Source: an optimization exercise on an open RTL-to-GDS flow (aim: small area and a short achievable clock period). Production flows keep margins and buffers that such runs may drop.
Where RTL was checked, it was by simulation tests only, not by an equivalence proof against the original.
The series may have gaps, and a smaller design here may also do less where the tests do not look.
Function not checked in runs 2 to 4 and 8: the RTL went through the layout flow alone.

## design.v

```verilog
module divisor_frecuencia(
    input clk,
    input rst,
    input wire signed [31:0] freq,	
    output reg clk_out
    );
parameter freq_in = 50000000;
reg [25:0] cuenta;
always @(posedge clk) begin
    if (rst)
    begin
	cuenta <= 26'b0;
	clk_out <= 1'b0;
    end
    else if (freq != 32'b0)
    begin
	    if(cuenta>=(freq_in/(2*freq)))
	    begin
		clk_out <= ~clk_out;
		cuenta <= 0;
	    end
	    else
	    begin
		cuenta <= cuenta + 1;
	    end
    end
    else
    begin 
    	clk_out <= 0;
    end
end
endmodule
`timescale 1ns / 1ps
module principal (
	input clk,
	input reset,
	input [6:0] teclas,
   	output clk_out
	);
parameter freq_DO = 1046;
wire senal_do;
parameter freq_RE = 1174;
wire senal_re;
parameter freq_MI = 1318;
wire senal_mi;
parameter freq_FA = 1396;
wire senal_fa;
parameter freq_SOL = 1567;
wire senal_sol;
parameter freq_LA = 1760;
wire senal_la;
parameter freq_SI = 1975;
wire senal_si;
reg signed [31:0] s_freq;
wire senal_divisor;
divisor_frecuencia divisor(.clk(clk), .rst(reset), .freq(s_freq), .clk_out(senal_divisor));
always @(*)
if(reset == 1'b0)
begin
	if(teclas[0]==1'b1)
	begin
		s_freq <= 1046;
	end
	else if (teclas[1]==1'b1)
	begin
		s_freq <= 1174;
	end
	else if (teclas[2]==1'b1)
	begin
		s_freq <= 1318;
	end
	else if (teclas[3]==1'b1)
	begin
		s_freq <= 1396;
	end
	else if (teclas[4]==1'b1)
	begin
		s_freq <= 1567;
	end
	else if (teclas[5]==1'b1)
	begin
		s_freq <= 1760;
	end
	else if (teclas[6]==1'b1)
	begin
		s_freq <= 1975;
	end
	else
	begin
		s_freq <= 0;			
	end
end
else 
begin 
	s_freq <= 0;	
end
assign clk_out	 = senal_divisor;
endmodule
```

## run.sh

```bash
#!/bin/bash
# synth_recipe.tcl (not shown) runs the flow's synth.tcl, then flattens the netlist and writes it again
# the make line also repeats each setting of config.mk as NAME=value (left out here)
make -C /OpenROAD-flow-scripts/flow DESIGN_CONFIG=/design/flow/config.mk WORK_HOME=/design/flow/orfs CLKGATE_MAP_FILE= SYNTH_SCRIPT=/design/flow/synth_recipe.tcl finish
```

## config.mk

```make
export PLATFORM = sky130hd
export DESIGN_NAME = principal
export DESIGN_NICKNAME = principal
export VERILOG_FILES = /design/flow/design.v
export SDC_FILE = /design/flow/constraint.sdc
export NUM_CORES = 4
export LEC_CHECK = 0
export CAP_MARGIN = 20
export CORE_MARGIN = 2
export CORE_UTILIZATION = 40
export SLEW_MARGIN = 20
```

## constraint.sdc

```tcl
create_clock -name core_clock -period 100.0 [get_ports {clk}]
set_input_delay 20.0000 -clock core_clock [delete_from_list [all_inputs] [get_ports {clk}]]
set_output_delay 20.0000 -clock core_clock [all_outputs]
set_load 0.01 [all_outputs]
```

==> impl_metrics.json, run 1 <==
{
  "vias_per_cell": 6.17,
  "synth_common_cells": "419 x nor2_1, 320 x a21oi_1, 280 x ha_1",
  "drt_iter0_markers": 2049,
  "synth_seq_cells": 27,
  "synthXorXnorAreaFrac_pct": 9.10,
  "place_ws_ns": -2.33,
  "worst_path_most_repeated_cell": "nor2_1",
  "pin_count": 10,
  "grt_max_degree": 49,
  "critPathArrivalTime_ns": 93.99,
  "synth_simple_gate_area_share_pct": 30.3,
  "clock_latency_ns": 0.26,
  "met1_usage_pct": 34.8,
  "final-max-slew-violation-count": 0,
  "setup_tns_ns": 0,
  "largest-register": "divisor.cuenta",
  "skew_ns": 0.00422,
  "hpwl_um": 61300,
  "synth_enable_flop_cells": 0,
  "cp_num_cells": 418,
  "die_area_um2": 62200,
  "row_count": 89,
  "reg_top3": "divisor.cuenta (26), divisor.clk_out (1)",
  "crit_buf_inv": 28,
  "synth-compound-area-share_pct": 35.9,
  "die_x_um": 249,
  "layout.nets": 3950,
  "largest_reg_flops": 26,
  "io_buffers": 9,
  "final_cell_mix": "413 x nor2_1, 295 x a21oi_1, 275 x ha_1, 259 x nand2_1, 181 x o21ai_0",
  "final-hold-violation-count": 0,
  "avgSynthCellArea_um2": 6.73,
  "crit_path_end_kind": "register",
  "final_common_cell": "nor2_1",
  "initial_utilization_pct": 40.6,
  "synth_cell_types": 133,
  "syn_inst": 3575,
  "grt_first_pass_wirelength_um": 127000,
  "top_layer": "met5",
  "r2r_slack_ns": 94.70,
  "synth_top_area_share_pct": 14.6,
  "cts_root_buffer": "clkbuf_16",
  "multi_input_area_um2": 23300,
  "max_freq_mhz": 10.7,
  "path_clk_slew_ns": 0.06,
  "nClkBuffers": 4,
  "seq_area_share_pct": 2.02,
  "grtUsageMet2_pct": 40.0,
  "multi_input_gates": 3321,
  "yosysWarnings": 2,
  "cp.required_ns": 100.12,
  "crit_slowest_cell": "or4_4",
  "buffers": 168,
  "design.seq.count": 27,
  "drc": 0,
  "tapCellCount": 773,
  "diodes": 0,
  "ys_async_sr_fraction_pct": 0,
  "ant_nets": 0,
  "wire_per_inst_um": 18.0,
  "reg2reg_depth": 39,
  "placed_cells": 4353,
  "multi_input_area_share_pct": 87.1,
  "inverters": 140,
  "clkSinkCount": 27,
  "largest_cell_class": "multi-input gates",
  "totalWireLength_um": 79900,
  "clockNetworkAreaShare_pct": 0.294,
  "grt_use_total_pct": 23.9,
  "final_area_um2": 26800,
  "grt_pass1_vias": 24300,
  "rr_startpoint": "divisor.cuenta[0]",
  "muxShareOfSynthArea_pct": 3.87,
  "min_delay_path_depth": 2,
  "wl_met2_um": 36300,
  "wl_met3_um": 3850,
  "cap_violations": 0,
  "cp_max_fo": 30,
  "synth_area_leaders": "ha_1 15%, a21oi_1 6.7%, nor2_1 6.5%",
  "yosysMostFrequentCell": "nor2_1",
  "r2r-end": "divisor.clk_out",
  "worstSetupPathType": "primary input to register",
  "htreeDepth": 1,
  "critPathMaxStageDelay_ns": 0.60,
  "dieHeight_um": 249,
  "ys_seq_area_share_pct": 2.25,
  "syn2layout_area_growth_pct": 11.3,
  "antenna_found_initial": 1,
  "core-area_um2": 59200,
  "dr.pass1.iters": 5,
  "drive_gt1_share_pct": 12.5,
  "buffer_area_share_pct": 4.85,
  "synth.largest_area_cell": "ha_1",
  "setup_ws_ns": 6.13,
  "nFillCells": 6175,
  "post_dp_cell_area_um2": 25500,
  "post_cts_resized": 21,
  "gp_congestion": 0.926,
  "finalCritPeriodShare_pct": 93.9,
  "syn_area_um2": 24100,
  "endpoint": "divisor.clk_out",
  "num_vias": 27300,
  "postCtsSetupBuffers": 0,
  "met1_length_um": 38700,
  "status": "timing/DRC/antenna clean",
  "clockBufferDepth": 2,
  "whs_ns": 0.550,
  "cp-startpoint": "teclas[4]",
  "ys.flop_type": "dfxtp_1",
  "grt_use_met3_pct": 1.11,
  "final-seq-area_um2": 541,
  "busiest_layer": "met2",
  "overflow": 0,
  "critical_path.top_delay_family": "compound AO/OA/AOI/OAI gates",
  "worst_pin_slew_ns": 1.18,
  "min_delay_worst_endpoint": "divisor.cuenta[25]",
  "cts_tree": "built",
  "setup_viol": 0,
  "synth_top_family_by_area": "compound AO/OA/AOI/OAI gates",
  "hold_class": "register to register"
}
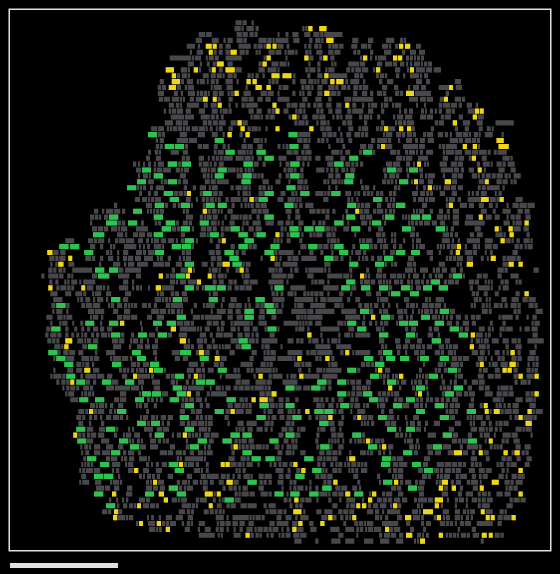
**Above:** run 1 (gate-type map).
Scale bar: 50 um.
- green: fa/ha/maj cells (cells 280)
- yellow: and/or cells (cells 228; where spread over the die)

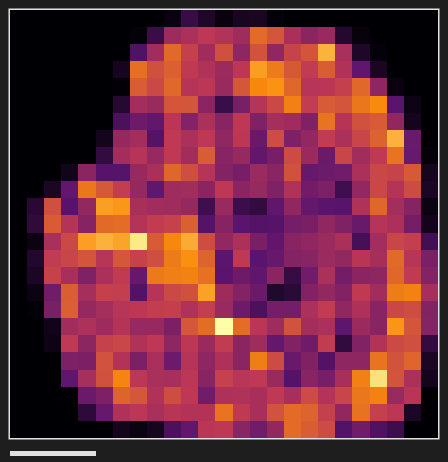
**Above:** run 1 (signal metal coverage by tile).
Scale bar: 50 um. 25 x 25 tiles, from black (low) to pale yellow (high), scaled to the fullest tile. Values are wire area over tile area, all layers added.
- mean over tiles: 0.20
- emptiest ninth of the die: upper left
- nearly empty tiles: 20%
- tiles over half the peak: 27%
- fullest tile: 0.59

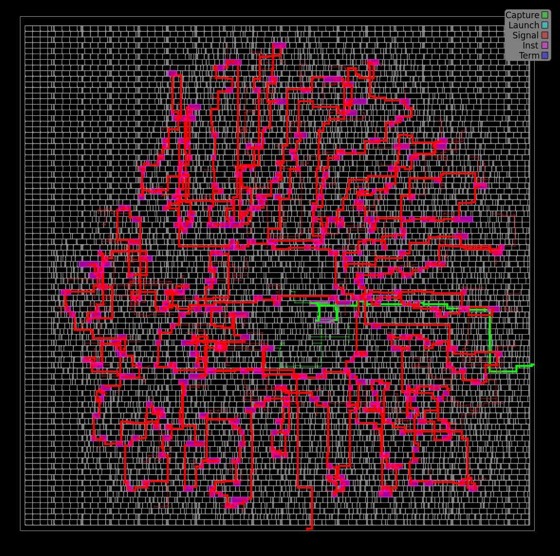
**Above:** run 1 (the worst timing path).
Layout Utilization: 45.2%
final std cells w/o fill: 4433
Min Clock Period, post-route: 93.87 ns

**Run 1: signal wires on met1**

Scale bar: 50 um. Supply wires on this layer in grey.
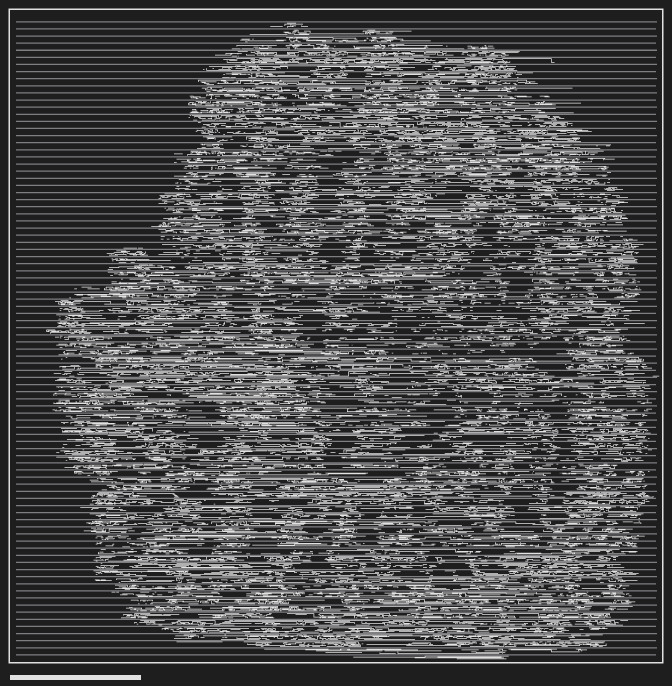

--- run 2 (diff from run 1) ---
==> design.v (replaced) <==
module divisor_frecuencia(
    input clk,
    input rst,
    input [6:0] teclas,
    output reg clk_out
    );
reg [14:0] cuenta;
wire [12:0] lo = cuenta[12:0];
wire [6:0] lt;
assign lt[0] = ~cuenta[14] | (lo < 13'd7516);
assign lt[1] = ~cuenta[14] | (lo < 13'd4910);
assign lt[2] = ~cuenta[14] | (lo < 13'd2584);
assign lt[3] = ~cuenta[14] | (lo < 13'd1524);
assign lt[4] = ~cuenta[14] & (cuenta[13:0] < 14'd15954);
assign lt[5] = ~cuenta[14] & (cuenta[13:0] < 14'd14204);
assign lt[6] = ~cuenta[14] & (cuenta[13:0] < 14'd12658);
wire tecla = |teclas;
wire debajo = |(teclas & lt);
wire [14:0] lleva;
assign lleva[0] = tecla;
genvar i;
generate for (i = 1; i < 15; i = i + 1) begin : g_lleva
    assign lleva[i] = lleva[i-1] & cuenta[i-1];
end endgenerate
wire sigue = ~rst & (~tecla | debajo);
always @(posedge clk) begin
    cuenta <= {15{sigue}} & (cuenta ^ lleva);
    clk_out <= ~rst & tecla & (clk_out ^ ~debajo);
end
endmodule
`timescale 1ns / 1ps
module principal (
	input clk,
	input reset,
	input [6:0] teclas,
	output clk_out
	);
divisor_frecuencia divisor(.clk(clk), .rst(reset), .teclas(teclas), .clk_out(clk_out));
endmodule
==> flow/run.sh (new file) <==
#!/bin/bash
# Layout flow: the standard ORFS flow with two changes.
#  - Synthesis is the standard flow's own synthesis script with only the ABC script
#    swapped for an area-oriented one (flow/abc_area.script); every other
#    step, including flip-flop mapping and register naming, is unchanged.
#  - Port buffers use the smallest buffer (buf_1).
# Each tool's full output goes to a log file in this folder and under
# orfs/logs as ORFS writes them.
set -euo pipefail
W=$(pwd)

cat > "$W/own_synth.tcl" <<EOF
proc abc {args} {
  set i [lsearch -exact \$args -script]
  if {\$i >= 0} { lset args [expr {\$i + 1}] $W/flow/abc_area.script }
  yosys abc {*}\$args
}
source $W/synth_recipe.tcl
EOF

sed "s#SYNTH_SCRIPT=[^ ]*#SYNTH_SCRIPT=$W/own_synth.tcl#" standard.sh > own_standard.sh
grep -q "SYNTH_SCRIPT=$W/own_synth.tcl" own_standard.sh

export BUFFER_PORTS_ARGS="-buffer_cell sky130_fd_sc_hd__buf_1"
bash own_standard.sh finish > "$W/flow_make.log" 2>&1
==> flow/abc_area.script (new file) <==
strash
&get -n
&fraig -x
&put
dc2
dch -f
amap
topo
==> standard.sh (new file) <==
#!/bin/bash
# synth_recipe.tcl (not shown) runs the flow's synth.tcl, then flattens the netlist and writes it again
# the make line also repeats each setting of config.mk as NAME=value (left out here)
make -C /OpenROAD-flow-scripts/flow DESIGN_CONFIG=/design/flow/config.mk WORK_HOME=/design/flow/orfs CLKGATE_MAP_FILE= SYNTH_SCRIPT=/design/flow/synth_recipe.tcl "${@:-finish}"
--- a/config.mk
+++ b/config.mk
@@ -6,6 +6,6 @@
 export NUM_CORES = 4
 export LEC_CHECK = 0
 export CAP_MARGIN = 20
-export CORE_MARGIN = 2
-export CORE_UTILIZATION = 40
+export CORE_AREA = 4 4 76 76
+export DIE_AREA = 0 0 80 80
 export SLEW_MARGIN = 20
removed: run.sh
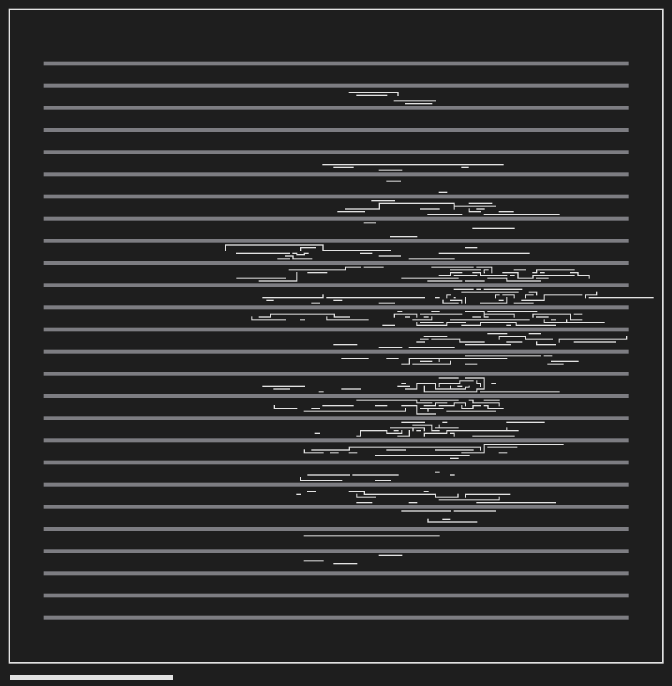
**Above:** run 2 (signal wires on met1).
Scale bar: 20 um. Supply wires on this layer in grey.
- nets with wire on the layer: 127
- share of all routed wire: 49%
- main direction: horizontal

==> impl_metrics.json, run 2 <==
{
  "status": "timing/DRC/antenna clean",
  "buffers": 9,
  "tapCellCount": 67,
  "synth_top_family_by_area": "simple AND/OR/NAND/NOR gates",
  "multi_input_area_share_pct": 49.8,
  "synth_enable_flop_cells": 0,
  "r2r-end": "divisor.cuenta[13]",
  "grt_use_met3_pct": 2.93,
  "cp-startpoint": "teclas[2]",
  "num_vias": 712,
  "postCtsSetupBuffers": 0,
  "place_ws_ns": 76.45,
  "whs_ns": 0.453,
  "avgSynthCellArea_um2": 8.76,
  "layoutNonFillerInstCount": 181,
  "core-area_um2": 4880,
  "io_buffers": 9,
  "initial_utilization_pct": 18.1,
  "min_delay_path_depth": 1,
  "placed_cells": 177,
  "largest_cell_class": "multi-input gates",
  "synth_simple_gate_area_share_pct": 25.0,
  "grt_pass1_vias": 726,
  "setup_viol": 0,
  "drive_gt1_share_pct": 3.51,
  "top_layer": "met4",
  "multi_input_gates": 75,
  "overflow": 0,
  "wire_per_inst_um": 9.73,
  "synthXorXnorAreaFrac_pct": 0,
  "synth_area_leaders": "dfxtp_1 36%, ha_1 20%, nor2b_1 9.9%",
  "critPathArrivalTime_ns": 23.38,
  "worst_path_most_repeated_cell": "ha_1",
  "synth.largest_area_cell": "dfxtp_1",
  "final_cell_mix": "16 x dfxtp_1, 14 x nor2b_1, 14 x ha_1, 10 x clkinv_1, 10 x nor2_1",
  "cp_max_fo": 3,
  "hpwl_um": 1430,
  "nFillCells": 567,
  "endpoint": "divisor.cuenta[13]",
  "crit_buf_inv": 1,
  "multi_input_area_um2": 527,
  "reg_top3": "divisor.cuenta (15), divisor.clk_out (1)",
  "final-max-slew-violation-count": 0,
  "buffer_area_share_pct": 3.20,
  "worst_pin_slew_ns": 0.758,
  "drt_iter0_markers": 47,
  "cts_tree": "built",
  "critical_path.top_delay_family": "adder cells",
  "grt_use_total_pct": 6.34,
  "finalCritPeriodShare_pct": 23.2,
  "critPathMaxStageDelay_ns": 0.26,
  "post_dp_cell_area_um2": 1000,
  "cts_root_buffer": "clkbuf_8",
  "syn_inst": 101,
  "ant_nets": 0,
  "crit_slowest_cell": "ha_1",
  "rr_startpoint": "divisor.cuenta[0]",
  "met1_length_um": 868,
  "cp.required_ns": 100.13,
  "layout.nets": 138,
  "synth_top_area_share_pct": 36.2,
  "final_area_um2": 1060,
  "syn2layout_area_growth_pct": 19.5,
  "vias_per_cell": 3.93,
  "diodes": 0,
  "worstSetupPathType": "primary input to register",
  "die_area_um2": 6400,
  "met1_usage_pct": 7.09,
  "inverters": 10,
  "final_common_cell": "dfxtp_1",
  "clkSinkCount": 16,
  "post_cts_resized": 0,
  "wl_met3_um": 167,
  "grtUsageMet2_pct": 9.60,
  "cp_num_cells": 19,
  "setup_ws_ns": 76.75,
  "reg2reg_depth": 15,
  "max_freq_mhz": 43.0,
  "crit_path_end_kind": "register",
  "cap_violations": 0,
  "largest-register": "divisor.cuenta",
  "clockBufferDepth": 2,
  "syn_area_um2": 885,
  "skew_ns": 0.00106,
  "totalWireLength_um": 1760,
  "ys_seq_area_share_pct": 36.2
}
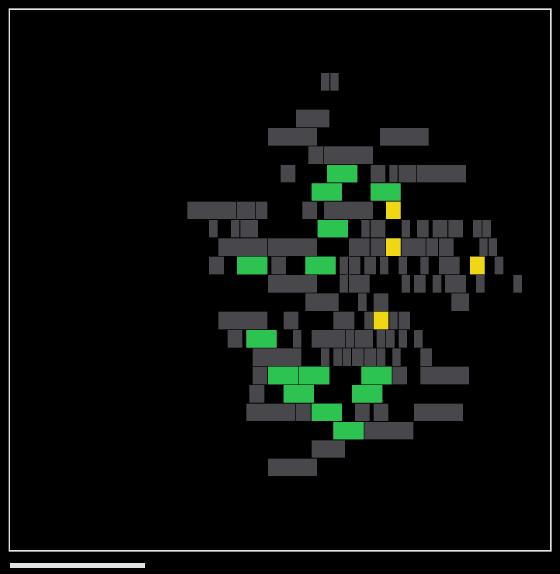
**Above:** run 2 (gate-type map).
Scale bar: 20 um.
- green: fa/ha/maj cells (cells 14)
- yellow: and/or cells (cells 4)

**Run 2: signal metal coverage by tile**

Scale bar: 20 um. 16 x 16 tiles, from black (low) to pale yellow (high), scaled to the fullest tile. Values are wire area over tile area, all layers added.
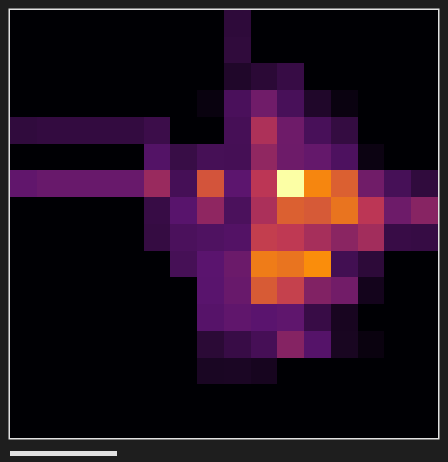

--- run 3 (diff from run 2) ---
--- a/design.v
+++ b/design.v
@@ -17,14 +17,14 @@
 wire tecla = |teclas;
 wire debajo = |(teclas & lt);
 wire [14:0] lleva;
-assign lleva[0] = tecla;
+assign lleva[0] = 1'b1;
 genvar i;
 generate for (i = 1; i < 15; i = i + 1) begin : g_lleva
     assign lleva[i] = lleva[i-1] & cuenta[i-1];
 end endgenerate
 wire sigue = ~rst & (~tecla | debajo);
 always @(posedge clk) begin
-    cuenta <= {15{sigue}} & (cuenta ^ lleva);
+    cuenta <= {15{sigue}} & (cuenta ^ ({15{tecla}} & lleva));
     clk_out <= ~rst & tecla & (clk_out ^ ~debajo);
 end
 endmodule
--- a/flow/run.sh
+++ b/flow/run.sh
@@ -22,4 +22,7 @@
 grep -q "SYNTH_SCRIPT=$W/own_synth.tcl" own_standard.sh
 
 export BUFFER_PORTS_ARGS="-buffer_cell sky130_fd_sc_hd__buf_1"
+# optimisation target only: ask timing repair for this much setup slack at
+# the design's period, so it speeds up the input and output paths
+export SETUP_SLACK_MARGIN=$(cat flow/setup_margin)
 bash own_standard.sh finish > "$W/flow_make.log" 2>&1
==> flow/setup_margin (new file) <==
79.0
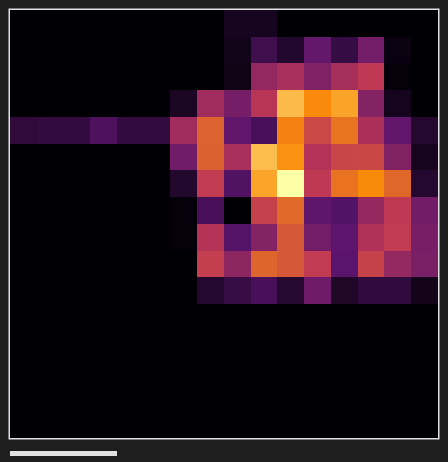
**Above:** run 3 (signal metal coverage by tile).
Scale bar: 20 um. 16 x 16 tiles, from black (low) to pale yellow (high), scaled to the fullest tile. Values are wire area over tile area, all layers added.
- nearly empty tiles: 63%
- densest ninth of the die: middle right
- tiles over half the peak: 12%

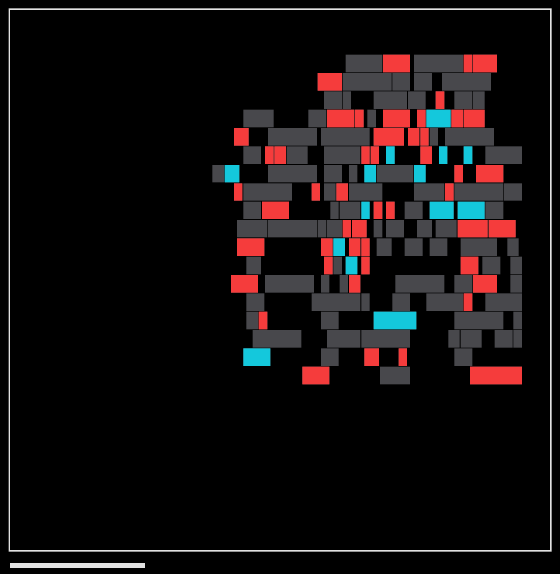
**Above:** run 3 (gate-type map).
Scale bar: 20 um.
- red: nor cells (cells 49)
- cyan: nand cells (cells 14)

==> impl_metrics.json, run 3 <==
{
  "row_count": 25,
  "clock_latency_ns": 0.25,
  "synth.largest_area_cell": "dfxtp_1",
  "syn2layout_area_growth_pct": 62.6,
  "synth-compound-area-share_pct": 19.2,
  "post_dp_cell_area_um2": 1020,
  "met1_length_um": 1110,
  "wire_per_inst_um": 11.4,
  "top_layer": "met4",
  "avgSynthCellArea_um2": 7.06,
  "reg2reg_depth": 10,
  "diodes": 0,
  "synth_common_cells": "31 x nor2_1, 16 x dfxtp_1, 15 x clkinv_1",
  "drc": 0,
  "antenna_found_initial": 0,
  "status": "timing/DRC/antenna clean",
  "yosysWarnings": 1,
  "crit_slowest_cell": "a2111oi_0",
  "die_x_um": 80,
  "grt_use_total_pct": 8.12,
  "num_vias": 911,
  "cp-startpoint": "teclas[2]",
  "fin_util_pct": 27.8,
  "ys.flop_type": "dfxtp_1",
  "grtUsageMet2_pct": 13.7,
  "min_delay_worst_endpoint": "divisor.clk_out",
  "synth_top_family_by_area": "simple AND/OR/NAND/NOR gates",
  "nFillCells": 522,
  "die_area_um2": 6400,
  "multi_input_area_share_pct": 48.4,
  "worst_pin_slew_ns": 0.435,
  "place_ws_ns": 78.08,
  "ys_seq_area_share_pct": 38.4,
  "overflow": 0,
  "skew_ns": 0.000931,
  "largest_reg_flops": 15,
  "max_freq_mhz": 46.9,
  "synth_seq_cells": 16,
  "syn_area_um2": 833,
  "setup_ws_ns": 78.68,
  "hpwl_um": 1520,
  "critPathMaxStageDelay_ns": 0.30,
  "final-hold-violation-count": 0,
  "final-max-slew-violation-count": 0,
  "wl_met3_um": 97,
  "htreeDepth": 1,
  "post_cts_resized": 30,
  "final_common_cell": "nor2_1",
  "buffer_area_share_pct": 13.9,
  "grt_first_pass_wirelength_um": 4040,
  "rr_startpoint": "divisor.cuenta[5]",
  "postCtsSetupBuffers": 7,
  "final-seq-area_um2": 320,
  "hold_class": "register to register",
  "critPathArrivalTime_ns": 21.46,
  "syn_inst": 118,
  "cts_root_buffer": "clkbuf_8",
  "clkSinkCount": 16,
  "whs_ns": 0.482,
  "clockBufferDepth": 2,
  "pin_count": 10,
  "seq_area_share_pct": 23.6,
  "crit_buf_inv": 3,
  "final_cell_mix": "21 x nor2_1, 16 x dfxtp_1, 14 x buf_4, 11 x clkinv_1, 9 x nor2_4",
  "drt_iter0_markers": 45,
  "ys_async_sr_fraction_pct": 0,
  "largest-register": "divisor.cuenta",
  "totalWireLength_um": 2420,
  "min_delay_path_depth": 1,
  "multi_input_area_um2": 656,
  "met1_usage_pct": 9.47,
  "design.seq.count": 16,
  "placed_cells": 194,
  "synth_simple_gate_area_share_pct": 34.1,
  "grt_max_degree": 9,
  "setup_viol": 0,
  "layout.nets": 157
}
**Run 3: signal wires on met1**

Scale bar: 20 um. Supply wires on this layer in grey.
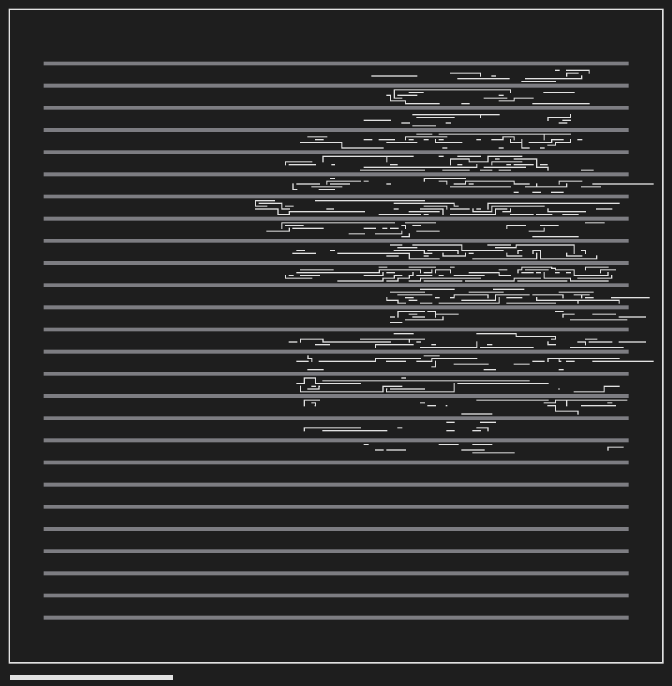

--- run 4 (diff from run 3) ---
==> flow/setup_margin (replaced) <==
79.4
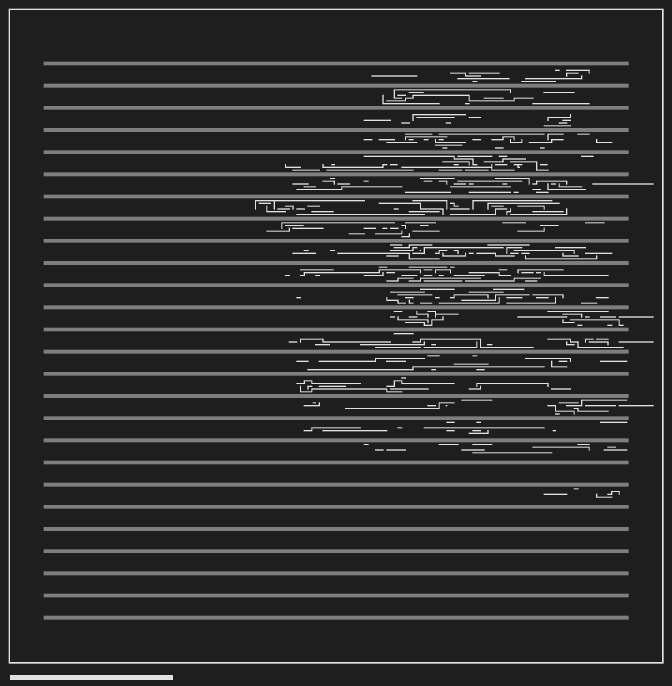
**Above:** run 4 (signal wires on met1).
Scale bar: 20 um. Supply wires on this layer in grey.
- main direction: horizontal
- longest straight run: 16.1 um
- wire length on this layer: 1130 um
- share of all routed wire: 45%

==> impl_metrics.json, run 4 <==
{
  "final_area_um2": 1350,
  "pin_count": 10,
  "synth.largest_area_cell": "dfxtp_1",
  "core-area_um2": 4880,
  "cts_tree": "built",
  "grt_first_pass_wirelength_um": 4150,
  "met1_length_um": 1130,
  "layoutNonFillerInstCount": 210,
  "largest_reg_flops": 15,
  "seq_area_share_pct": 23.8,
  "max_freq_mhz": 46.9,
  "synth_enable_flop_cells": 0,
  "reg2reg_depth": 9,
  "row_count": 25,
  "synth-compound-area-share_pct": 19.2,
  "totalWireLength_um": 2520,
  "final_common_cell": "nor2_1",
  "clkSinkCount": 16,
  "synth_top_family_by_area": "simple AND/OR/NAND/NOR gates",
  "final-seq-area_um2": 322,
  "initial_utilization_pct": 17.1,
  "synth_area_leaders": "dfxtp_1 38%, nor2_1 14%, clkinv_1 6.8%",
  "met1_usage_pct": 9.53,
  "postCtsSetupBuffers": 8,
  "synth_seq_cells": 16,
  "largest-register": "divisor.cuenta",
  "synth_simple_gate_area_share_pct": 34.1,
  "synthXorXnorAreaFrac_pct": 0,
  "ys.flop_type": "dfxtp_1",
  "post_dp_cell_area_um2": 1020,
  "nFillCells": 524,
  "crit_path_end_kind": "register",
  "buffers": 21,
  "min_delay_path_depth": 2,
  "clockBufferDepth": 2,
  "min_delay_worst_endpoint": "divisor.cuenta[14]",
  "overflow": 0,
  "multi_input_area_um2": 656,
  "hold_class": "register to register",
  "finalCritPeriodShare_pct": 21.3,
  "diodes": 0,
  "critPathArrivalTime_ns": 21.44,
  "cp.required_ns": 100.13,
  "die_area_um2": 6400,
  "hpwl_um": 1520,
  "endpoint": "divisor.clk_out",
  "post_cts_resized": 33,
  "setup_tns_ns": 0,
  "multi_input_gates": 88,
  "largest_cell_class": "multi-input gates",
  "wire_per_inst_um": 12.0,
  "muxShareOfSynthArea_pct": 0,
  "nClkBuffers": 3,
  "dr.pass1.iters": 4,
  "synth_top_area_share_pct": 38.4,
  "htreeDepth": 1,
  "yosysMostFrequentCell": "nor2_1",
  "worstSetupPathType": "primary input to register",
  "critPathMaxStageDelay_ns": 0.38,
  "place_ws_ns": 78.08,
  "clock_latency_ns": 0.25,
  "final_cell_mix": "22 x nor2_1, 15 x dfxtp_1, 12 x buf_4, 11 x clkinv_1",
  "num_vias": 906,
  "top_layer": "met4",
  "ys_async_sr_fraction_pct": 0,
  "syn2layout_area_growth_pct": 61.9,
  "antenna_found_initial": 0,
  "syn_inst": 118,
  "buffer_area_share_pct": 13.4,
  "layout.nets": 155,
  "design.seq.count": 16,
  "die_x_um": 80,
  "cp_max_fo": 4,
  "vias_per_cell": 4.31,
  "gp_congestion": 0.775,
  "yosysWarnings": 1,
  "inverters": 15,
  "fin_util_pct": 27.6,
  "status": "timing/DRC/antenna clean",
  "cp_num_cells": 9
}
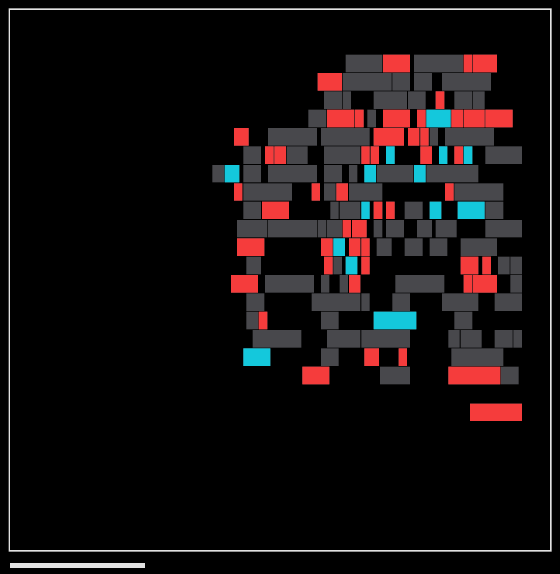
**Above:** run 4 (gate-type map).
Scale bar: 20 um.
- red: nor cells (cells 49)
- cyan: nand cells (cells 14)

**Run 4: signal metal coverage by tile**

Scale bar: 20 um. 16 x 16 tiles, from black (low) to pale yellow (high), scaled to the fullest tile. Values are wire area over tile area, all layers added.
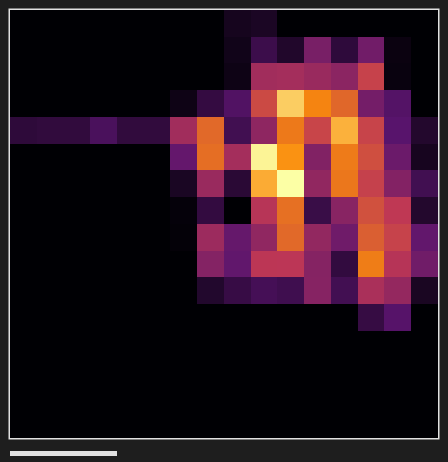

--- run 5 (diff from run 4) ---
==> design.v (replaced) <==
module divisor_frecuencia(
    input clk,
    input rst,
    input [6:0] teclas,
    output reg clk_out
    );
localparam [14:0] BASE = 15'd324;
localparam [14:0] INV = 15'd0;
reg [14:0] cuenta_q;
wire [14:0] cuenta = cuenta_q ^ INV;
wire [6:0] lt;
wire c0 = ~cuenta[5];
wire c1 = ~cuenta[7];
wire c2 = c1 | c0;
wire c3 = ~cuenta[9];
wire c4 = c3 | c2;
wire c5 = ~cuenta[10];
wire c6 = c5 | c4;
wire c7 = ~cuenta[11];
wire c8 = c7 | c6;
wire c9 = ~cuenta[12];
wire c10 = c9 | c8;
wire c11 = ~cuenta[14];
wire c12 = c11 | c10;
wire c13 = ~cuenta[1];
wire c14 = ~cuenta[2];
wire c15 = c14 & c13;
wire c16 = ~cuenta[3];
wire c17 = c16 & c15;
wire c18 = ~cuenta[4];
wire c19 = c18 | c17;
wire c20 = c0 | c19;
wire c21 = ~cuenta[6];
wire c22 = c21 | c20;
wire c23 = c1 & c22;
wire c24 = ~cuenta[8];
wire c25 = c24 & c23;
wire c26 = c3 & c25;
wire c27 = c5 | c26;
wire c28 = c7 & c27;
wire c29 = c9 | c28;
wire c30 = c11 | c29;
wire c31 = c16 | c14;
wire c32 = c18 | c31;
wire c33 = c0 & c32;
wire c34 = c21 | c33;
wire c35 = c1 & c34;
wire c36 = c24 | c35;
wire c37 = c3 | c36;
wire c38 = c5 & c37;
wire c39 = c7 | c38;
wire c40 = c9 & c39;
wire c41 = c11 | c40;
wire c42 = c18 | c16;
wire c43 = c0 | c42;
wire c44 = c21 & c43;
wire c45 = c1 & c44;
wire c46 = c24 | c45;
wire c47 = c3 | c46;
wire c48 = c5 | c47;
wire c49 = c7 & c48;
wire c50 = c9 & c49;
wire c51 = c11 | c50;
wire c52 = c14 | c13;
wire c53 = c16 & c52;
wire c54 = c18 | c53;
wire c55 = c0 & c54;
wire c56 = c21 & c55;
wire c57 = c1 | c56;
wire c58 = c24 | c57;
wire c59 = c3 | c58;
wire c60 = c5 | c59;
wire c61 = c7 | c60;
wire c62 = c9 | c61;
wire c63 = ~cuenta[13];
wire c64 = c63 | c62;
wire c65 = c11 & c64;
wire c66 = c1 | c21;
wire c67 = c24 & c66;
wire c68 = c3 & c67;
wire c69 = c5 & c68;
wire c70 = c7 | c69;
wire c71 = c9 | c70;
wire c72 = c63 | c71;
wire c73 = c11 & c72;
wire c74 = c0 | c54;
wire c75 = c21 & c74;
wire c76 = c1 | c75;
wire c77 = c24 & c76;
wire c78 = c3 | c77;
wire c79 = c5 & c78;
wire c80 = c7 & c79;
wire c81 = c9 | c80;
wire c82 = c63 | c81;
wire c83 = c11 & c82;
assign lt[0] = c12;
assign lt[1] = c30;
assign lt[2] = c41;
assign lt[3] = c51;
assign lt[4] = c65;
assign lt[5] = c73;
assign lt[6] = c83;
wire tecla = |teclas;
wire debajo = |(teclas & lt);
wire [14:0] lleva;
assign lleva[0] = 1'b1;
genvar i;
generate for (i = 1; i < 15; i = i + 1) begin : g_lleva
    assign lleva[i] = lleva[i-1] & cuenta[i-1];
end endgenerate
wire sigue = ~rst & (~tecla | debajo);
always @(posedge clk) begin
    cuenta_q <= INV ^ (({15{sigue}} & (cuenta ^ ({15{tecla}} & lleva))) | ({15{~sigue}} & BASE));
    clk_out <= ~rst & tecla & (clk_out ^ ~debajo);
end
endmodule
`timescale 1ns / 1ps
module principal (
	input clk,
	input reset,
	input [6:0] teclas,
	output clk_out
	);
divisor_frecuencia divisor(.clk(clk), .rst(reset), .teclas(teclas), .clk_out(clk_out));
endmodule
--- a/flow/run.sh
+++ b/flow/run.sh
@@ -24,5 +24,5 @@
 export BUFFER_PORTS_ARGS="-buffer_cell sky130_fd_sc_hd__buf_1"
 # optimisation target only: ask timing repair for this much setup slack at
 # the design's period, so it speeds up the input and output paths
-export SETUP_SLACK_MARGIN=$(cat flow/setup_margin)
+if [[ -f flow/setup_margin ]]; then export SETUP_SLACK_MARGIN=$(cat flow/setup_margin); fi
 bash own_standard.sh finish > "$W/flow_make.log" 2>&1
==> flow/setup_margin (replaced) <==
78.4
--- a/config.mk
+++ b/config.mk
@@ -7,5 +7,9 @@
 export LEC_CHECK = 0
 export CAP_MARGIN = 20
 export CORE_AREA = 4 4 76 76
+export CTS_BUF_LIST = sky130_fd_sc_hd__clkbuf_4
+export CTS_CLUSTER_DIAMETER = 100
+export CTS_CLUSTER_SIZE = 30
 export DIE_AREA = 0 0 80 80
 export SLEW_MARGIN = 20
+export SYNTH_HIERARCHICAL = 0
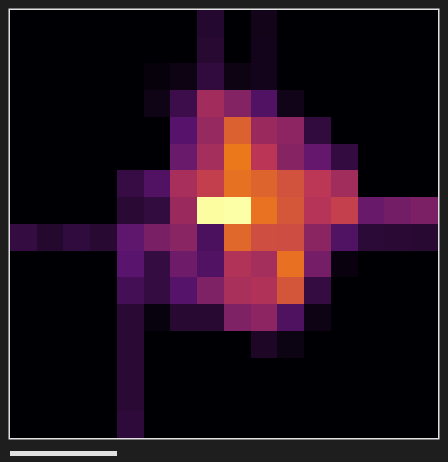
**Above:** run 5 (signal metal coverage by tile).
Scale bar: 20 um. 16 x 16 tiles, from black (low) to pale yellow (high), scaled to the fullest tile. Values are wire area over tile area, all layers added.
- densest ninth of the die: centre
- tiles over half the peak: 6.2%
- nearly empty tiles: 63%
- emptiest ninth of the die: upper left
- fullest tile: 0.52

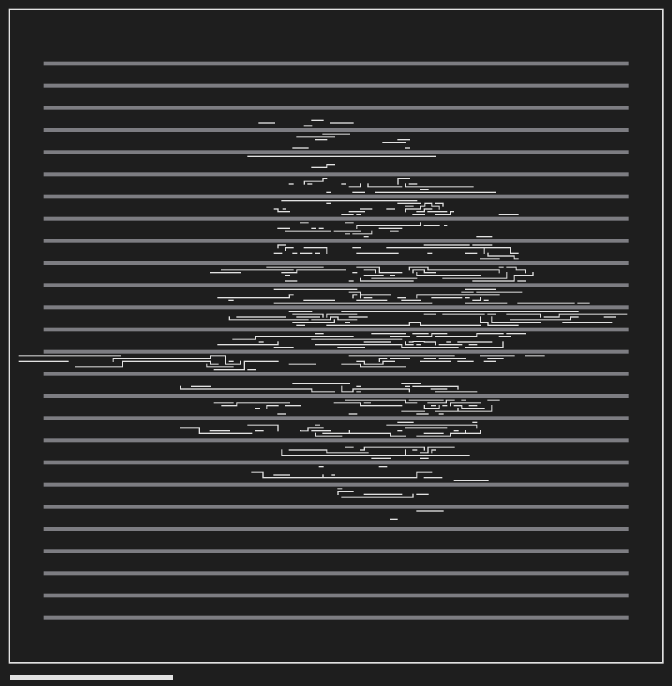
**Above:** run 5 (signal wires on met1).
Scale bar: 20 um. Supply wires on this layer in grey.
- longest straight run: 29.0 um
- share of all routed wire: 47%

==> impl_metrics.json, run 5 <==
{
  "status": "timing/DRC/antenna clean",
  "synth_top_area_share_pct": 40.0,
  "cts_root_buffer": "clkbuf_4",
  "reg2reg_depth": 8,
  "synth_common_cells": "22 x nor2_1, 17 x clkinv_1, 16 x dfxtp_1",
  "top_layer": "met4",
  "muxShareOfSynthArea_pct": 0,
  "final_common_cell": "nor2_1",
  "met1_length_um": 1080,
  "max_freq_mhz": 46.5,
  "period_needed_ns": 21.49,
  "wl_met2_um": 1060,
  "crit_path_end_kind": "register",
  "crit_slowest_cell": "nor4_4",
  "dr.pass1.iters": 4,
  "diodes": 0,
  "buffers": 14,
  "busiest_layer": "met2",
  "largest_cell_class": "multi-input gates",
  "hpwl_um": 1670,
  "die_x_um": 80,
  "htreeDepth": 1,
  "ys_seq_area_share_pct": 40.0,
  "min_delay_worst_endpoint": "divisor.cuenta_q[14]",
  "core-area_um2": 4880,
  "synth.largest_area_cell": "dfxtp_1",
  "r2r-end": "divisor.cuenta_q[1]",
  "placed_cells": 185,
  "totalWireLength_um": 2320,
  "cp_num_cells": 13,
  "path_clk_slew_ns": 0.10,
  "final-seq-area_um2": 320,
  "syn_inst": 109,
  "multi_input_area_share_pct": 47.5,
  "gp_congestion": 0.840,
  "num_vias": 836,
  "setup_ws_ns": 78.51,
  "ys_async_sr_fraction_pct": 0,
  "ant_nets": 0,
  "fin_util_pct": 22.7,
  "met1_usage_pct": 9.82,
  "setup_viol": 0,
  "inverters": 17,
  "buffer_area_share_pct": 7.01,
  "skew_ns": 0.00541,
  "pin_count": 10,
  "cts_tree": "built",
  "grt_use_total_pct": 7.61,
  "dieHeight_um": 80,
  "cp.required_ns": 100.22,
  "finalCritPeriodShare_pct": 21.5,
  "grtUsageMet2_pct": 11.3,
  "grt_use_met3_pct": 0.903,
  "rr_startpoint": "divisor.cuenta_q[7]",
  "clockBufferDepth": 2,
  "largest_reg_flops": 15,
  "crit_buf_inv": 2,
  "ys.flop_type": "dfxtp_1",
  "worst_pin_slew_ns": 0.367,
  "endpoint": "divisor.cuenta_q[14]",
  "synth_cell_types": 23,
  "die_area_um2": 6400,
  "synth_area_leaders": "dfxtp_1 40%, nor2_1 10%, clkinv_1 8.0%",
  "multi_input_area_um2": 526,
  "drc": 0,
  "drt_iter0_markers": 38,
  "row_count": 25,
  "largest-register": "divisor.cuenta_q",
  "grt_first_pass_wirelength_um": 3770,
  "critical_path.top_delay_family": "simple AND/OR/NAND/NOR gates",
  "postCtsSetupBuffers": 0,
  "avgSynthCellArea_um2": 7.35,
  "initial_utilization_pct": 16.4,
  "synth-compound-area-share_pct": 27.5,
  "critPathArrivalTime_ns": 21.71,
  "cap_violations": 0,
  "final-hold-violation-count": 0,
  "vias_per_cell": 4.33,
  "overflow": 0,
  "wire_per_inst_um": 12.0,
  "drive_gt1_share_pct": 25.4,
  "synth_simple_gate_area_share_pct": 23.0,
  "clkSinkCount": 16,
  "post_cts_resized": 5,
  "cp_max_fo": 4,
  "min_delay_path_depth": 1,
  "critPathMaxStageDelay_ns": 0.34,
  "synth_enable_flop_cells": 0,
  "setup_tns_ns": 0,
  "cp-startpoint": "teclas[2]",
  "final_area_um2": 1110,
  "io_buffers": 9,
  "place_ws_ns": 77.89,
  "hold_class": "register to register",
  "yosysWarnings": 1,
  "whs_ns": 0.493,
  "layout.nets": 138,
  "antenna_found_initial": 0,
  "final-max-slew-violation-count": 0,
  "syn_area_um2": 801,
  "clockNetworkAreaShare_pct": 2.03,
  "tapCellCount": 67,
  "worstSetupPathType": "primary input to register",
  "multi_input_gates": 76,
  "reg_top3": "divisor.cuenta_q (15), divisor.clk_out (1)",
  "final_cell_mix": "18 x nor2_1, 16 x dfxtp_1, 13 x clkinv_1, 7 x a21oi_1, 6 x a211oi_1",
  "start_kind": "primary input",
  "seq_area_share_pct": 28.9,
  "layoutNonFillerInstCount": 193,
  "wl_met3_um": 77,
  "synthXorXnorAreaFrac_pct": 0,
  "grt_max_degree": 14,
  "syn2layout_area_growth_pct": 38.3,
  "nFillCells": 568,
  "r2r_slack_ns": 97.59,
  "post_dp_cell_area_um2": 925
}
**Run 5: the metal 3 layer**

Scale bar: 20 um.
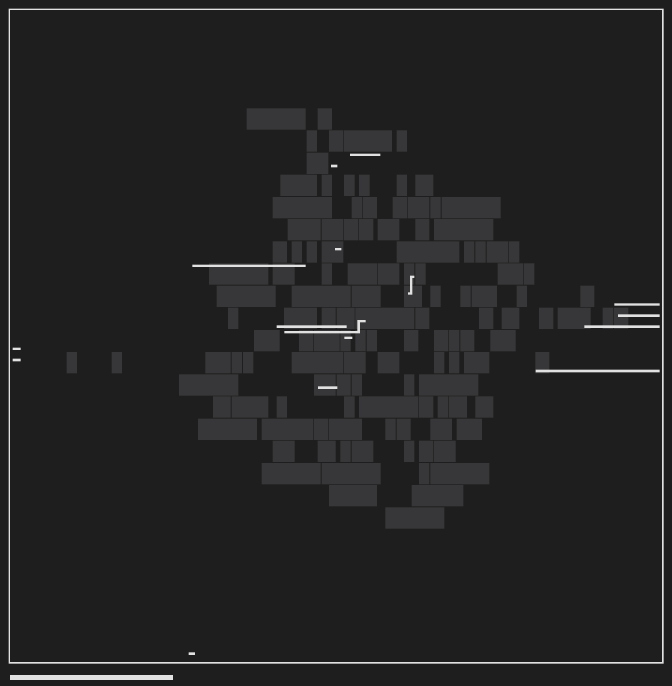

--- run 6 (diff from run 5) ---
==> flow/setup_margin (replaced) <==
78.7
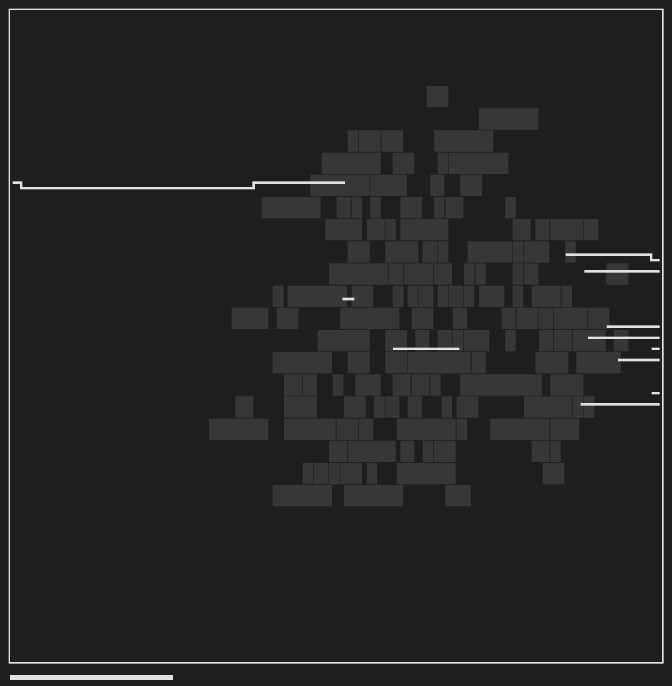
**Above:** run 6 (the metal 3 layer).
Scale bar: 20 um.
- nets with wire on the layer: 10
- wire length on this layer: 102 um

==> impl_metrics.json, run 6 <==
{
  "totalWireLength_um": 2280,
  "dr.pass1.iters": 4,
  "grt_use_met3_pct": 2.26,
  "wire_per_inst_um": 11.4,
  "grtUsageMet2_pct": 12.0,
  "buffers": 20,
  "final_cell_mix": "16 x nor2_1, 16 x dfxtp_1, 13 x clkinv_1, 13 x buf_4, 7 x a21oi_1",
  "diodes": 0,
  "ant_nets": 0,
  "avgSynthCellArea_um2": 7.35,
  "layout.nets": 145,
  "synth_cell_types": 23,
  "muxShareOfSynthArea_pct": 0,
  "skew_ns": 0.0156,
  "grt_use_total_pct": 7.61,
  "design.seq.count": 16,
  "wl_met3_um": 102,
  "nFillCells": 546,
  "buffer_area_share_pct": 11.8,
  "syn_area_um2": 801,
  "postCtsSetupBuffers": 10,
  "vias_per_cell": 4.39,
  "tapCellCount": 67,
  "synth_simple_gate_area_share_pct": 23.0,
  "status": "timing/DRC/antenna clean",
  "critical_path.top_delay_family": "compound AO/OA/AOI/OAI gates",
  "final-max-slew-violation-count": 0,
  "synth.largest_area_cell": "dfxtp_1",
  "path_clk_slew_ns": 0.10,
  "setup_ws_ns": 78.67,
  "place_ws_ns": 78.15,
  "period_needed_ns": 21.33,
  "crit_path_end_kind": "register",
  "r2r-end": "divisor.cuenta_q[8]",
  "wl_met2_um": 1110,
  "clockBufferDepth": 2,
  "synthXorXnorAreaFrac_pct": 0,
  "setup_viol": 0,
  "inverters": 18,
  "final_area_um2": 1230,
  "met1_length_um": 1040,
  "htreeDepth": 1,
  "rr_startpoint": "divisor.cuenta_q[7]",
  "r2r_slack_ns": 97.68,
  "setup_tns_ns": 0,
  "hold_class": "register to register",
  "min_delay_path_depth": 1,
  "fin_util_pct": 25.3,
  "placed_cells": 185,
  "gp_congestion": 0.883,
  "max_freq_mhz": 46.9,
  "cp-startpoint": "teclas[2]",
  "ys_seq_area_share_pct": 40.0,
  "grt_pass1_vias": 867,
  "drt_iter0_markers": 62,
  "cts_tree": "built",
  "row_count": 25,
  "die_area_um2": 6400,
  "critPathArrivalTime_ns": 21.51,
  "grt_max_degree": 14,
  "cp_max_fo": 6,
  "whs_ns": 0.475,
  "reg_top3": "divisor.cuenta_q (15), divisor.clk_out (1)",
  "die_x_um": 80,
  "io_buffers": 9,
  "synth_top_family_by_area": "compound AO/OA/AOI/OAI gates",
  "synth_seq_cells": 16,
  "final-hold-violation-count": 0,
  "multi_input_area_um2": 582,
  "worstSetupPathType": "primary input to register",
  "yosysMostFrequentCell": "nor2_1",
  "num_vias": 878,
  "critPathMaxStageDelay_ns": 0.22,
  "synth_area_leaders": "dfxtp_1 40%, nor2_1 10%, clkinv_1 8.0%",
  "pin_count": 10,
  "ys_async_sr_fraction_pct": 0,
  "post_dp_cell_area_um2": 996,
  "synth_top_area_share_pct": 40.0,
  "final-seq-area_um2": 320,
  "dieHeight_um": 80,
  "post_cts_resized": 17,
  "finalCritPeriodShare_pct": 21.3,
  "start_kind": "primary input",
  "overflow": 0,
  "largest-register": "divisor.cuenta_q",
  "top_layer": "met4",
  "antenna_found_initial": 0,
  "cap_violations": 0,
  "synth_enable_flop_cells": 0,
  "initial_utilization_pct": 16.4,
  "crit_slowest_cell": "a21oi_4",
  "synth_common_cells": "22 x nor2_1, 17 x clkinv_1, 16 x dfxtp_1",
  "reg2reg_depth": 9,
  "crit_buf_inv": 3,
  "endpoint": "divisor.cuenta_q[10]",
  "yosysWarnings": 1,
  "syn2layout_area_growth_pct": 54.1,
  "clockNetworkAreaShare_pct": 1.83,
  "worst_pin_slew_ns": 0.378,
  "cts_root_buffer": "clkbuf_4",
  "largest_cell_class": "multi-input gates",
  "synth-compound-area-share_pct": 27.5,
  "cp.required_ns": 100.19,
  "core-area_um2": 4880,
  "drive_gt1_share_pct": 34.6,
  "syn_inst": 109,
  "ys.flop_type": "dfxtp_1"
}
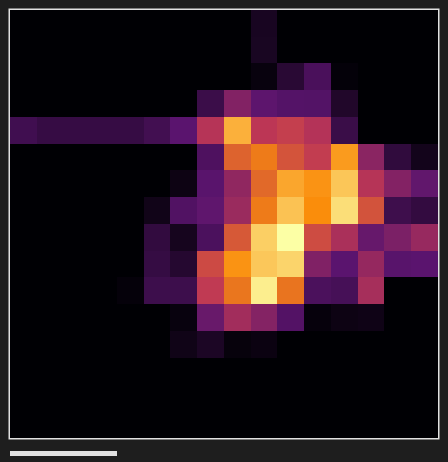
**Above:** run 6 (signal metal coverage by tile).
Scale bar: 20 um. 16 x 16 tiles, from black (low) to pale yellow (high), scaled to the fullest tile. Values are wire area over tile area, all layers added.
- tiles over half the peak: 11%
- fullest tile: 0.40
- nearly empty tiles: 63%
- emptiest ninth of the die: lower left
- mean over tiles: 0.055

**Run 6: signal wires on met1**

Scale bar: 20 um. Supply wires on this layer in grey.
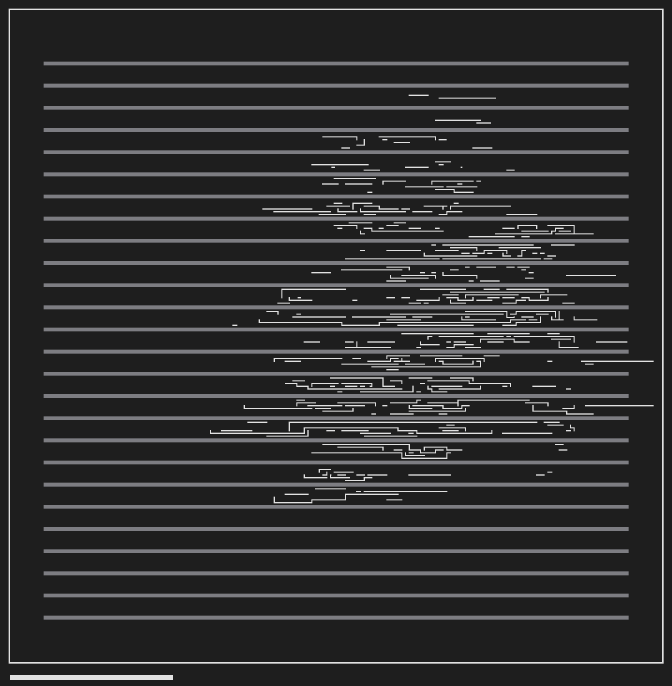

--- run 7 (diff from run 6) ---
removed: flow/setup_margin
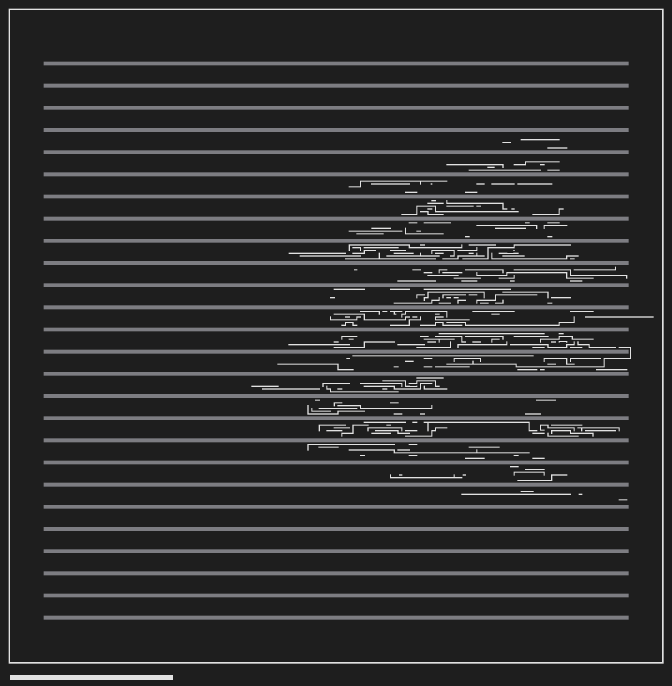
**Above:** run 7 (signal wires on met1).
Scale bar: 20 um. Supply wires on this layer in grey.
- share of all routed wire: 51%
- main direction: horizontal
- nets with wire on the layer: 120
- longest straight run: 22.1 um
- wire length on this layer: 894 um

==> impl_metrics.json, run 7 <==
{
  "inverters": 17,
  "drt_iter0_markers": 50,
  "dieHeight_um": 80,
  "buffer_area_share_pct": 3.59,
  "crit_slowest_cell": "nor4_1",
  "core-area_um2": 4880,
  "finalCritPeriodShare_pct": 21.9,
  "cp.required_ns": 100.20,
  "status": "timing/DRC/antenna clean",
  "clockBufferDepth": 2,
  "r2r-end": "divisor.cuenta_q[2]",
  "final-hold-violation-count": 0,
  "worst_pin_slew_ns": 0.585,
  "post_dp_cell_area_um2": 918,
  "layoutNonFillerInstCount": 188,
  "die_area_um2": 6400,
  "largest_cell_class": "multi-input gates",
  "final-max-slew-violation-count": 0,
  "final_cell_mix": "22 x nor2_1, 17 x clkinv_1, 16 x dfxtp_1, 9 x buf_1, 8 x a21oi_1",
  "buffers": 9,
  "min_delay_path_depth": 1,
  "multi_input_area_um2": 417,
  "yosysWarnings": 1,
  "initial_utilization_pct": 16.4,
  "whs_ns": 0.483,
  "hold_class": "register to register",
  "post_cts_resized": 0,
  "wire_per_inst_um": 9.28,
  "cp-startpoint": "teclas[2]",
  "row_count": 25,
  "htreeDepth": 1,
  "avgSynthCellArea_um2": 7.35,
  "antenna_found_initial": 0,
  "tapCellCount": 67,
  "num_vias": 776,
  "synth_top_family_by_area": "compound AO/OA/AOI/OAI gates",
  "period_needed_ns": 21.86,
  "die_x_um": 80,
  "ant_nets": 0,
  "hpwl_um": 1390,
  "placed_cells": 185,
  "clockNetworkAreaShare_pct": 2.39,
  "clock_latency_ns": 0.28,
  "final_common_cell": "nor2_1",
  "setup_viol": 0,
  "synth_cell_types": 23,
  "grtUsageMet2_pct": 8.53,
  "max_freq_mhz": 45.8,
  "cp_num_cells": 13,
  "diodes": 0,
  "synth_simple_gate_area_share_pct": 23.0,
  "layout.nets": 133,
  "synth_area_leaders": "dfxtp_1 40%, nor2_1 10%, clkinv_1 8.0%",
  "syn_area_um2": 801,
  "multi_input_gates": 76,
  "endpoint": "divisor.cuenta_q[14]",
  "final-seq-area_um2": 320,
  "fin_util_pct": 19.3,
  "nFillCells": 565,
  "ys_seq_area_share_pct": 40.0,
  "synth_top_area_share_pct": 40.0,
  "critPathArrivalTime_ns": 22.05,
  "cp_max_fo": 4,
  "grt_use_met3_pct": 2.71,
  "largest-register": "divisor.cuenta_q",
  "overflow": 0,
  "crit_path_end_kind": "register",
  "postCtsSetupBuffers": 0,
  "ys_async_sr_fraction_pct": 0,
  "critPathMaxStageDelay_ns": 0.48,
  "largest_reg_flops": 15,
  "synth-compound-area-share_pct": 27.5,
  "start_kind": "primary input",
  "reg2reg_depth": 8,
  "skew_ns": 0.00324,
  "busiest_layer": "met2",
  "cts_root_buffer": "clkbuf_4",
  "synth.largest_area_cell": "dfxtp_1",
  "gp_congestion": 0.867,
  "setup_ws_ns": 78.14,
  "drive_gt1_share_pct": 2.48,
  "drc": 0,
  "grt_max_degree": 14,
  "top_layer": "met4",
  "muxShareOfSynthArea_pct": 0,
  "grt_first_pass_wirelength_um": 3030,
  "reg_top3": "divisor.cuenta_q (15), divisor.clk_out (1)",
  "cap_violations": 0,
  "min_delay_worst_endpoint": "divisor.cuenta_q[14]",
  "syn2layout_area_growth_pct": 17.5,
  "io_buffers": 9,
  "cts_tree": "built",
  "path_clk_slew_ns": 0.08,
  "critical_path.top_delay_family": "simple AND/OR/NAND/NOR gates",
  "ys.flop_type": "dfxtp_1",
  "synth_enable_flop_cells": 0,
  "final_area_um2": 941,
  "met1_length_um": 894,
  "nClkBuffers": 3,
  "design.seq.count": 16,
  "seq_area_share_pct": 34.0,
  "wl_met2_um": 697
}
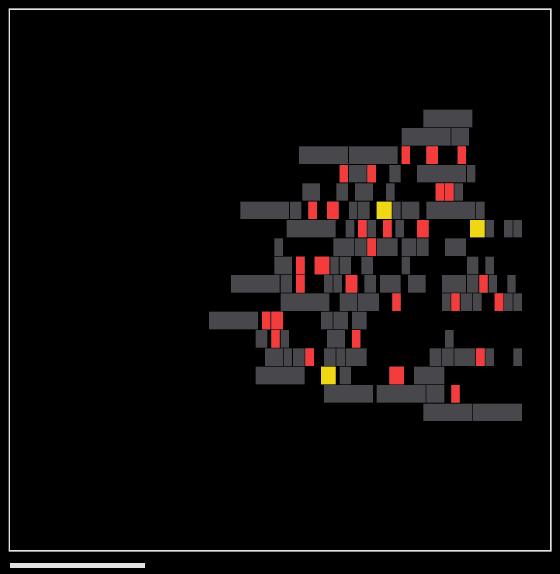
**Above:** run 7 (gate-type map).
Scale bar: 20 um.
- yellow: and/or cells (cells 3)
- red: nor cells (cells 29)

**Run 7: signal metal coverage by tile**

Scale bar: 20 um. 16 x 16 tiles, from black (low) to pale yellow (high), scaled to the fullest tile. Values are wire area over tile area, all layers added.
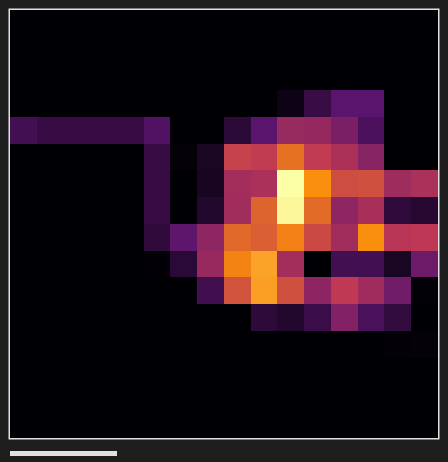

--- run 8 (diff from run 7) ---
==> design.v (replaced) <==
module divisor_frecuencia(
    input clk,
    input rst,
    input [6:0] teclas,
    output reg clk_out
    );
localparam [14:0] BASE = 15'd420;
localparam [14:0] INV = 15'd0;
reg [14:0] cuenta_q;
wire [14:0] cuenta = cuenta_q ^ INV;
wire [6:0] lt;
wire c0 = ~cuenta[8];
wire c1 = ~cuenta[9];
wire c2 = c1 | c0;
wire c3 = ~cuenta[10];
wire c4 = c3 | c2;
wire c5 = ~cuenta[11];
wire c6 = c5 | c4;
wire c7 = ~cuenta[12];
wire c8 = c7 | c6;
wire c9 = ~cuenta[14];
wire c10 = c9 | c8;
wire c11 = ~cuenta[1];
wire c12 = ~cuenta[2];
wire c13 = c12 & c11;
wire c14 = ~cuenta[3];
wire c15 = c14 & c13;
wire c16 = ~cuenta[4];
wire c17 = c16 | c15;
wire c18 = ~cuenta[5];
wire c19 = c18 & c17;
wire c20 = ~cuenta[6];
wire c21 = c20 | c19;
wire c22 = ~cuenta[7];
wire c23 = c22 | c21;
wire c24 = c0 & c23;
wire c25 = c1 & c24;
wire c26 = c3 | c25;
wire c27 = c5 & c26;
wire c28 = c7 | c27;
wire c29 = c9 | c28;
wire c30 = c14 | c12;
wire c31 = c16 | c30;
wire c32 = c18 | c31;
wire c33 = c20 & c32;
wire c34 = c22 | c33;
wire c35 = c0 | c34;
wire c36 = c1 | c35;
wire c37 = c3 & c36;
wire c38 = c5 | c37;
wire c39 = c7 & c38;
wire c40 = c9 | c39;
wire c41 = c16 | c14;
wire c42 = c18 & c41;
wire c43 = c20 & c42;
wire c44 = c22 | c43;
wire c45 = c0 | c44;
wire c46 = c1 | c45;
wire c47 = c3 | c46;
wire c48 = c5 & c47;
wire c49 = c7 & c48;
wire c50 = c9 | c49;
wire c51 = c12 | c11;
wire c52 = c14 & c51;
wire c53 = c16 | c52;
wire c54 = c18 | c53;
wire c55 = c20 | c54;
wire c56 = c22 | c55;
wire c57 = c0 | c56;
wire c58 = c1 | c57;
wire c59 = c3 | c58;
wire c60 = c5 | c59;
wire c61 = c7 | c60;
wire c62 = ~cuenta[13];
wire c63 = c62 | c61;
wire c64 = c9 & c63;
wire c65 = c20 & c18;
wire c66 = c22 & c65;
wire c67 = c0 | c66;
wire c68 = c1 & c67;
wire c69 = c3 & c68;
wire c70 = c5 | c69;
wire c71 = c7 | c70;
wire c72 = c62 | c71;
wire c73 = c9 & c72;
wire c74 = c18 & c53;
wire c75 = c20 & c74;
wire c76 = c22 & c75;
wire c77 = c0 | c76;
wire c78 = c1 | c77;
wire c79 = c3 & c78;
wire c80 = c5 & c79;
wire c81 = c7 | c80;
wire c82 = c62 | c81;
wire c83 = c9 & c82;
assign lt[0] = c10;
assign lt[1] = c29;
assign lt[2] = c40;
assign lt[3] = c50;
assign lt[4] = c64;
assign lt[5] = c73;
assign lt[6] = c83;
wire tecla = |teclas;
wire debajo = |(teclas & lt);
wire [14:0] lleva;
assign lleva[0] = 1'b1;
genvar i;
generate for (i = 1; i < 15; i = i + 1) begin : g_lleva
    assign lleva[i] = lleva[i-1] & cuenta[i-1];
end endgenerate
wire sigue = ~rst & (~tecla | debajo);
always @(posedge clk) begin
    cuenta_q <= INV ^ (({15{sigue}} & (cuenta ^ ({15{tecla}} & lleva))) | ({15{~sigue}} & BASE));
    clk_out <= ~rst & tecla & (clk_out ^ ~debajo);
end
endmodule
`timescale 1ns / 1ps
module principal (
	input clk,
	input reset,
	input [6:0] teclas,
	output clk_out
	);
divisor_frecuencia divisor(.clk(clk), .rst(reset), .teclas(teclas), .clk_out(clk_out));
endmodule
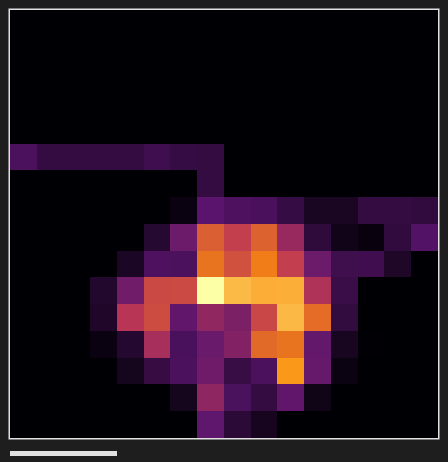
**Above:** run 8 (signal metal coverage by tile).
Scale bar: 20 um. 16 x 16 tiles, from black (low) to pale yellow (high), scaled to the fullest tile. Values are wire area over tile area, all layers added.
- fullest tile: 0.42
- nearly empty tiles: 65%
- tiles over half the peak: 7.8%
- mean over tiles: 0.043
- emptiest ninth of the die: upper right

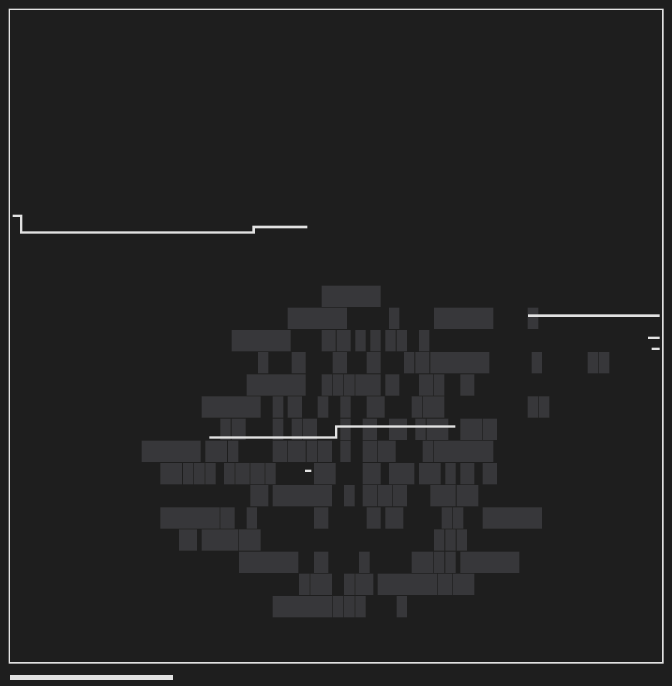
**Above:** run 8 (the metal 3 layer).
Scale bar: 20 um.
- wire length on this layer: 87.8 um
- share of all routed wire: 5.1%
- nets with wire on the layer: 5
- main direction: horizontal
- longest straight run: 28.5 um

==> impl_metrics.json, run 8 <==
{
  "status": "timing/DRC/antenna clean",
  "ant_nets": 0,
  "busiest_layer": "met2",
  "grt_pass1_vias": 716,
  "grt_first_pass_wirelength_um": 3000,
  "grt_use_met3_pct": 3.16,
  "wl_met3_um": 87,
  "r2r_slack_ns": 97.54,
  "critPathMaxStageDelay_ns": 0.25,
  "grt_max_degree": 13,
  "diodes": 0,
  "place_ws_ns": 77.73,
  "endpoint": "divisor.cuenta_q[14]",
  "totalWireLength_um": 1730,
  "synth-compound-area-share_pct": 25.2,
  "start_kind": "primary input",
  "post_cts_resized": 0,
  "synthXorXnorAreaFrac_pct": 0,
  "cp_num_cells": 14,
  "synth_fa_ha_area_share_pct": 1.58,
  "cp.required_ns": 100.21,
  "io_buffers": 9,
  "largest-register": "divisor.cuenta_q",
  "period_needed_ns": 21.95,
  "fin_util_pct": 19.1,
  "largest_reg_flops": 15,
  "synth_enable_flop_cells": 0,
  "worstSetupPathType": "primary input to register",
  "worst_path_most_repeated_cell": "nor2_1",
  "multi_input_area_um2": 405,
  "buffer_area_share_pct": 3.62,
  "postCtsSetupBuffers": 0,
  "final-hold-violation-count": 0,
  "die_x_um": 80,
  "vias_per_cell": 3.96,
  "path_cells": "buf_1 > clkinv_1 > nand3_1 > or3_1 > nand3_1 > nor3_1 > clkinv_1 > nor2_1 > nand3_1 > nor2_1 > clkinv_1 > nor2_1 > nor2_1 > a211oi_1",
  "cap_violations": 0,
  "seq_area_share_pct": 34.3,
  "synth.largest_area_cell": "dfxtp_1",
  "max_freq_mhz": 45.6,
  "min_delay_worst_endpoint": "divisor.clk_out",
  "synth_area_leaders": "dfxtp_1 41%, nor2_1 9.5%, clkinv_1 8.1%",
  "clockBufferDepth": 2,
  "synth_common_cells": "20 x nor2_1, 17 x clkinv_1, 16 x dfxtp_1",
  "nClkBuffers": 3,
  "largest_cell_class": "multi-input gates",
  "finalCritPeriodShare_pct": 21.9,
  "placed_cells": 186,
  "final-seq-area_um2": 320,
  "initial_utilization_pct": 16.2,
  "hold_class": "register to register",
  "row_count": 25,
  "synth_seq_cells": 16,
  "muxShareOfSynthArea_pct": 0,
  "tritoncts.num_buffers": 3,
  "inverters": 17,
  "synth_top_area_share_pct": 40.6,
  "pin_count": 10,
  "crit_slowest_cell": "nor2_1",
  "grtUsageMet2_pct": 8.86,
  "path_clk_slew_ns": 0.09,
  "setup_viol": 0,
  "avgSynthCellArea_um2": 7.18,
  "reg2reg_depth": 11,
  "setup_tns_ns": 0,
  "yosysWarnings": 1,
  "min_delay_path_depth": 1,
  "syn_inst": 110,
  "hpwl_um": 1370,
  "cts_tree": "built",
  "design.seq.count": 16,
  "synth_simple_gate_area_share_pct": 24.6,
  "multi_input_gates": 77,
  "clock_latency_ns": 0.29,
  "multi_input_area_share_pct": 43.4,
  "ys_seq_area_share_pct": 40.6,
  "top_layer": "met4",
  "rr_startpoint": "divisor.cuenta_q[4]",
  "met1_usage_pct": 7.28,
  "syn_area_um2": 790,
  "crit_buf_inv": 4,
  "hp-start": "divisor.clk_out",
  "final_common_cell": "nor2_1",
  "dr.pass1.iters": 4,
  "grt_use_total_pct": 6.03,
  "core-area_um2": 4880,
  "final_cell_mix": "20 x nor2_1, 18 x clkinv_1, 16 x dfxtp_1, 9 x o21ai_0, 9 x buf_1",
  "die_area_um2": 6400,
  "final-max-slew-violation-count": 0,
  "wl_met2_um": 744,
  "antenna_found_initial": 0,
  "drc": 0,
  "ys.flop_type": "dfxtp_1",
  "overflow": 0,
  "cts_hold_buf": 0,
  "synth_top_family_by_area": "compound AO/OA/AOI/OAI gates",
  "wire_per_inst_um": 9.08,
  "met1_length_um": 863,
  "grt_setup_unrepaired": "no",
  "skew_ns": 0.000553,
  "whs_ns": 0.459,
  "dieHeight_um": 80,
  "gp_congestion": 0.796,
  "buffers": 9,
  "layout.nets": 134,
  "cp-startpoint": "teclas[4]",
  "synth_cell_types": 20,
  "critical_path.top_delay_family": "simple AND/OR/NAND/NOR gates",
  "worst_pin_slew_ns": 0.359,
  "htreeDepth": 1,
  "num_vias": 753,
  "drt_iter0_markers": 29,
  "drive_gt1_share_pct": 2.44,
  "critPathArrivalTime_ns": 22.16,
  "cp_max_fo": 5,
  "syn2layout_area_growth_pct": 18.2,
  "cts_root_buffer": "clkbuf_4",
  "crit_path_end_kind": "register",
  "yosysMostFrequentCell": "nor2_1",
  "clockNetworkAreaShare_pct": 2.82,
  "post_dp_cell_area_um2": 907,
  "r2r-end": "divisor.cuenta_q[2]",
  "layoutNonFillerInstCount": 190,
  "nFillCells": 581,
  "setup_ws_ns": 78.05,
  "slew_headroom_pct": 75.5,
  "clkSinkCount": 16,
  "ys_async_sr_fraction_pct": 0,
  "reg_top3": "divisor.cuenta_q (15), divisor.clk_out (1)",
  "final_area_um2": 933,
  "tapCellCount": 67
}
**Run 8: signal wires on met1**

Scale bar: 20 um. Supply wires on this layer in grey.
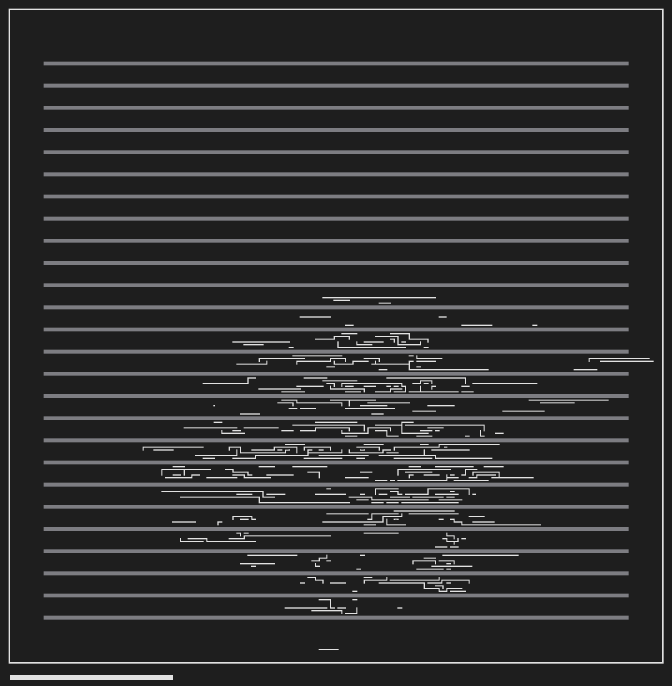

--- run 9 (diff from run 8) ---
==> design.v (replaced) <==
module divisor_frecuencia(
    input clk,
    input rst,
    input [6:0] teclas,
    output reg clk_out
    );
localparam [14:0] BASE = 15'd1796;
localparam [14:0] INV = 15'd0;
reg [14:0] cuenta_q;
wire [14:0] cuenta = cuenta_q ^ INV;
wire [6:0] lt;
wire c0 = ~cuenta[5];
wire c1 = ~cuenta[6];
wire c2 = c1 | c0;
wire c3 = ~cuenta[10];
wire c4 = c3 | c2;
wire c5 = ~cuenta[13];
wire c6 = c5 | c4;
wire c7 = ~cuenta[14];
wire c8 = c7 | c6;
wire c9 = ~cuenta[1];
wire c10 = ~cuenta[2];
wire c11 = c10 & c9;
wire c12 = ~cuenta[3];
wire c13 = c12 & c11;
wire c14 = ~cuenta[4];
wire c15 = c14 | c13;
wire c16 = c0 | c15;
wire c17 = c1 & c16;
wire c18 = ~cuenta[7];
wire c19 = c18 & c17;
wire c20 = ~cuenta[8];
wire c21 = c20 & c19;
wire c22 = ~cuenta[9];
wire c23 = c22 | c21;
wire c24 = c3 & c23;
wire c25 = ~cuenta[11];
wire c26 = c25 | c24;
wire c27 = ~cuenta[12];
wire c28 = c27 | c26;
wire c29 = c5 & c28;
wire c30 = c7 | c29;
wire c31 = c12 | c10;
wire c32 = c14 | c31;
wire c33 = c0 & c32;
wire c34 = c1 & c33;
wire c35 = c18 & c34;
wire c36 = c20 | c35;
wire c37 = c22 & c36;
wire c38 = c3 & c37;
wire c39 = c25 & c38;
wire c40 = c27 | c39;
wire c41 = c5 & c40;
wire c42 = c7 | c41;
wire c43 = c14 | c12;
wire c44 = c0 | c43;
wire c45 = c1 | c44;
wire c46 = c18 | c45;
wire c47 = c20 & c46;
wire c48 = c22 & c47;
wire c49 = c3 | c48;
wire c50 = c25 | c49;
wire c51 = c27 & c50;
wire c52 = c5 & c51;
wire c53 = c7 | c52;
wire c54 = c10 | c9;
wire c55 = c12 & c54;
wire c56 = c14 | c55;
wire c57 = c0 & c56;
wire c58 = c1 | c57;
wire c59 = c18 & c58;
wire c60 = c20 | c59;
wire c61 = c22 & c60;
wire c62 = c3 | c61;
wire c63 = c25 & c62;
wire c64 = c27 & c63;
wire c65 = c5 & c64;
wire c66 = c7 | c65;
wire c67 = c20 & c18;
wire c68 = c22 | c67;
wire c69 = c3 | c68;
wire c70 = c25 | c69;
wire c71 = c27 | c70;
wire c72 = c5 | c71;
wire c73 = c7 & c72;
wire c74 = c0 | c56;
wire c75 = c1 | c74;
wire c76 = c18 & c75;
wire c77 = c20 & c76;
wire c78 = c22 & c77;
wire c79 = c3 & c78;
wire c80 = c25 | c79;
wire c81 = c27 | c80;
wire c82 = c5 | c81;
wire c83 = c7 & c82;
assign lt[0] = c8;
assign lt[1] = c30;
assign lt[2] = c42;
assign lt[3] = c53;
assign lt[4] = c66;
assign lt[5] = c73;
assign lt[6] = c83;
wire tecla = |teclas;
wire debajo = |(teclas & lt);
wire [14:0] lleva;
assign lleva[0] = 1'b1;
genvar i;
generate for (i = 1; i < 15; i = i + 1) begin : g_lleva
    assign lleva[i] = lleva[i-1] & cuenta[i-1];
end endgenerate
wire sigue = ~rst & (~tecla | debajo);
always @(posedge clk) begin
    cuenta_q <= INV ^ (({15{sigue}} & (cuenta ^ ({15{tecla}} & lleva))) | ({15{~sigue}} & BASE));
    clk_out <= ~rst & tecla & (clk_out ^ ~debajo);
end
endmodule
`timescale 1ns / 1ps
module principal (
	input clk,
	input reset,
	input [6:0] teclas,
	output clk_out
	);
divisor_frecuencia divisor(.clk(clk), .rst(reset), .teclas(teclas), .clk_out(clk_out));
endmodule
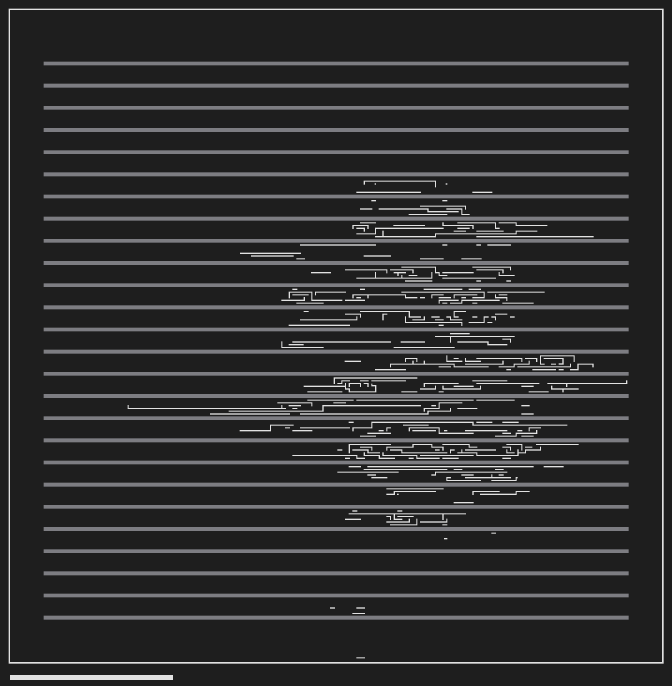
**Above:** run 9 (signal wires on met1).
Scale bar: 20 um. Supply wires on this layer in grey.
- share of all routed wire: 51%
- main direction: horizontal

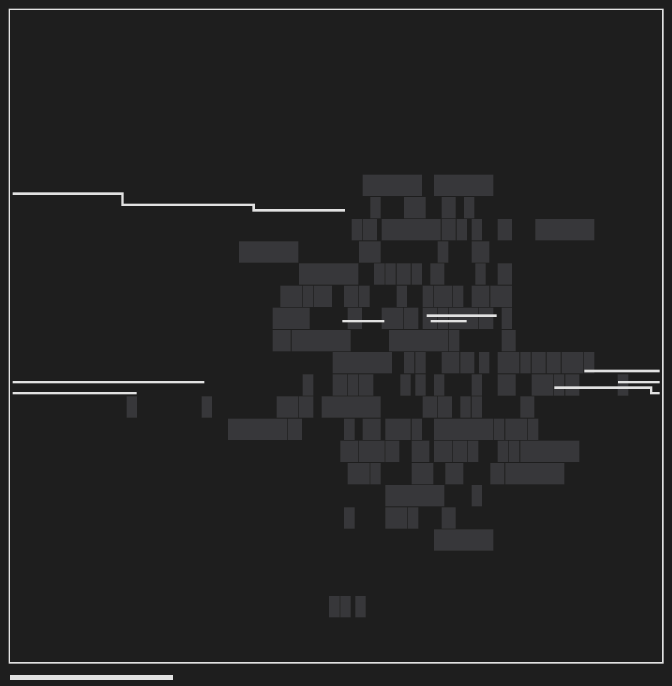
**Above:** run 9 (the metal 3 layer).
Scale bar: 20 um.
- wire length on this layer: 125 um
- longest straight run: 23.2 um
- share of all routed wire: 6.6%
- nets with wire on the layer: 8

==> impl_metrics.json, run 9 <==
{
  "hpwl_um": 1500,
  "critical_path.top_delay_family": "compound AO/OA/AOI/OAI gates",
  "clock_latency_ns": 0.29,
  "tritoncts.num_buffers": 3,
  "min_delay_worst_endpoint": "divisor.clk_out",
  "crit_slowest_cell": "a2111oi_0",
  "grt_first_pass_wirelength_um": 3280,
  "wl_met2_um": 797,
  "rr_startpoint": "divisor.cuenta_q[5]",
  "buffer_area_share_pct": 3.59,
  "syn_inst": 109,
  "whs_ns": 0.477,
  "cts_root_buffer": "clkbuf_4",
  "synth_top_area_share_pct": 40.2,
  "clockNetworkAreaShare_pct": 2.79,
  "fin_util_pct": 19.3,
  "skew_ns": 0.00289,
  "row_count": 25,
  "cts_tree": "built",
  "reg_top3": "divisor.cuenta_q (15), divisor.clk_out (1)",
  "worst_pin_slew_ns": 0.735,
  "synth-compound-area-share_pct": 21.0,
  "grt_use_total_pct": 6.62,
  "design.seq.count": 16,
  "wl_met3_um": 125,
  "vias_per_cell": 4.19,
  "final_area_um2": 941,
  "synth_enable_flop_cells": 0,
  "hold_class": "register to register",
  "largest-register": "divisor.cuenta_q",
  "setup_ws_ns": 78.31,
  "r2r-end": "divisor.cuenta_q[7]",
  "dieHeight_um": 80,
  "status": "timing/DRC/antenna clean",
  "io_buffers": 9,
  "gp_congestion": 0.835,
  "setup_viol": 0,
  "core-area_um2": 4880,
  "busiest_layer": "met2",
  "reg2reg_depth": 11,
  "final-seq-area_um2": 320,
  "hp-start": "divisor.clk_out",
  "tapCellCount": 67,
  "cp_max_fo": 12,
  "final_cell_mix": "22 x nor2_1, 16 x dfxtp_1, 12 x clkinv_1, 11 x nor3_1",
  "max_freq_mhz": 46.1,
  "inverters": 11,
  "synth_fa_ha_area_share_pct": 1.57,
  "layoutNonFillerInstCount": 189,
  "dr.pass1.iters": 4,
  "grt_use_met3_pct": 3.05,
  "buffers": 9,
  "synth_seq_cells": 16,
  "multi_input_area_um2": 435,
  "initial_utilization_pct": 16.3,
  "post_cts_resized": 0,
  "totalWireLength_um": 1910,
  "htreeDepth": 1,
  "min_delay_path_depth": 1,
  "multi_input_area_share_pct": 46.3,
  "syn2layout_area_growth_pct": 18.1,
  "syn_area_um2": 797,
  "final-max-slew-violation-count": 0,
  "cp_num_cells": 7,
  "final_common_cell": "nor2_1",
  "finalCritPeriodShare_pct": 21.7,
  "final-hold-violation-count": 0,
  "grt_pass1_vias": 706,
  "r2r_slack_ns": 97.02,
  "ys_async_sr_fraction_pct": 0,
  "nClkBuffers": 3,
  "synth.largest_area_cell": "dfxtp_1",
  "start_kind": "primary input",
  "ys.flop_type": "dfxtp_1",
  "ant_nets": 0,
  "diodes": 0,
  "layout.nets": 133,
  "largest_reg_flops": 15,
  "worst_path_most_repeated_cell": "nor3_1",
  "cp.required_ns": 100.18,
  "wire_per_inst_um": 10.1,
  "synth_top_family_by_area": "simple AND/OR/NAND/NOR gates",
  "yosysMostFrequentCell": "nor2_1",
  "post_dp_cell_area_um2": 915,
  "avgSynthCellArea_um2": 7.31,
  "postCtsSetupBuffers": 0,
  "largest_cell_class": "multi-input gates",
  "path_cells": "buf_1 > nor3_1 > a31oi_1 > a2111oi_0 > a21oi_1 > clkinv_1 > nor3_1",
  "drt_iter0_markers": 61,
  "place_ws_ns": 78.03,
  "drive_gt1_share_pct": 2.46,
  "pin_count": 10,
  "seq_area_share_pct": 34.0,
  "drc": 0,
  "met1_usage_pct": 8.73,
  "setup_tns_ns": 0,
  "crit_path_end_kind": "register",
  "muxShareOfSynthArea_pct": 0,
  "grt_max_degree": 13,
  "overflow": 0,
  "synth_cell_types": 23,
  "synth_area_leaders": "dfxtp_1 40%, nor2_1 10%, nor3_1 6.9%",
  "period_needed_ns": 21.69,
  "endpoint": "divisor.cuenta_q[7]",
  "antenna_found_initial": 0,
  "path_clk_slew_ns": 0.10
}
**Run 9: gate-type map**

Scale bar: 20 um.
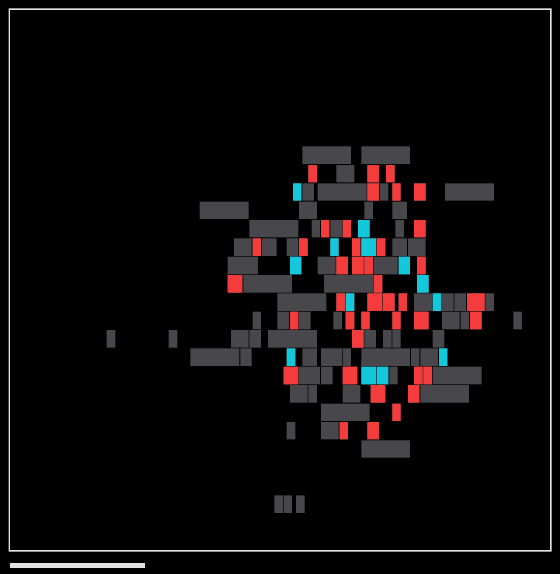

--- run 10 (diff from run 9) ---
--- a/flow/run.sh
+++ b/flow/run.sh
@@ -25,4 +25,5 @@
 # optimisation target only: ask timing repair for this much setup slack at
 # the design's period, so it speeds up the input and output paths
 if [[ -f flow/setup_margin ]]; then export SETUP_SLACK_MARGIN=$(cat flow/setup_margin); fi
+if [[ -f flow/setup_moves ]]; then export SETUP_MOVE_SEQUENCE=$(cat flow/setup_moves); export SKIP_GATE_CLONING=1; fi
 bash own_standard.sh finish > "$W/flow_make.log" 2>&1
==> flow/setup_margin (new file) <==
78.35
==> flow/setup_moves (new file) <==
sizeup,swap
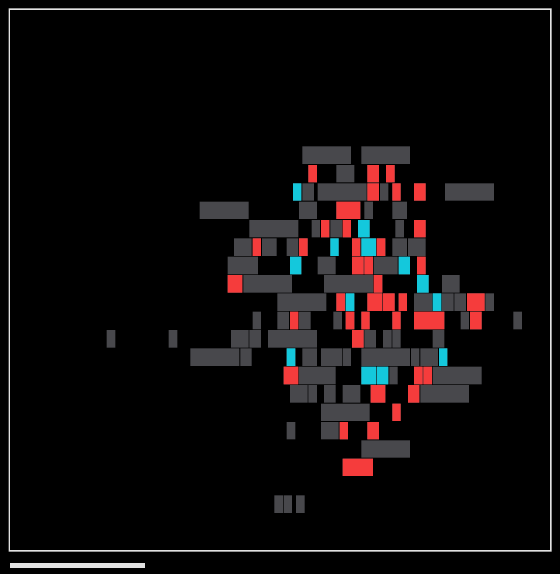
**Above:** run 10 (gate-type map).
Scale bar: 20 um.
- cyan: nand cells (cells 13)
- red: nor cells (cells 40)

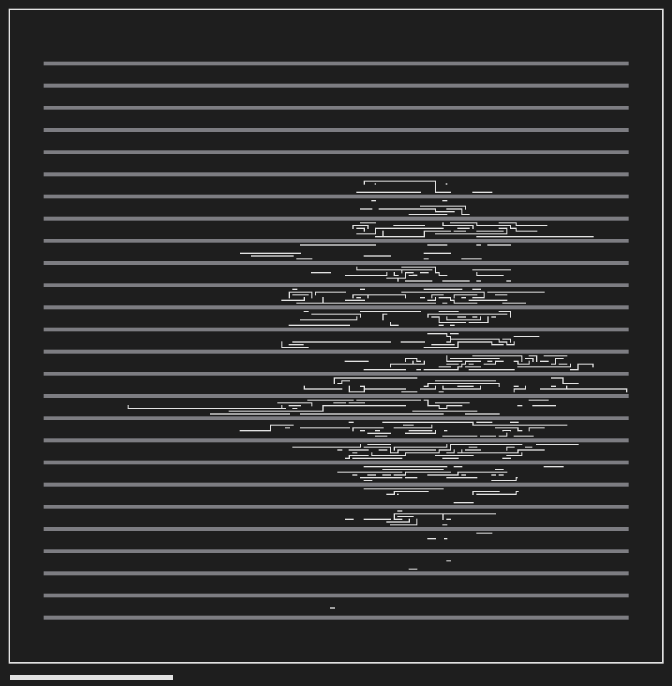
**Above:** run 10 (signal wires on met1).
Scale bar: 20 um. Supply wires on this layer in grey.
- wire length on this layer: 983 um
- share of all routed wire: 50%
- nets with wire on the layer: 121
- main direction: horizontal
- longest straight run: 19.3 um

==> impl_metrics.json, run 10 <==
{
  "ys_async_sr_fraction_pct": 0,
  "buffers": 9,
  "synth.largest_area_cell": "dfxtp_1",
  "crit_slowest_cell": "nor3_2",
  "final_common_cell": "nor2_1",
  "pin_count": 10,
  "synth_simple_gate_area_share_pct": 32.0,
  "crit_path_end_kind": "register",
  "cp.required_ns": 100.22,
  "synth_area_leaders": "dfxtp_1 40%, nor2_1 10%, nor3_1 6.9%",
  "layoutNonFillerInstCount": 189,
  "top_layer": "met4",
  "tapCellCount": 67,
  "num_vias": 803,
  "clkSinkCount": 16,
  "grt_pass1_vias": 706,
  "synth_cell_types": 23,
  "placed_cells": 185,
  "reg_top3": "divisor.cuenta_q (15), divisor.clk_out (1)",
  "vias_per_cell": 4.25,
  "post_dp_cell_area_um2": 915,
  "synth-compound-area-share_pct": 21.0,
  "dieHeight_um": 80,
  "setup_viol": 0,
  "cap_violations": 0,
  "post_cts_resized": 1,
  "grt_use_met3_pct": 3.05,
  "drt_iter0_markers": 71,
  "final_cell_mix": "22 x nor2_1, 16 x dfxtp_1, 11 x clkinv_1, 10 x nor3_1",
  "final-max-slew-violation-count": 0,
  "skew_ns": 0.00433,
  "hpwl_um": 1500,
  "setup_ws_ns": 78.58,
  "cts_root_buffer": "clkbuf_4",
  "place_ws_ns": 78.03,
  "nClkBuffers": 3,
  "htreeDepth": 1,
  "setup_tns_ns": 0,
  "slew_headroom_pct": 73.7,
  "crit_buf_inv": 2,
  "clockBufferDepth": 2,
  "nFillCells": 569,
  "critPathArrivalTime_ns": 21.64,
  "period_needed_ns": 21.42,
  "worst_pin_slew_ns": 0.393,
  "endpoint": "divisor.cuenta_q[13]",
  "path_clk_slew_ns": 0.09,
  "dr.pass1.iters": 4,
  "clockNetworkAreaShare_pct": 2.72,
  "multi_input_gates": 82,
  "hp-start": "divisor.clk_out",
  "initial_utilization_pct": 16.3,
  "tritoncts.num_buffers": 3,
  "worstSetupPathType": "primary input to register",
  "grt_use_total_pct": 6.62,
  "critPathMaxStageDelay_ns": 0.26,
  "syn_inst": 109,
  "antenna_found_initial": 0,
  "largest_reg_flops": 15,
  "hold_class": "register to register",
  "multi_input_area_share_pct": 47.6,
  "ys_seq_area_share_pct": 40.2,
  "syn_area_um2": 797,
  "final_area_um2": 965,
  "reg2reg_depth": 11,
  "grt_max_degree": 13,
  "yosysWarnings": 1,
  "min_delay_worst_endpoint": "divisor.clk_out",
  "synth_fa_ha_area_share_pct": 1.57,
  "start_kind": "primary input",
  "yosysMostFrequentCell": "nor2_1",
  "cp_max_fo": 4,
  "synth_top_area_share_pct": 40.2,
  "grt_setup_unrepaired": "no",
  "ys.flop_type": "dfxtp_1",
  "seq_area_share_pct": 33.2,
  "core-area_um2": 4880,
  "wl_met3_um": 126,
  "diodes": 0,
  "whs_ns": 0.477,
  "synthXorXnorAreaFrac_pct": 0,
  "syn2layout_area_growth_pct": 21.0,
  "multi_input_area_um2": 459,
  "finalCritPeriodShare_pct": 21.4,
  "critical_path.top_delay_family": "simple AND/OR/NAND/NOR gates",
  "cp-startpoint": "teclas[0]",
  "row_count": 25,
  "min_delay_path_depth": 1,
  "synth_top_family_by_area": "simple AND/OR/NAND/NOR gates",
  "fin_util_pct": 19.8,
  "cts_tree": "built",
  "largest-register": "divisor.cuenta_q",
  "path_cells": "buf_1 > nor4_1 > nand2_1 > nand3_1 > nor3_2 > nand2_1 > nor3_1 > clkinv_1 > nor2_1 > nor2_1 > nor3_1",
  "avgSynthCellArea_um2": 7.31,
  "inverters": 11,
  "totalWireLength_um": 1970,
  "io_buffers": 9,
  "synth_enable_flop_cells": 0,
  "design.seq.count": 16,
  "grtUsageMet2_pct": 9.02,
  "buffer_area_share_pct": 3.50,
  "max_freq_mhz": 46.7,
  "cp_num_cells": 11,
  "postCtsSetupBuffers": 0,
  "die_area_um2": 6400,
  "synth_seq_cells": 16,
  "met1_length_um": 982,
  "r2r_slack_ns": 97.39,
  "met1_usage_pct": 8.73,
  "largest_cell_class": "multi-input gates",
  "drc": 0,
  "wire_per_inst_um": 10.4,
  "busiest_layer": "met2",
  "layout.nets": 133,
  "r2r-end": "divisor.cuenta_q[7]",
  "overflow": 0,
  "rr_startpoint": "divisor.cuenta_q[5]",
  "drive_gt1_share_pct": 6.56,
  "muxShareOfSynthArea_pct": 0,
  "gp_congestion": 0.835,
  "ant_nets": 0,
  "wl_met2_um": 832,
  "final-hold-violation-count": 0,
  "grt_first_pass_wirelength_um": 3280,
  "final-seq-area_um2": 320,
  "cts_hold_buf": 0,
  "clock_latency_ns": 0.29,
  "synth_common_cells": "22 x nor2_1, 16 x dfxtp_1, 11 x clkinv_1, 11 x nor3_1, 9 x o21ai_0",
  "die_x_um": 80,
  "status": "timing/DRC/antenna clean"
}
**Run 10: the metal 3 layer**

Scale bar: 20 um.
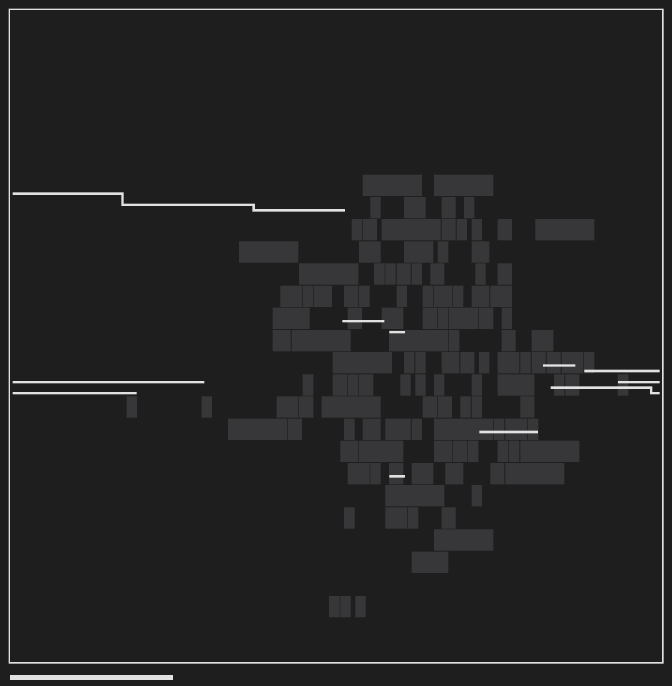

--- run 11 (diff from run 10) ---
==> flow/setup_margin (replaced) <==
78.6
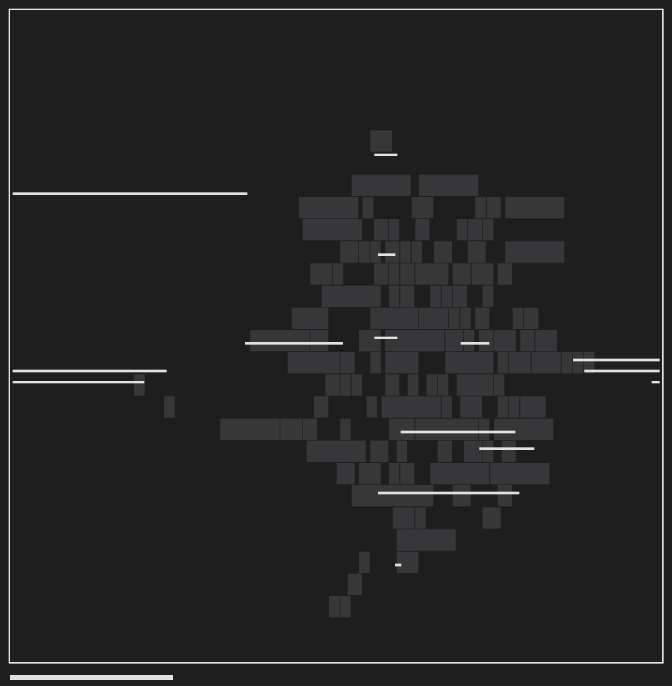
**Above:** run 11 (the metal 3 layer).
Scale bar: 20 um.
- nets with wire on the layer: 12
- main direction: horizontal
- share of all routed wire: 7.0%
- wire length on this layer: 142 um

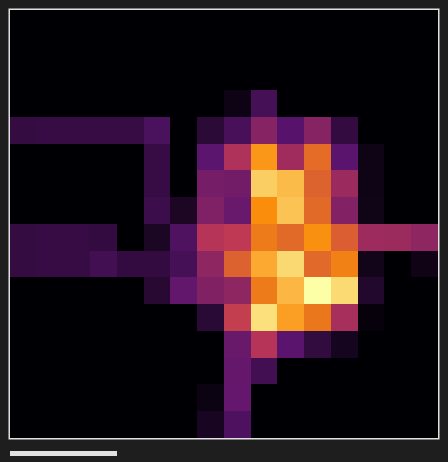
**Above:** run 11 (signal metal coverage by tile).
Scale bar: 20 um. 16 x 16 tiles, from black (low) to pale yellow (high), scaled to the fullest tile. Values are wire area over tile area, all layers added.
- tiles over half the peak: 10%
- nearly empty tiles: 63%
- emptiest ninth of the die: lower left
- fullest tile: 0.39
- mean over tiles: 0.052
- densest ninth of the die: centre

==> impl_metrics.json, run 11 <==
{
  "status": "timing/DRC/antenna clean",
  "seq_area_share_pct": 30.7,
  "finalCritPeriodShare_pct": 21.2,
  "crit_buf_inv": 2,
  "die_x_um": 80,
  "final-seq-area_um2": 320,
  "clock_latency_ns": 0.30,
  "final-max-slew-violation-count": 0,
  "multi_input_area_um2": 537,
  "synth_top_area_share_pct": 40.2,
  "period_needed_ns": 21.25,
  "final_area_um2": 1040,
  "synth_cell_types": 23,
  "initial_utilization_pct": 16.3,
  "nFillCells": 549,
  "skew_ns": 0.00112,
  "r2r_slack_ns": 97.37,
  "yosysMostFrequentCell": "nor2_1",
  "largest_reg_flops": 15,
  "grt_setup_unrepaired": "no",
  "synth-compound-area-share_pct": 21.0,
  "synth_common_cells": "22 x nor2_1, 16 x dfxtp_1, 11 x clkinv_1, 11 x nor3_1, 9 x o21ai_0",
  "drc": 0,
  "cp-startpoint": "teclas[2]",
  "path_cells": "buf_1 > nor3_2 > nand2_1 > nand3_4 > nor3_4 > nand2_4 > nor3_4 > clkinv_1 > nor2_2 > nor2_1 > nor3_1",
  "start_kind": "primary input",
  "grt_pass1_vias": 756,
  "avgSynthCellArea_um2": 7.31,
  "dieHeight_um": 80,
  "core-area_um2": 4880,
  "busiest_layer": "met2",
  "syn2layout_area_growth_pct": 30.9,
  "clkSinkCount": 16,
  "setup_tns_ns": 0,
  "reg2reg_depth": 11,
  "post_dp_cell_area_um2": 922,
  "slew_headroom_pct": 80.0,
  "tritoncts.num_buffers": 3,
  "rr_startpoint": "divisor.cuenta_q[5]",
  "cp_max_fo": 4,
  "grt_use_met3_pct": 2.71,
  "num_vias": 807,
  "dr.pass1.iters": 4,
  "grtUsageMet2_pct": 10.2,
  "cts_tree": "built",
  "worst_path_most_repeated_cell": "nor3_4",
  "max_freq_mhz": 47.1,
  "hpwl_um": 1530,
  "crit_slowest_cell": "nor3_4",
  "final_common_cell": "nor2_1",
  "largest-register": "divisor.cuenta_q",
  "totalWireLength_um": 2040,
  "clockNetworkAreaShare_pct": 2.52,
  "largest_cell_class": "multi-input gates",
  "vias_per_cell": 4.27,
  "yosysWarnings": 1,
  "nClkBuffers": 3,
  "final-hold-violation-count": 0,
  "ys_async_sr_fraction_pct": 0,
  "cts_root_buffer": "clkbuf_4",
  "multi_input_area_share_pct": 51.4,
  "ant_nets": 0,
  "endpoint": "divisor.cuenta_q[13]",
  "tapCellCount": 67,
  "clockBufferDepth": 2,
  "reg_top3": "divisor.cuenta_q (15), divisor.clk_out (1)",
  "wl_met3_um": 142,
  "buffer_area_share_pct": 3.36,
  "die_area_um2": 6400,
  "antenna_found_initial": 0,
  "ys_seq_area_share_pct": 40.2,
  "layoutNonFillerInstCount": 189,
  "synth_fa_ha_area_share_pct": 1.57,
  "syn_inst": 109,
  "setup_ws_ns": 78.75,
  "worstSetupPathType": "primary input to register",
  "io_buffers": 9,
  "diodes": 0,
  "critPathMaxStageDelay_ns": 0.28,
  "inverters": 11,
  "synth.largest_area_cell": "dfxtp_1",
  "cp.required_ns": 100.23,
  "layout.nets": 133,
  "buffers": 9,
  "r2r-end": "divisor.cuenta_q[5]",
  "postCtsSetupBuffers": 0,
  "hp-start": "divisor.clk_out",
  "fin_util_pct": 21.4,
  "syn_area_um2": 797,
  "grt_use_total_pct": 6.95,
  "synthXorXnorAreaFrac_pct": 0,
  "synth_enable_flop_cells": 0,
  "min_delay_worst_endpoint": "divisor.clk_out",
  "muxShareOfSynthArea_pct": 0,
  "hold_class": "register to register",
  "place_ws_ns": 78.20,
  "setup_viol": 0,
  "drive_gt1_share_pct": 13.1,
  "synth_top_family_by_area": "simple AND/OR/NAND/NOR gates"
}
**Run 11: gate-type map**

Scale bar: 20 um.
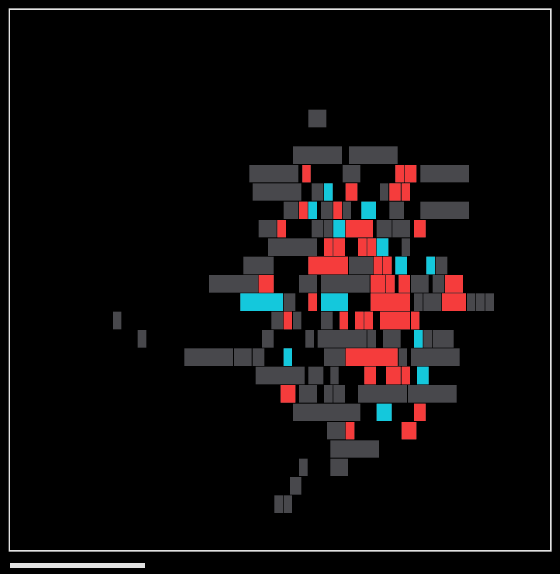

--- run 12 (diff from run 11) ---
==> flow/abc_area.script (replaced) <==
strash
&get -n
&deepsyn -J 100 -S 6 -T 100
&put
dch -f
&get -n
&dch -f
&nf -R 1000
&put
topo
removed: flow/setup_margin
removed: flow/setup_moves
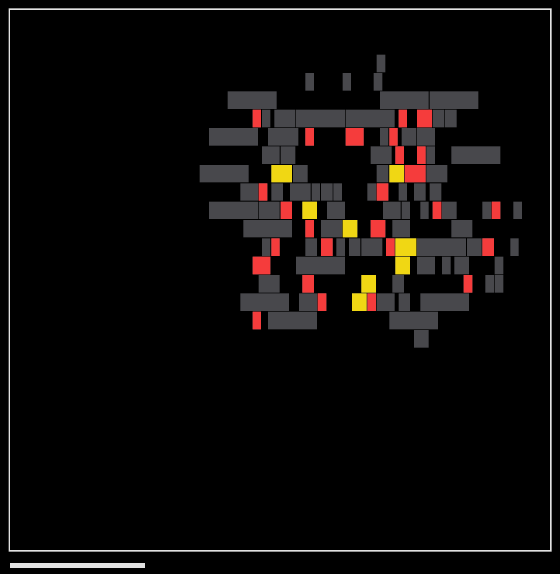
**Above:** run 12 (gate-type map).
Scale bar: 20 um.
- red: nor cells (cells 26)
- yellow: and/or cells (cells 8)

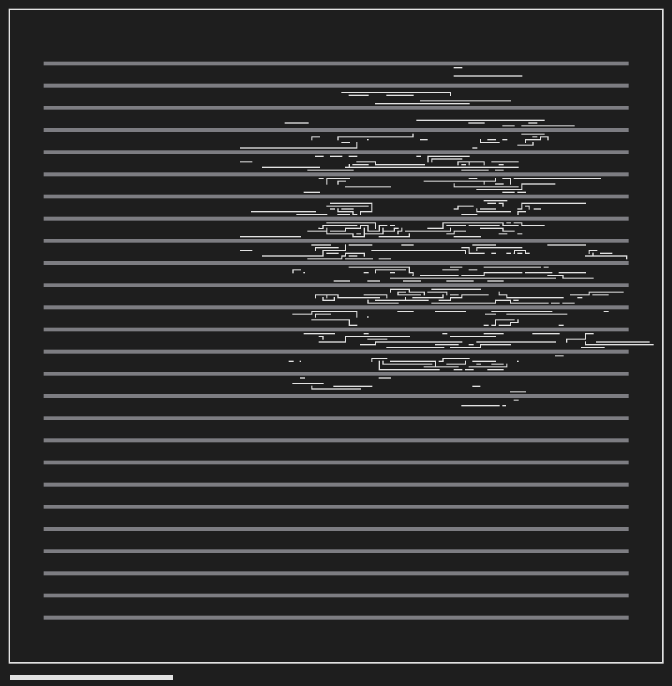
**Above:** run 12 (signal wires on met1).
Scale bar: 20 um. Supply wires on this layer in grey.
- nets with wire on the layer: 109
- share of all routed wire: 50%
- main direction: horizontal
- longest straight run: 21.2 um

==> impl_metrics.json, run 12 <==
{
  "status": "timing/DRC/antenna clean",
  "setup_tns_ns": 0,
  "grt_max_degree": 16,
  "met1_usage_pct": 7.35,
  "r2r-end": "divisor.cuenta_q[4]",
  "grtUsageMet2_pct": 8.61,
  "grt_pass1_vias": 720,
  "skew_ns": 0.00182,
  "top_layer": "met4",
  "worst_pin_slew_ns": 0.450,
  "largest_cell_class": "multi-input gates",
  "ys_async_sr_fraction_pct": 0,
  "final-hold-violation-count": 0,
  "period_needed_ns": 21.63,
  "final-seq-area_um2": 320,
  "buffers": 9,
  "synth_top_family_by_area": "simple AND/OR/NAND/NOR gates",
  "synth_cell_types": 32,
  "placed_cells": 172,
  "multi_input_area_share_pct": 48.4,
  "met1_length_um": 857,
  "whs_ns": 0.470,
  "yosysWarnings": 1,
  "critPathArrivalTime_ns": 21.79,
  "clkSinkCount": 16,
  "ant_nets": 0,
  "syn2layout_area_growth_pct": 18.5,
  "largest-register": "divisor.cuenta_q",
  "clockNetworkAreaShare_pct": 2.85,
  "reg_top3": "divisor.cuenta_q (15), divisor.clk_out (1)",
  "muxShareOfSynthArea_pct": 0,
  "totalWireLength_um": 1700,
  "seq_area_share_pct": 34.8,
  "rr_startpoint": "divisor.cuenta_q[6]",
  "critPathMaxStageDelay_ns": 0.35,
  "cap_violations": 0,
  "antenna_found_initial": 0,
  "crit_buf_inv": 1,
  "ys_seq_area_share_pct": 41.2,
  "synth.largest_area_cell": "dfxtp_1",
  "clock_latency_ns": 0.28,
  "ys.flop_type": "dfxtp_1",
  "clockBufferDepth": 2,
  "fin_util_pct": 18.9,
  "final-max-slew-violation-count": 0,
  "drc": 0,
  "synth_seq_cells": 16,
  "synth_area_leaders": "dfxtp_1 41%, nor2_1 7.7%, nand2_1 4.3%",
  "die_area_um2": 6400,
  "layout.nets": 120,
  "initial_utilization_pct": 15.9,
  "crit_slowest_cell": "nor3_1",
  "core-area_um2": 4880,
  "cp_num_cells": 11,
  "setup_viol": 0,
  "syn_inst": 96,
  "grt_use_met3_pct": 3.05,
  "synth_enable_flop_cells": 0,
  "post_dp_cell_area_um2": 895,
  "critical_path.top_delay_family": "simple AND/OR/NAND/NOR gates",
  "cts_hold_buf": 0,
  "final_cell_mix": "16 x nor2_1, 16 x dfxtp_1, 9 x nand2_1, 9 x buf_1",
  "synth-compound-area-share_pct": 20.6,
  "setup_ws_ns": 78.37,
  "start_kind": "primary input",
  "design.seq.count": 16,
  "buffer_area_share_pct": 3.67,
  "synth_top_area_share_pct": 41.2,
  "grt_first_pass_wirelength_um": 2980,
  "grt_setup_unrepaired": "no",
  "wire_per_inst_um": 9.67,
  "nFillCells": 554,
  "avgSynthCellArea_um2": 8.09,
  "final_area_um2": 921,
  "min_delay_worst_endpoint": "divisor.clk_out",
  "row_count": 25,
  "largest_reg_flops": 15,
  "hp-start": "divisor.clk_out",
  "busiest_layer": "met2",
  "synth_fa_ha_area_share_pct": 1.61,
  "overflow": 0,
  "gp_congestion": 0.774,
  "multi_input_area_um2": 445,
  "nClkBuffers": 3,
  "cts_root_buffer": "clkbuf_4",
  "synth_simple_gate_area_share_pct": 30.6,
  "die_x_um": 80,
  "pin_count": 10,
  "diodes": 0,
  "min_delay_path_depth": 1,
  "inverters": 3,
  "max_freq_mhz": 46.2,
  "dieHeight_um": 80,
  "layoutNonFillerInstCount": 176,
  "num_vias": 746,
  "grt_use_total_pct": 5.82,
  "synth_common_cells": "16 x dfxtp_1, 16 x nor2_1, 9 x nand2_1",
  "path_cells": "buf_1 > nor3_1 > nand2_1 > or3_1 > nand4_1 > nor3_1 > and3_1 > and3_1 > nand2_1 > xnor2_1 > nor2_1",
  "worstSetupPathType": "primary input to register",
  "hold_class": "register to register",
  "tritoncts.num_buffers": 3,
  "slew_headroom_pct": 70.0,
  "postCtsSetupBuffers": 0,
  "syn_area_um2": 777,
  "place_ws_ns": 78.11,
  "crit_path_end_kind": "register",
  "endpoint": "divisor.cuenta_q[13]",
  "finalCritPeriodShare_pct": 21.6,
  "vias_per_cell": 4.24,
  "multi_input_gates": 77,
  "cp-startpoint": "teclas[2]",
  "drive_gt1_share_pct": 2.75,
  "path_clk_slew_ns": 0.09,
  "post_cts_resized": 0,
  "dr.pass1.iters": 4,
  "wl_met2_um": 716,
  "wl_met3_um": 109,
  "drt_iter0_markers": 39,
  "reg2reg_depth": 10,
  "hpwl_um": 1320,
  "r2r_slack_ns": 97.27,
  "tapCellCount": 67,
  "htreeDepth": 1,
  "cp.required_ns": 100.16,
  "cts_tree": "built",
  "cp_max_fo": 6
}
**Run 12: signal metal coverage by tile**

Scale bar: 20 um. 16 x 16 tiles, from black (low) to pale yellow (high), scaled to the fullest tile. Values are wire area over tile area, all layers added.
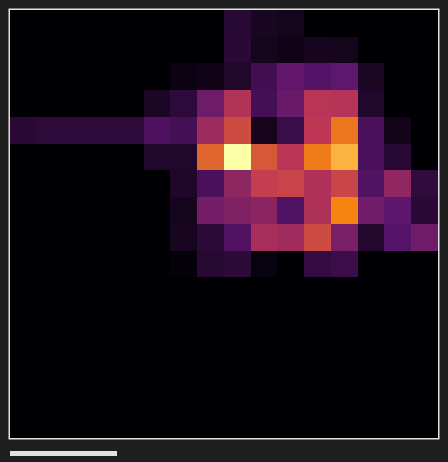

--- run 13 (diff from run 12) ---
--- a/config.mk
+++ b/config.mk
@@ -6,10 +6,10 @@
 export NUM_CORES = 4
 export LEC_CHECK = 0
 export CAP_MARGIN = 20
-export CORE_AREA = 4 4 76 76
+export CORE_AREA = 4 4 60 60
 export CTS_BUF_LIST = sky130_fd_sc_hd__clkbuf_4
 export CTS_CLUSTER_DIAMETER = 100
 export CTS_CLUSTER_SIZE = 30
-export DIE_AREA = 0 0 80 80
+export DIE_AREA = 0 0 64 64
 export SLEW_MARGIN = 20
 export SYNTH_HIERARCHICAL = 0
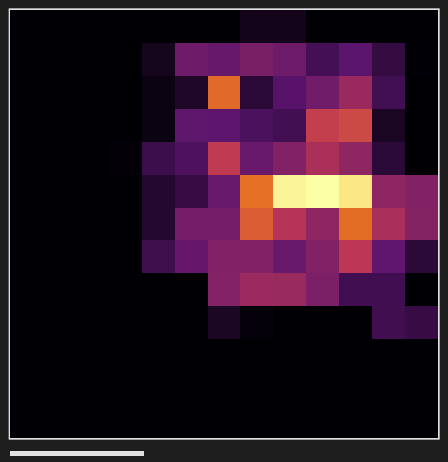
**Above:** run 13 (signal metal coverage by tile).
Scale bar: 20 um. 13 x 13 tiles, from black (low) to pale yellow (high), scaled to the fullest tile. Values are wire area over tile area, all layers added.
- tiles over half the peak: 5.9%
- densest ninth of the die: middle right
- nearly empty tiles: 59%
- fullest tile: 0.48
- mean over tiles: 0.063

==> impl_metrics.json, run 13 <==
{
  "min_delay_path_depth": 1,
  "crit_path_end_kind": "register",
  "cts_hold_buf": 0,
  "busiest_layer": "met2",
  "vias_per_cell": 4.76,
  "critical_path.top_delay_family": "compound AO/OA/AOI/OAI gates",
  "grt_max_degree": 16,
  "final_cell_mix": "16 x nor2_1, 16 x dfxtp_1, 9 x nand2_1, 9 x buf_1",
  "post_dp_cell_area_um2": 866,
  "hold_class": "register to register",
  "synth_top_family_by_area": "simple AND/OR/NAND/NOR gates",
  "totalWireLength_um": 1620,
  "grt_pass1_vias": 684,
  "cts_root_buffer": "clkbuf_4",
  "cp_max_fo": 15,
  "final-seq-area_um2": 320,
  "core-area_um2": 3030,
  "syn_inst": 96,
  "syn2layout_area_growth_pct": 14.8,
  "multi_input_area_share_pct": 49.9,
  "ys_seq_area_share_pct": 41.2,
  "critPathMaxStageDelay_ns": 0.49,
  "synth.largest_area_cell": "dfxtp_1",
  "cap_violations": 0,
  "cp-startpoint": "teclas[2]",
  "synth-compound-area-share_pct": 20.6,
  "grt_use_met3_pct": 2.11,
  "wire_per_inst_um": 10.6,
  "tritoncts.num_buffers": 3,
  "antenna_found_initial": 0,
  "whs_ns": 0.454,
  "endpoint": "divisor.cuenta_q[9]",
  "setup_ws_ns": 78.39,
  "clkSinkCount": 16,
  "design.seq.count": 16,
  "tapCellCount": 44,
  "worstSetupPathType": "primary input to register",
  "worst_pin_slew_ns": 0.480,
  "num_vias": 728,
  "buffer_area_share_pct": 3.79,
  "placed_cells": 149,
  "rr_startpoint": "divisor.cuenta_q[6]",
  "synth_fa_ha_area_share_pct": 1.61,
  "grt_first_pass_wirelength_um": 2970,
  "fin_util_pct": 29.5,
  "cp.required_ns": 100.21,
  "gp_congestion": 0.781,
  "drive_gt1_share_pct": 2.75,
  "ys.flop_type": "dfxtp_1",
  "diodes": 0,
  "start_kind": "primary input",
  "overflow": 0,
  "grtUsageMet2_pct": 14.7,
  "min_delay_worst_endpoint": "divisor.clk_out",
  "setup_viol": 0,
  "synth_top_area_share_pct": 41.2,
  "ant_nets": 0,
  "final_area_um2": 892,
  "clockNetworkAreaShare_pct": 2.95,
  "synth_simple_gate_area_share_pct": 30.6,
  "buffers": 9,
  "reg_top3": "divisor.cuenta_q (15), divisor.clk_out (1)",
  "cp_num_cells": 9,
  "dieHeight_um": 64,
  "hpwl_um": 1220,
  "crit_buf_inv": 1,
  "muxShareOfSynthArea_pct": 0,
  "wl_met3_um": 86,
  "grt_setup_unrepaired": "no",
  "largest-register": "divisor.cuenta_q",
  "crit_slowest_cell": "a21o_1",
  "syn_area_um2": 777,
  "r2r-end": "divisor.cuenta_q[9]",
  "postCtsSetupBuffers": 0,
  "yosysWarnings": 1,
  "path_clk_slew_ns": 0.09,
  "initial_utilization_pct": 25.7,
  "synth_cell_types": 32,
  "synth_seq_cells": 16,
  "ys_async_sr_fraction_pct": 0,
  "avgSynthCellArea_um2": 8.09,
  "drc": 0,
  "drt_iter0_markers": 47,
  "die_x_um": 64,
  "synthXorXnorAreaFrac_pct": 4.51,
  "clockBufferDepth": 2,
  "finalCritPeriodShare_pct": 21.6,
  "post_cts_resized": 0,
  "seq_area_share_pct": 35.9,
  "nClkBuffers": 3,
  "place_ws_ns": 78.10,
  "met1_usage_pct": 11.0,
  "wl_met2_um": 718,
  "cts_tree": "built",
  "final-hold-violation-count": 0,
  "inverters": 3,
  "multi_input_gates": 77,
  "status": "timing/DRC/antenna clean",
  "multi_input_area_um2": 445,
  "final-max-slew-violation-count": 0,
  "die_area_um2": 4100,
  "r2r_slack_ns": 97.28,
  "hp-start": "divisor.clk_out",
  "path_cells": "buf_1 > nor3_1 > nand2_1 > a21oi_1 > nor4b_1 > nor2_1 > a221oi_1 > a21o_1 > o21bai_1",
  "slew_headroom_pct": 68.0,
  "critPathArrivalTime_ns": 21.83,
  "max_freq_mhz": 46.3,
  "largest_cell_class": "multi-input gates",
  "row_count": 20,
  "synth_enable_flop_cells": 0,
  "skew_ns": 0.00435,
  "synth_area_leaders": "dfxtp_1 41%, nor2_1 7.7%, nand2_1 4.3%",
  "top_layer": "met4",
  "nFillCells": 323,
  "htreeDepth": 1,
  "layout.nets": 120,
  "met1_length_um": 795,
  "synth_common_cells": "16 x dfxtp_1, 16 x nor2_1, 9 x nand2_1",
  "pin_count": 10,
  "io_buffers": 9,
  "grt_use_total_pct": 9.05,
  "clock_latency_ns": 0.28,
  "reg2reg_depth": 10,
  "largest_reg_flops": 15,
  "dr.pass1.iters": 4
}
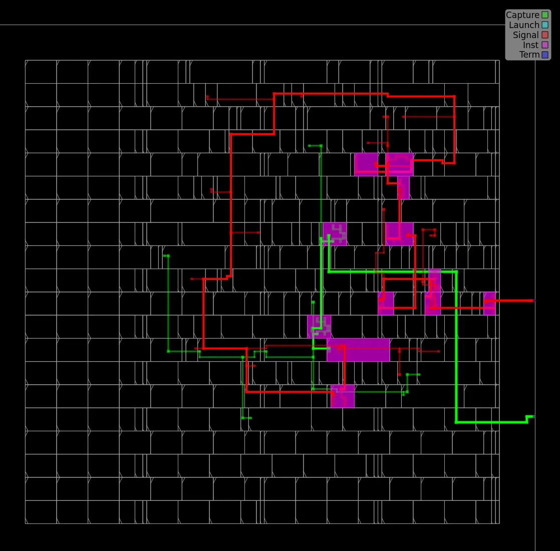
**Above:** run 13 (the worst timing path).
final std cells w/o fill: 153
setup TNS: 0 ns
Min Clock Period, post-route: 21.61 ns


## Gallery

The metal 3 layer.
picture 1
Scale bar: 50 um.
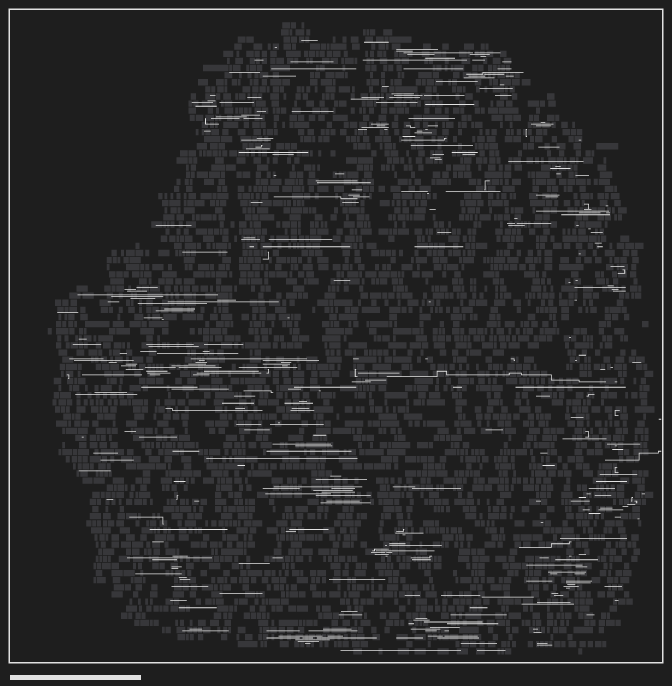
picture 2
Scale bar: 20 um.
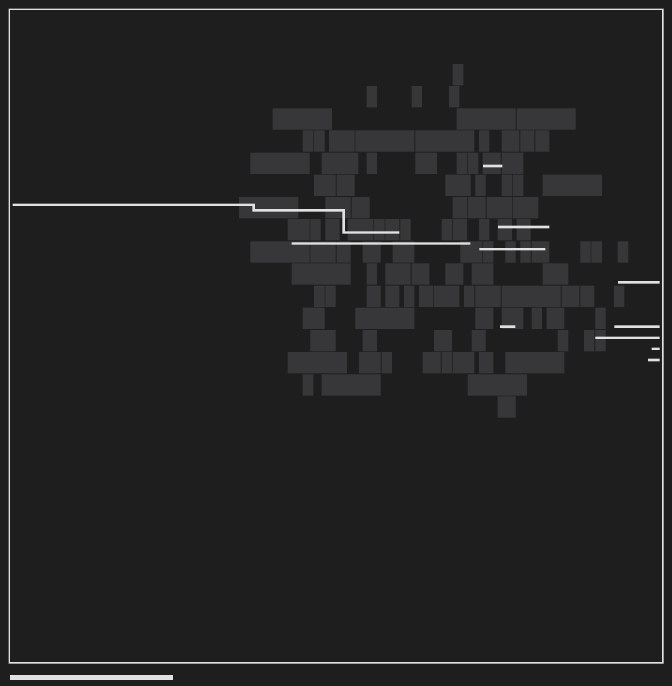
picture 3
Scale bar: 20 um.
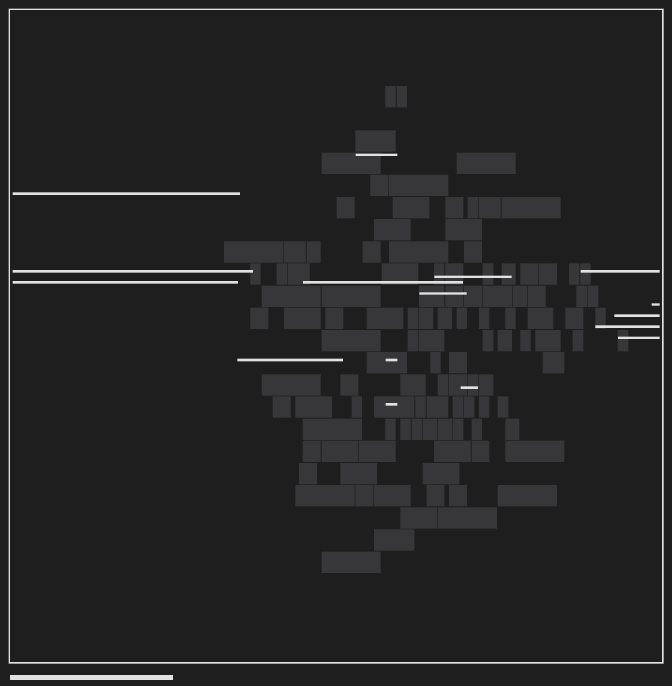
picture 4
Scale bar: 20 um.
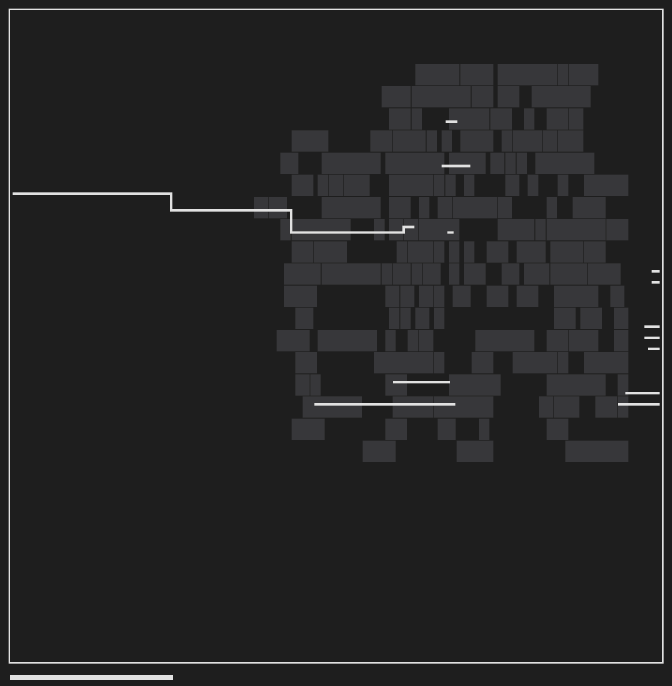
Run 2 is picture 3.
Run 3 is picture 4.
Run 1 is picture 1.
Run 12 is picture 2.


==> gallery <==
Gate-type map.
Scale bar: 20 um.
Plate I
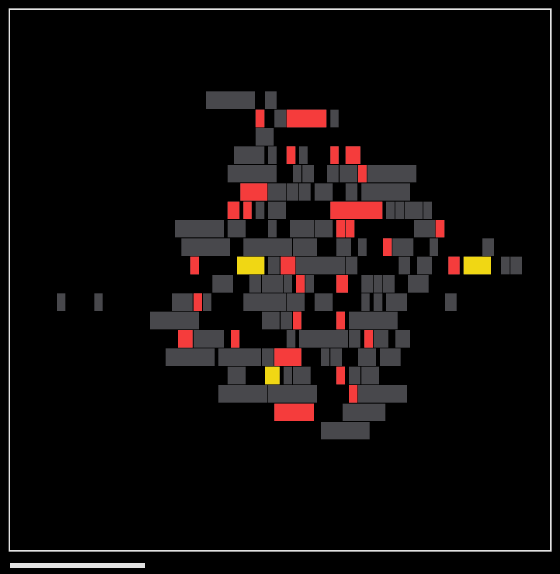
Plate II
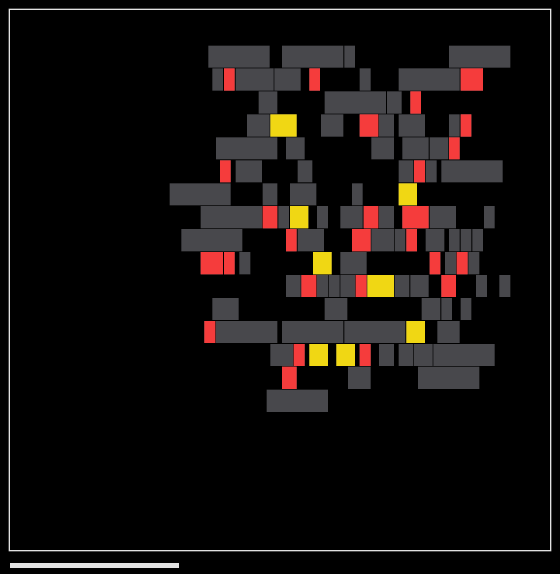
Plate III
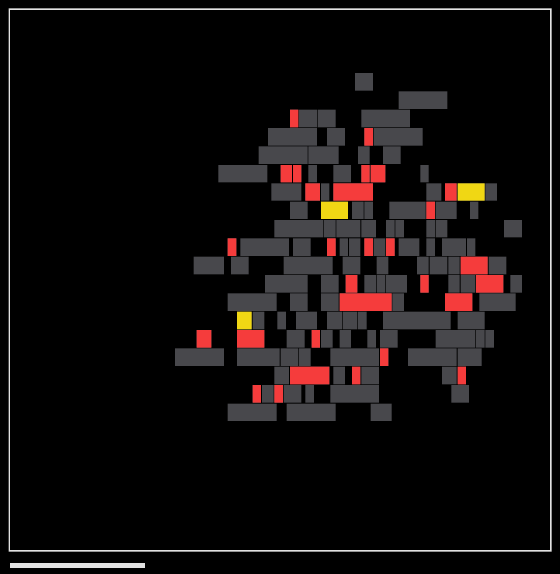
Plate IV
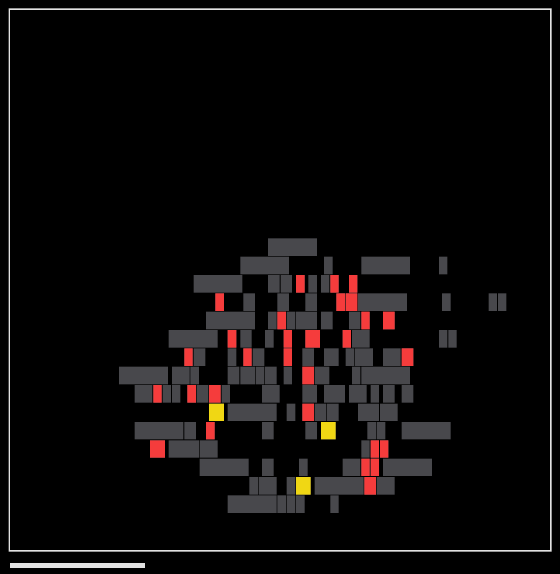
Run 13 is Plate II.
Run 6 is Plate III.
Run 8 is Plate IV.
Run 5 is Plate I.
- smallest die: Plate II
- fewest cells: Plate II

Key to Plate I:
- red: nor cells (cells 29; where centre)
- yellow: and/or cells (cells 3)

==> re-timing with driven ports <==
In the flow no input, the clock included, has a driving cell. The finished layouts below were timed again as built, in two steps. Step 1 (the two cells are an assumption about what drives the block):
set clk [get_ports {clk}]
set_driving_cell -lib_cell sky130_fd_sc_hd__clkbuf_16 $clk
set_driving_cell -lib_cell sky130_fd_sc_hd__buf_2 [delete_from_list [all_inputs] $clk]
Step 2 adds t to the input delays and takes it off the output delays; t is the mean of the earliest and latest rising clock arrival at the registers after step 1. Input paths then give back, and output paths get back, about the clock's delay inside the block. Slacks: ideal ports / drivers / drivers and shift; pairs: ideal ports / drivers.
run	shift t [ns]	slack for setup (ns)	worst slew at a driven data input, ns
run 1	0.307	6.127 / 6.096 / 5.789	0.08
run 2	0.276	76.751 / 76.750 / 76.474	0.04
run 3	0.273	78.677 / 78.657 / 78.385	0.06
run 4	0.274	78.691 / 78.672 / 78.398	0.06
run 5	0.309	78.509 / 78.505 / 78.196	0.03
run 6	0.299	78.673 / 78.643 / 78.343	0.05
run 7	0.304	78.143 / 78.143 / 77.838	0.03
run 8	0.315	78.053 / 78.050 / 77.735	0.03
run 9	0.306	78.310 / 78.304 / 77.998	0.04
run 10	0.314	78.581 / 78.580 / 78.266	0.04
run 11	0.324	78.754 / 78.748 / 78.425	0.04
run 12	0.305	78.372 / 78.365 / 78.060	0.04
run 13	0.301	78.386 / 78.387 / 78.086	0.03
After both steps every run listed still meets setup and hold. For run 1, which loses most, drivers alone change the setup slack by -0.031 ns; drivers and shift together by -0.338 ns.
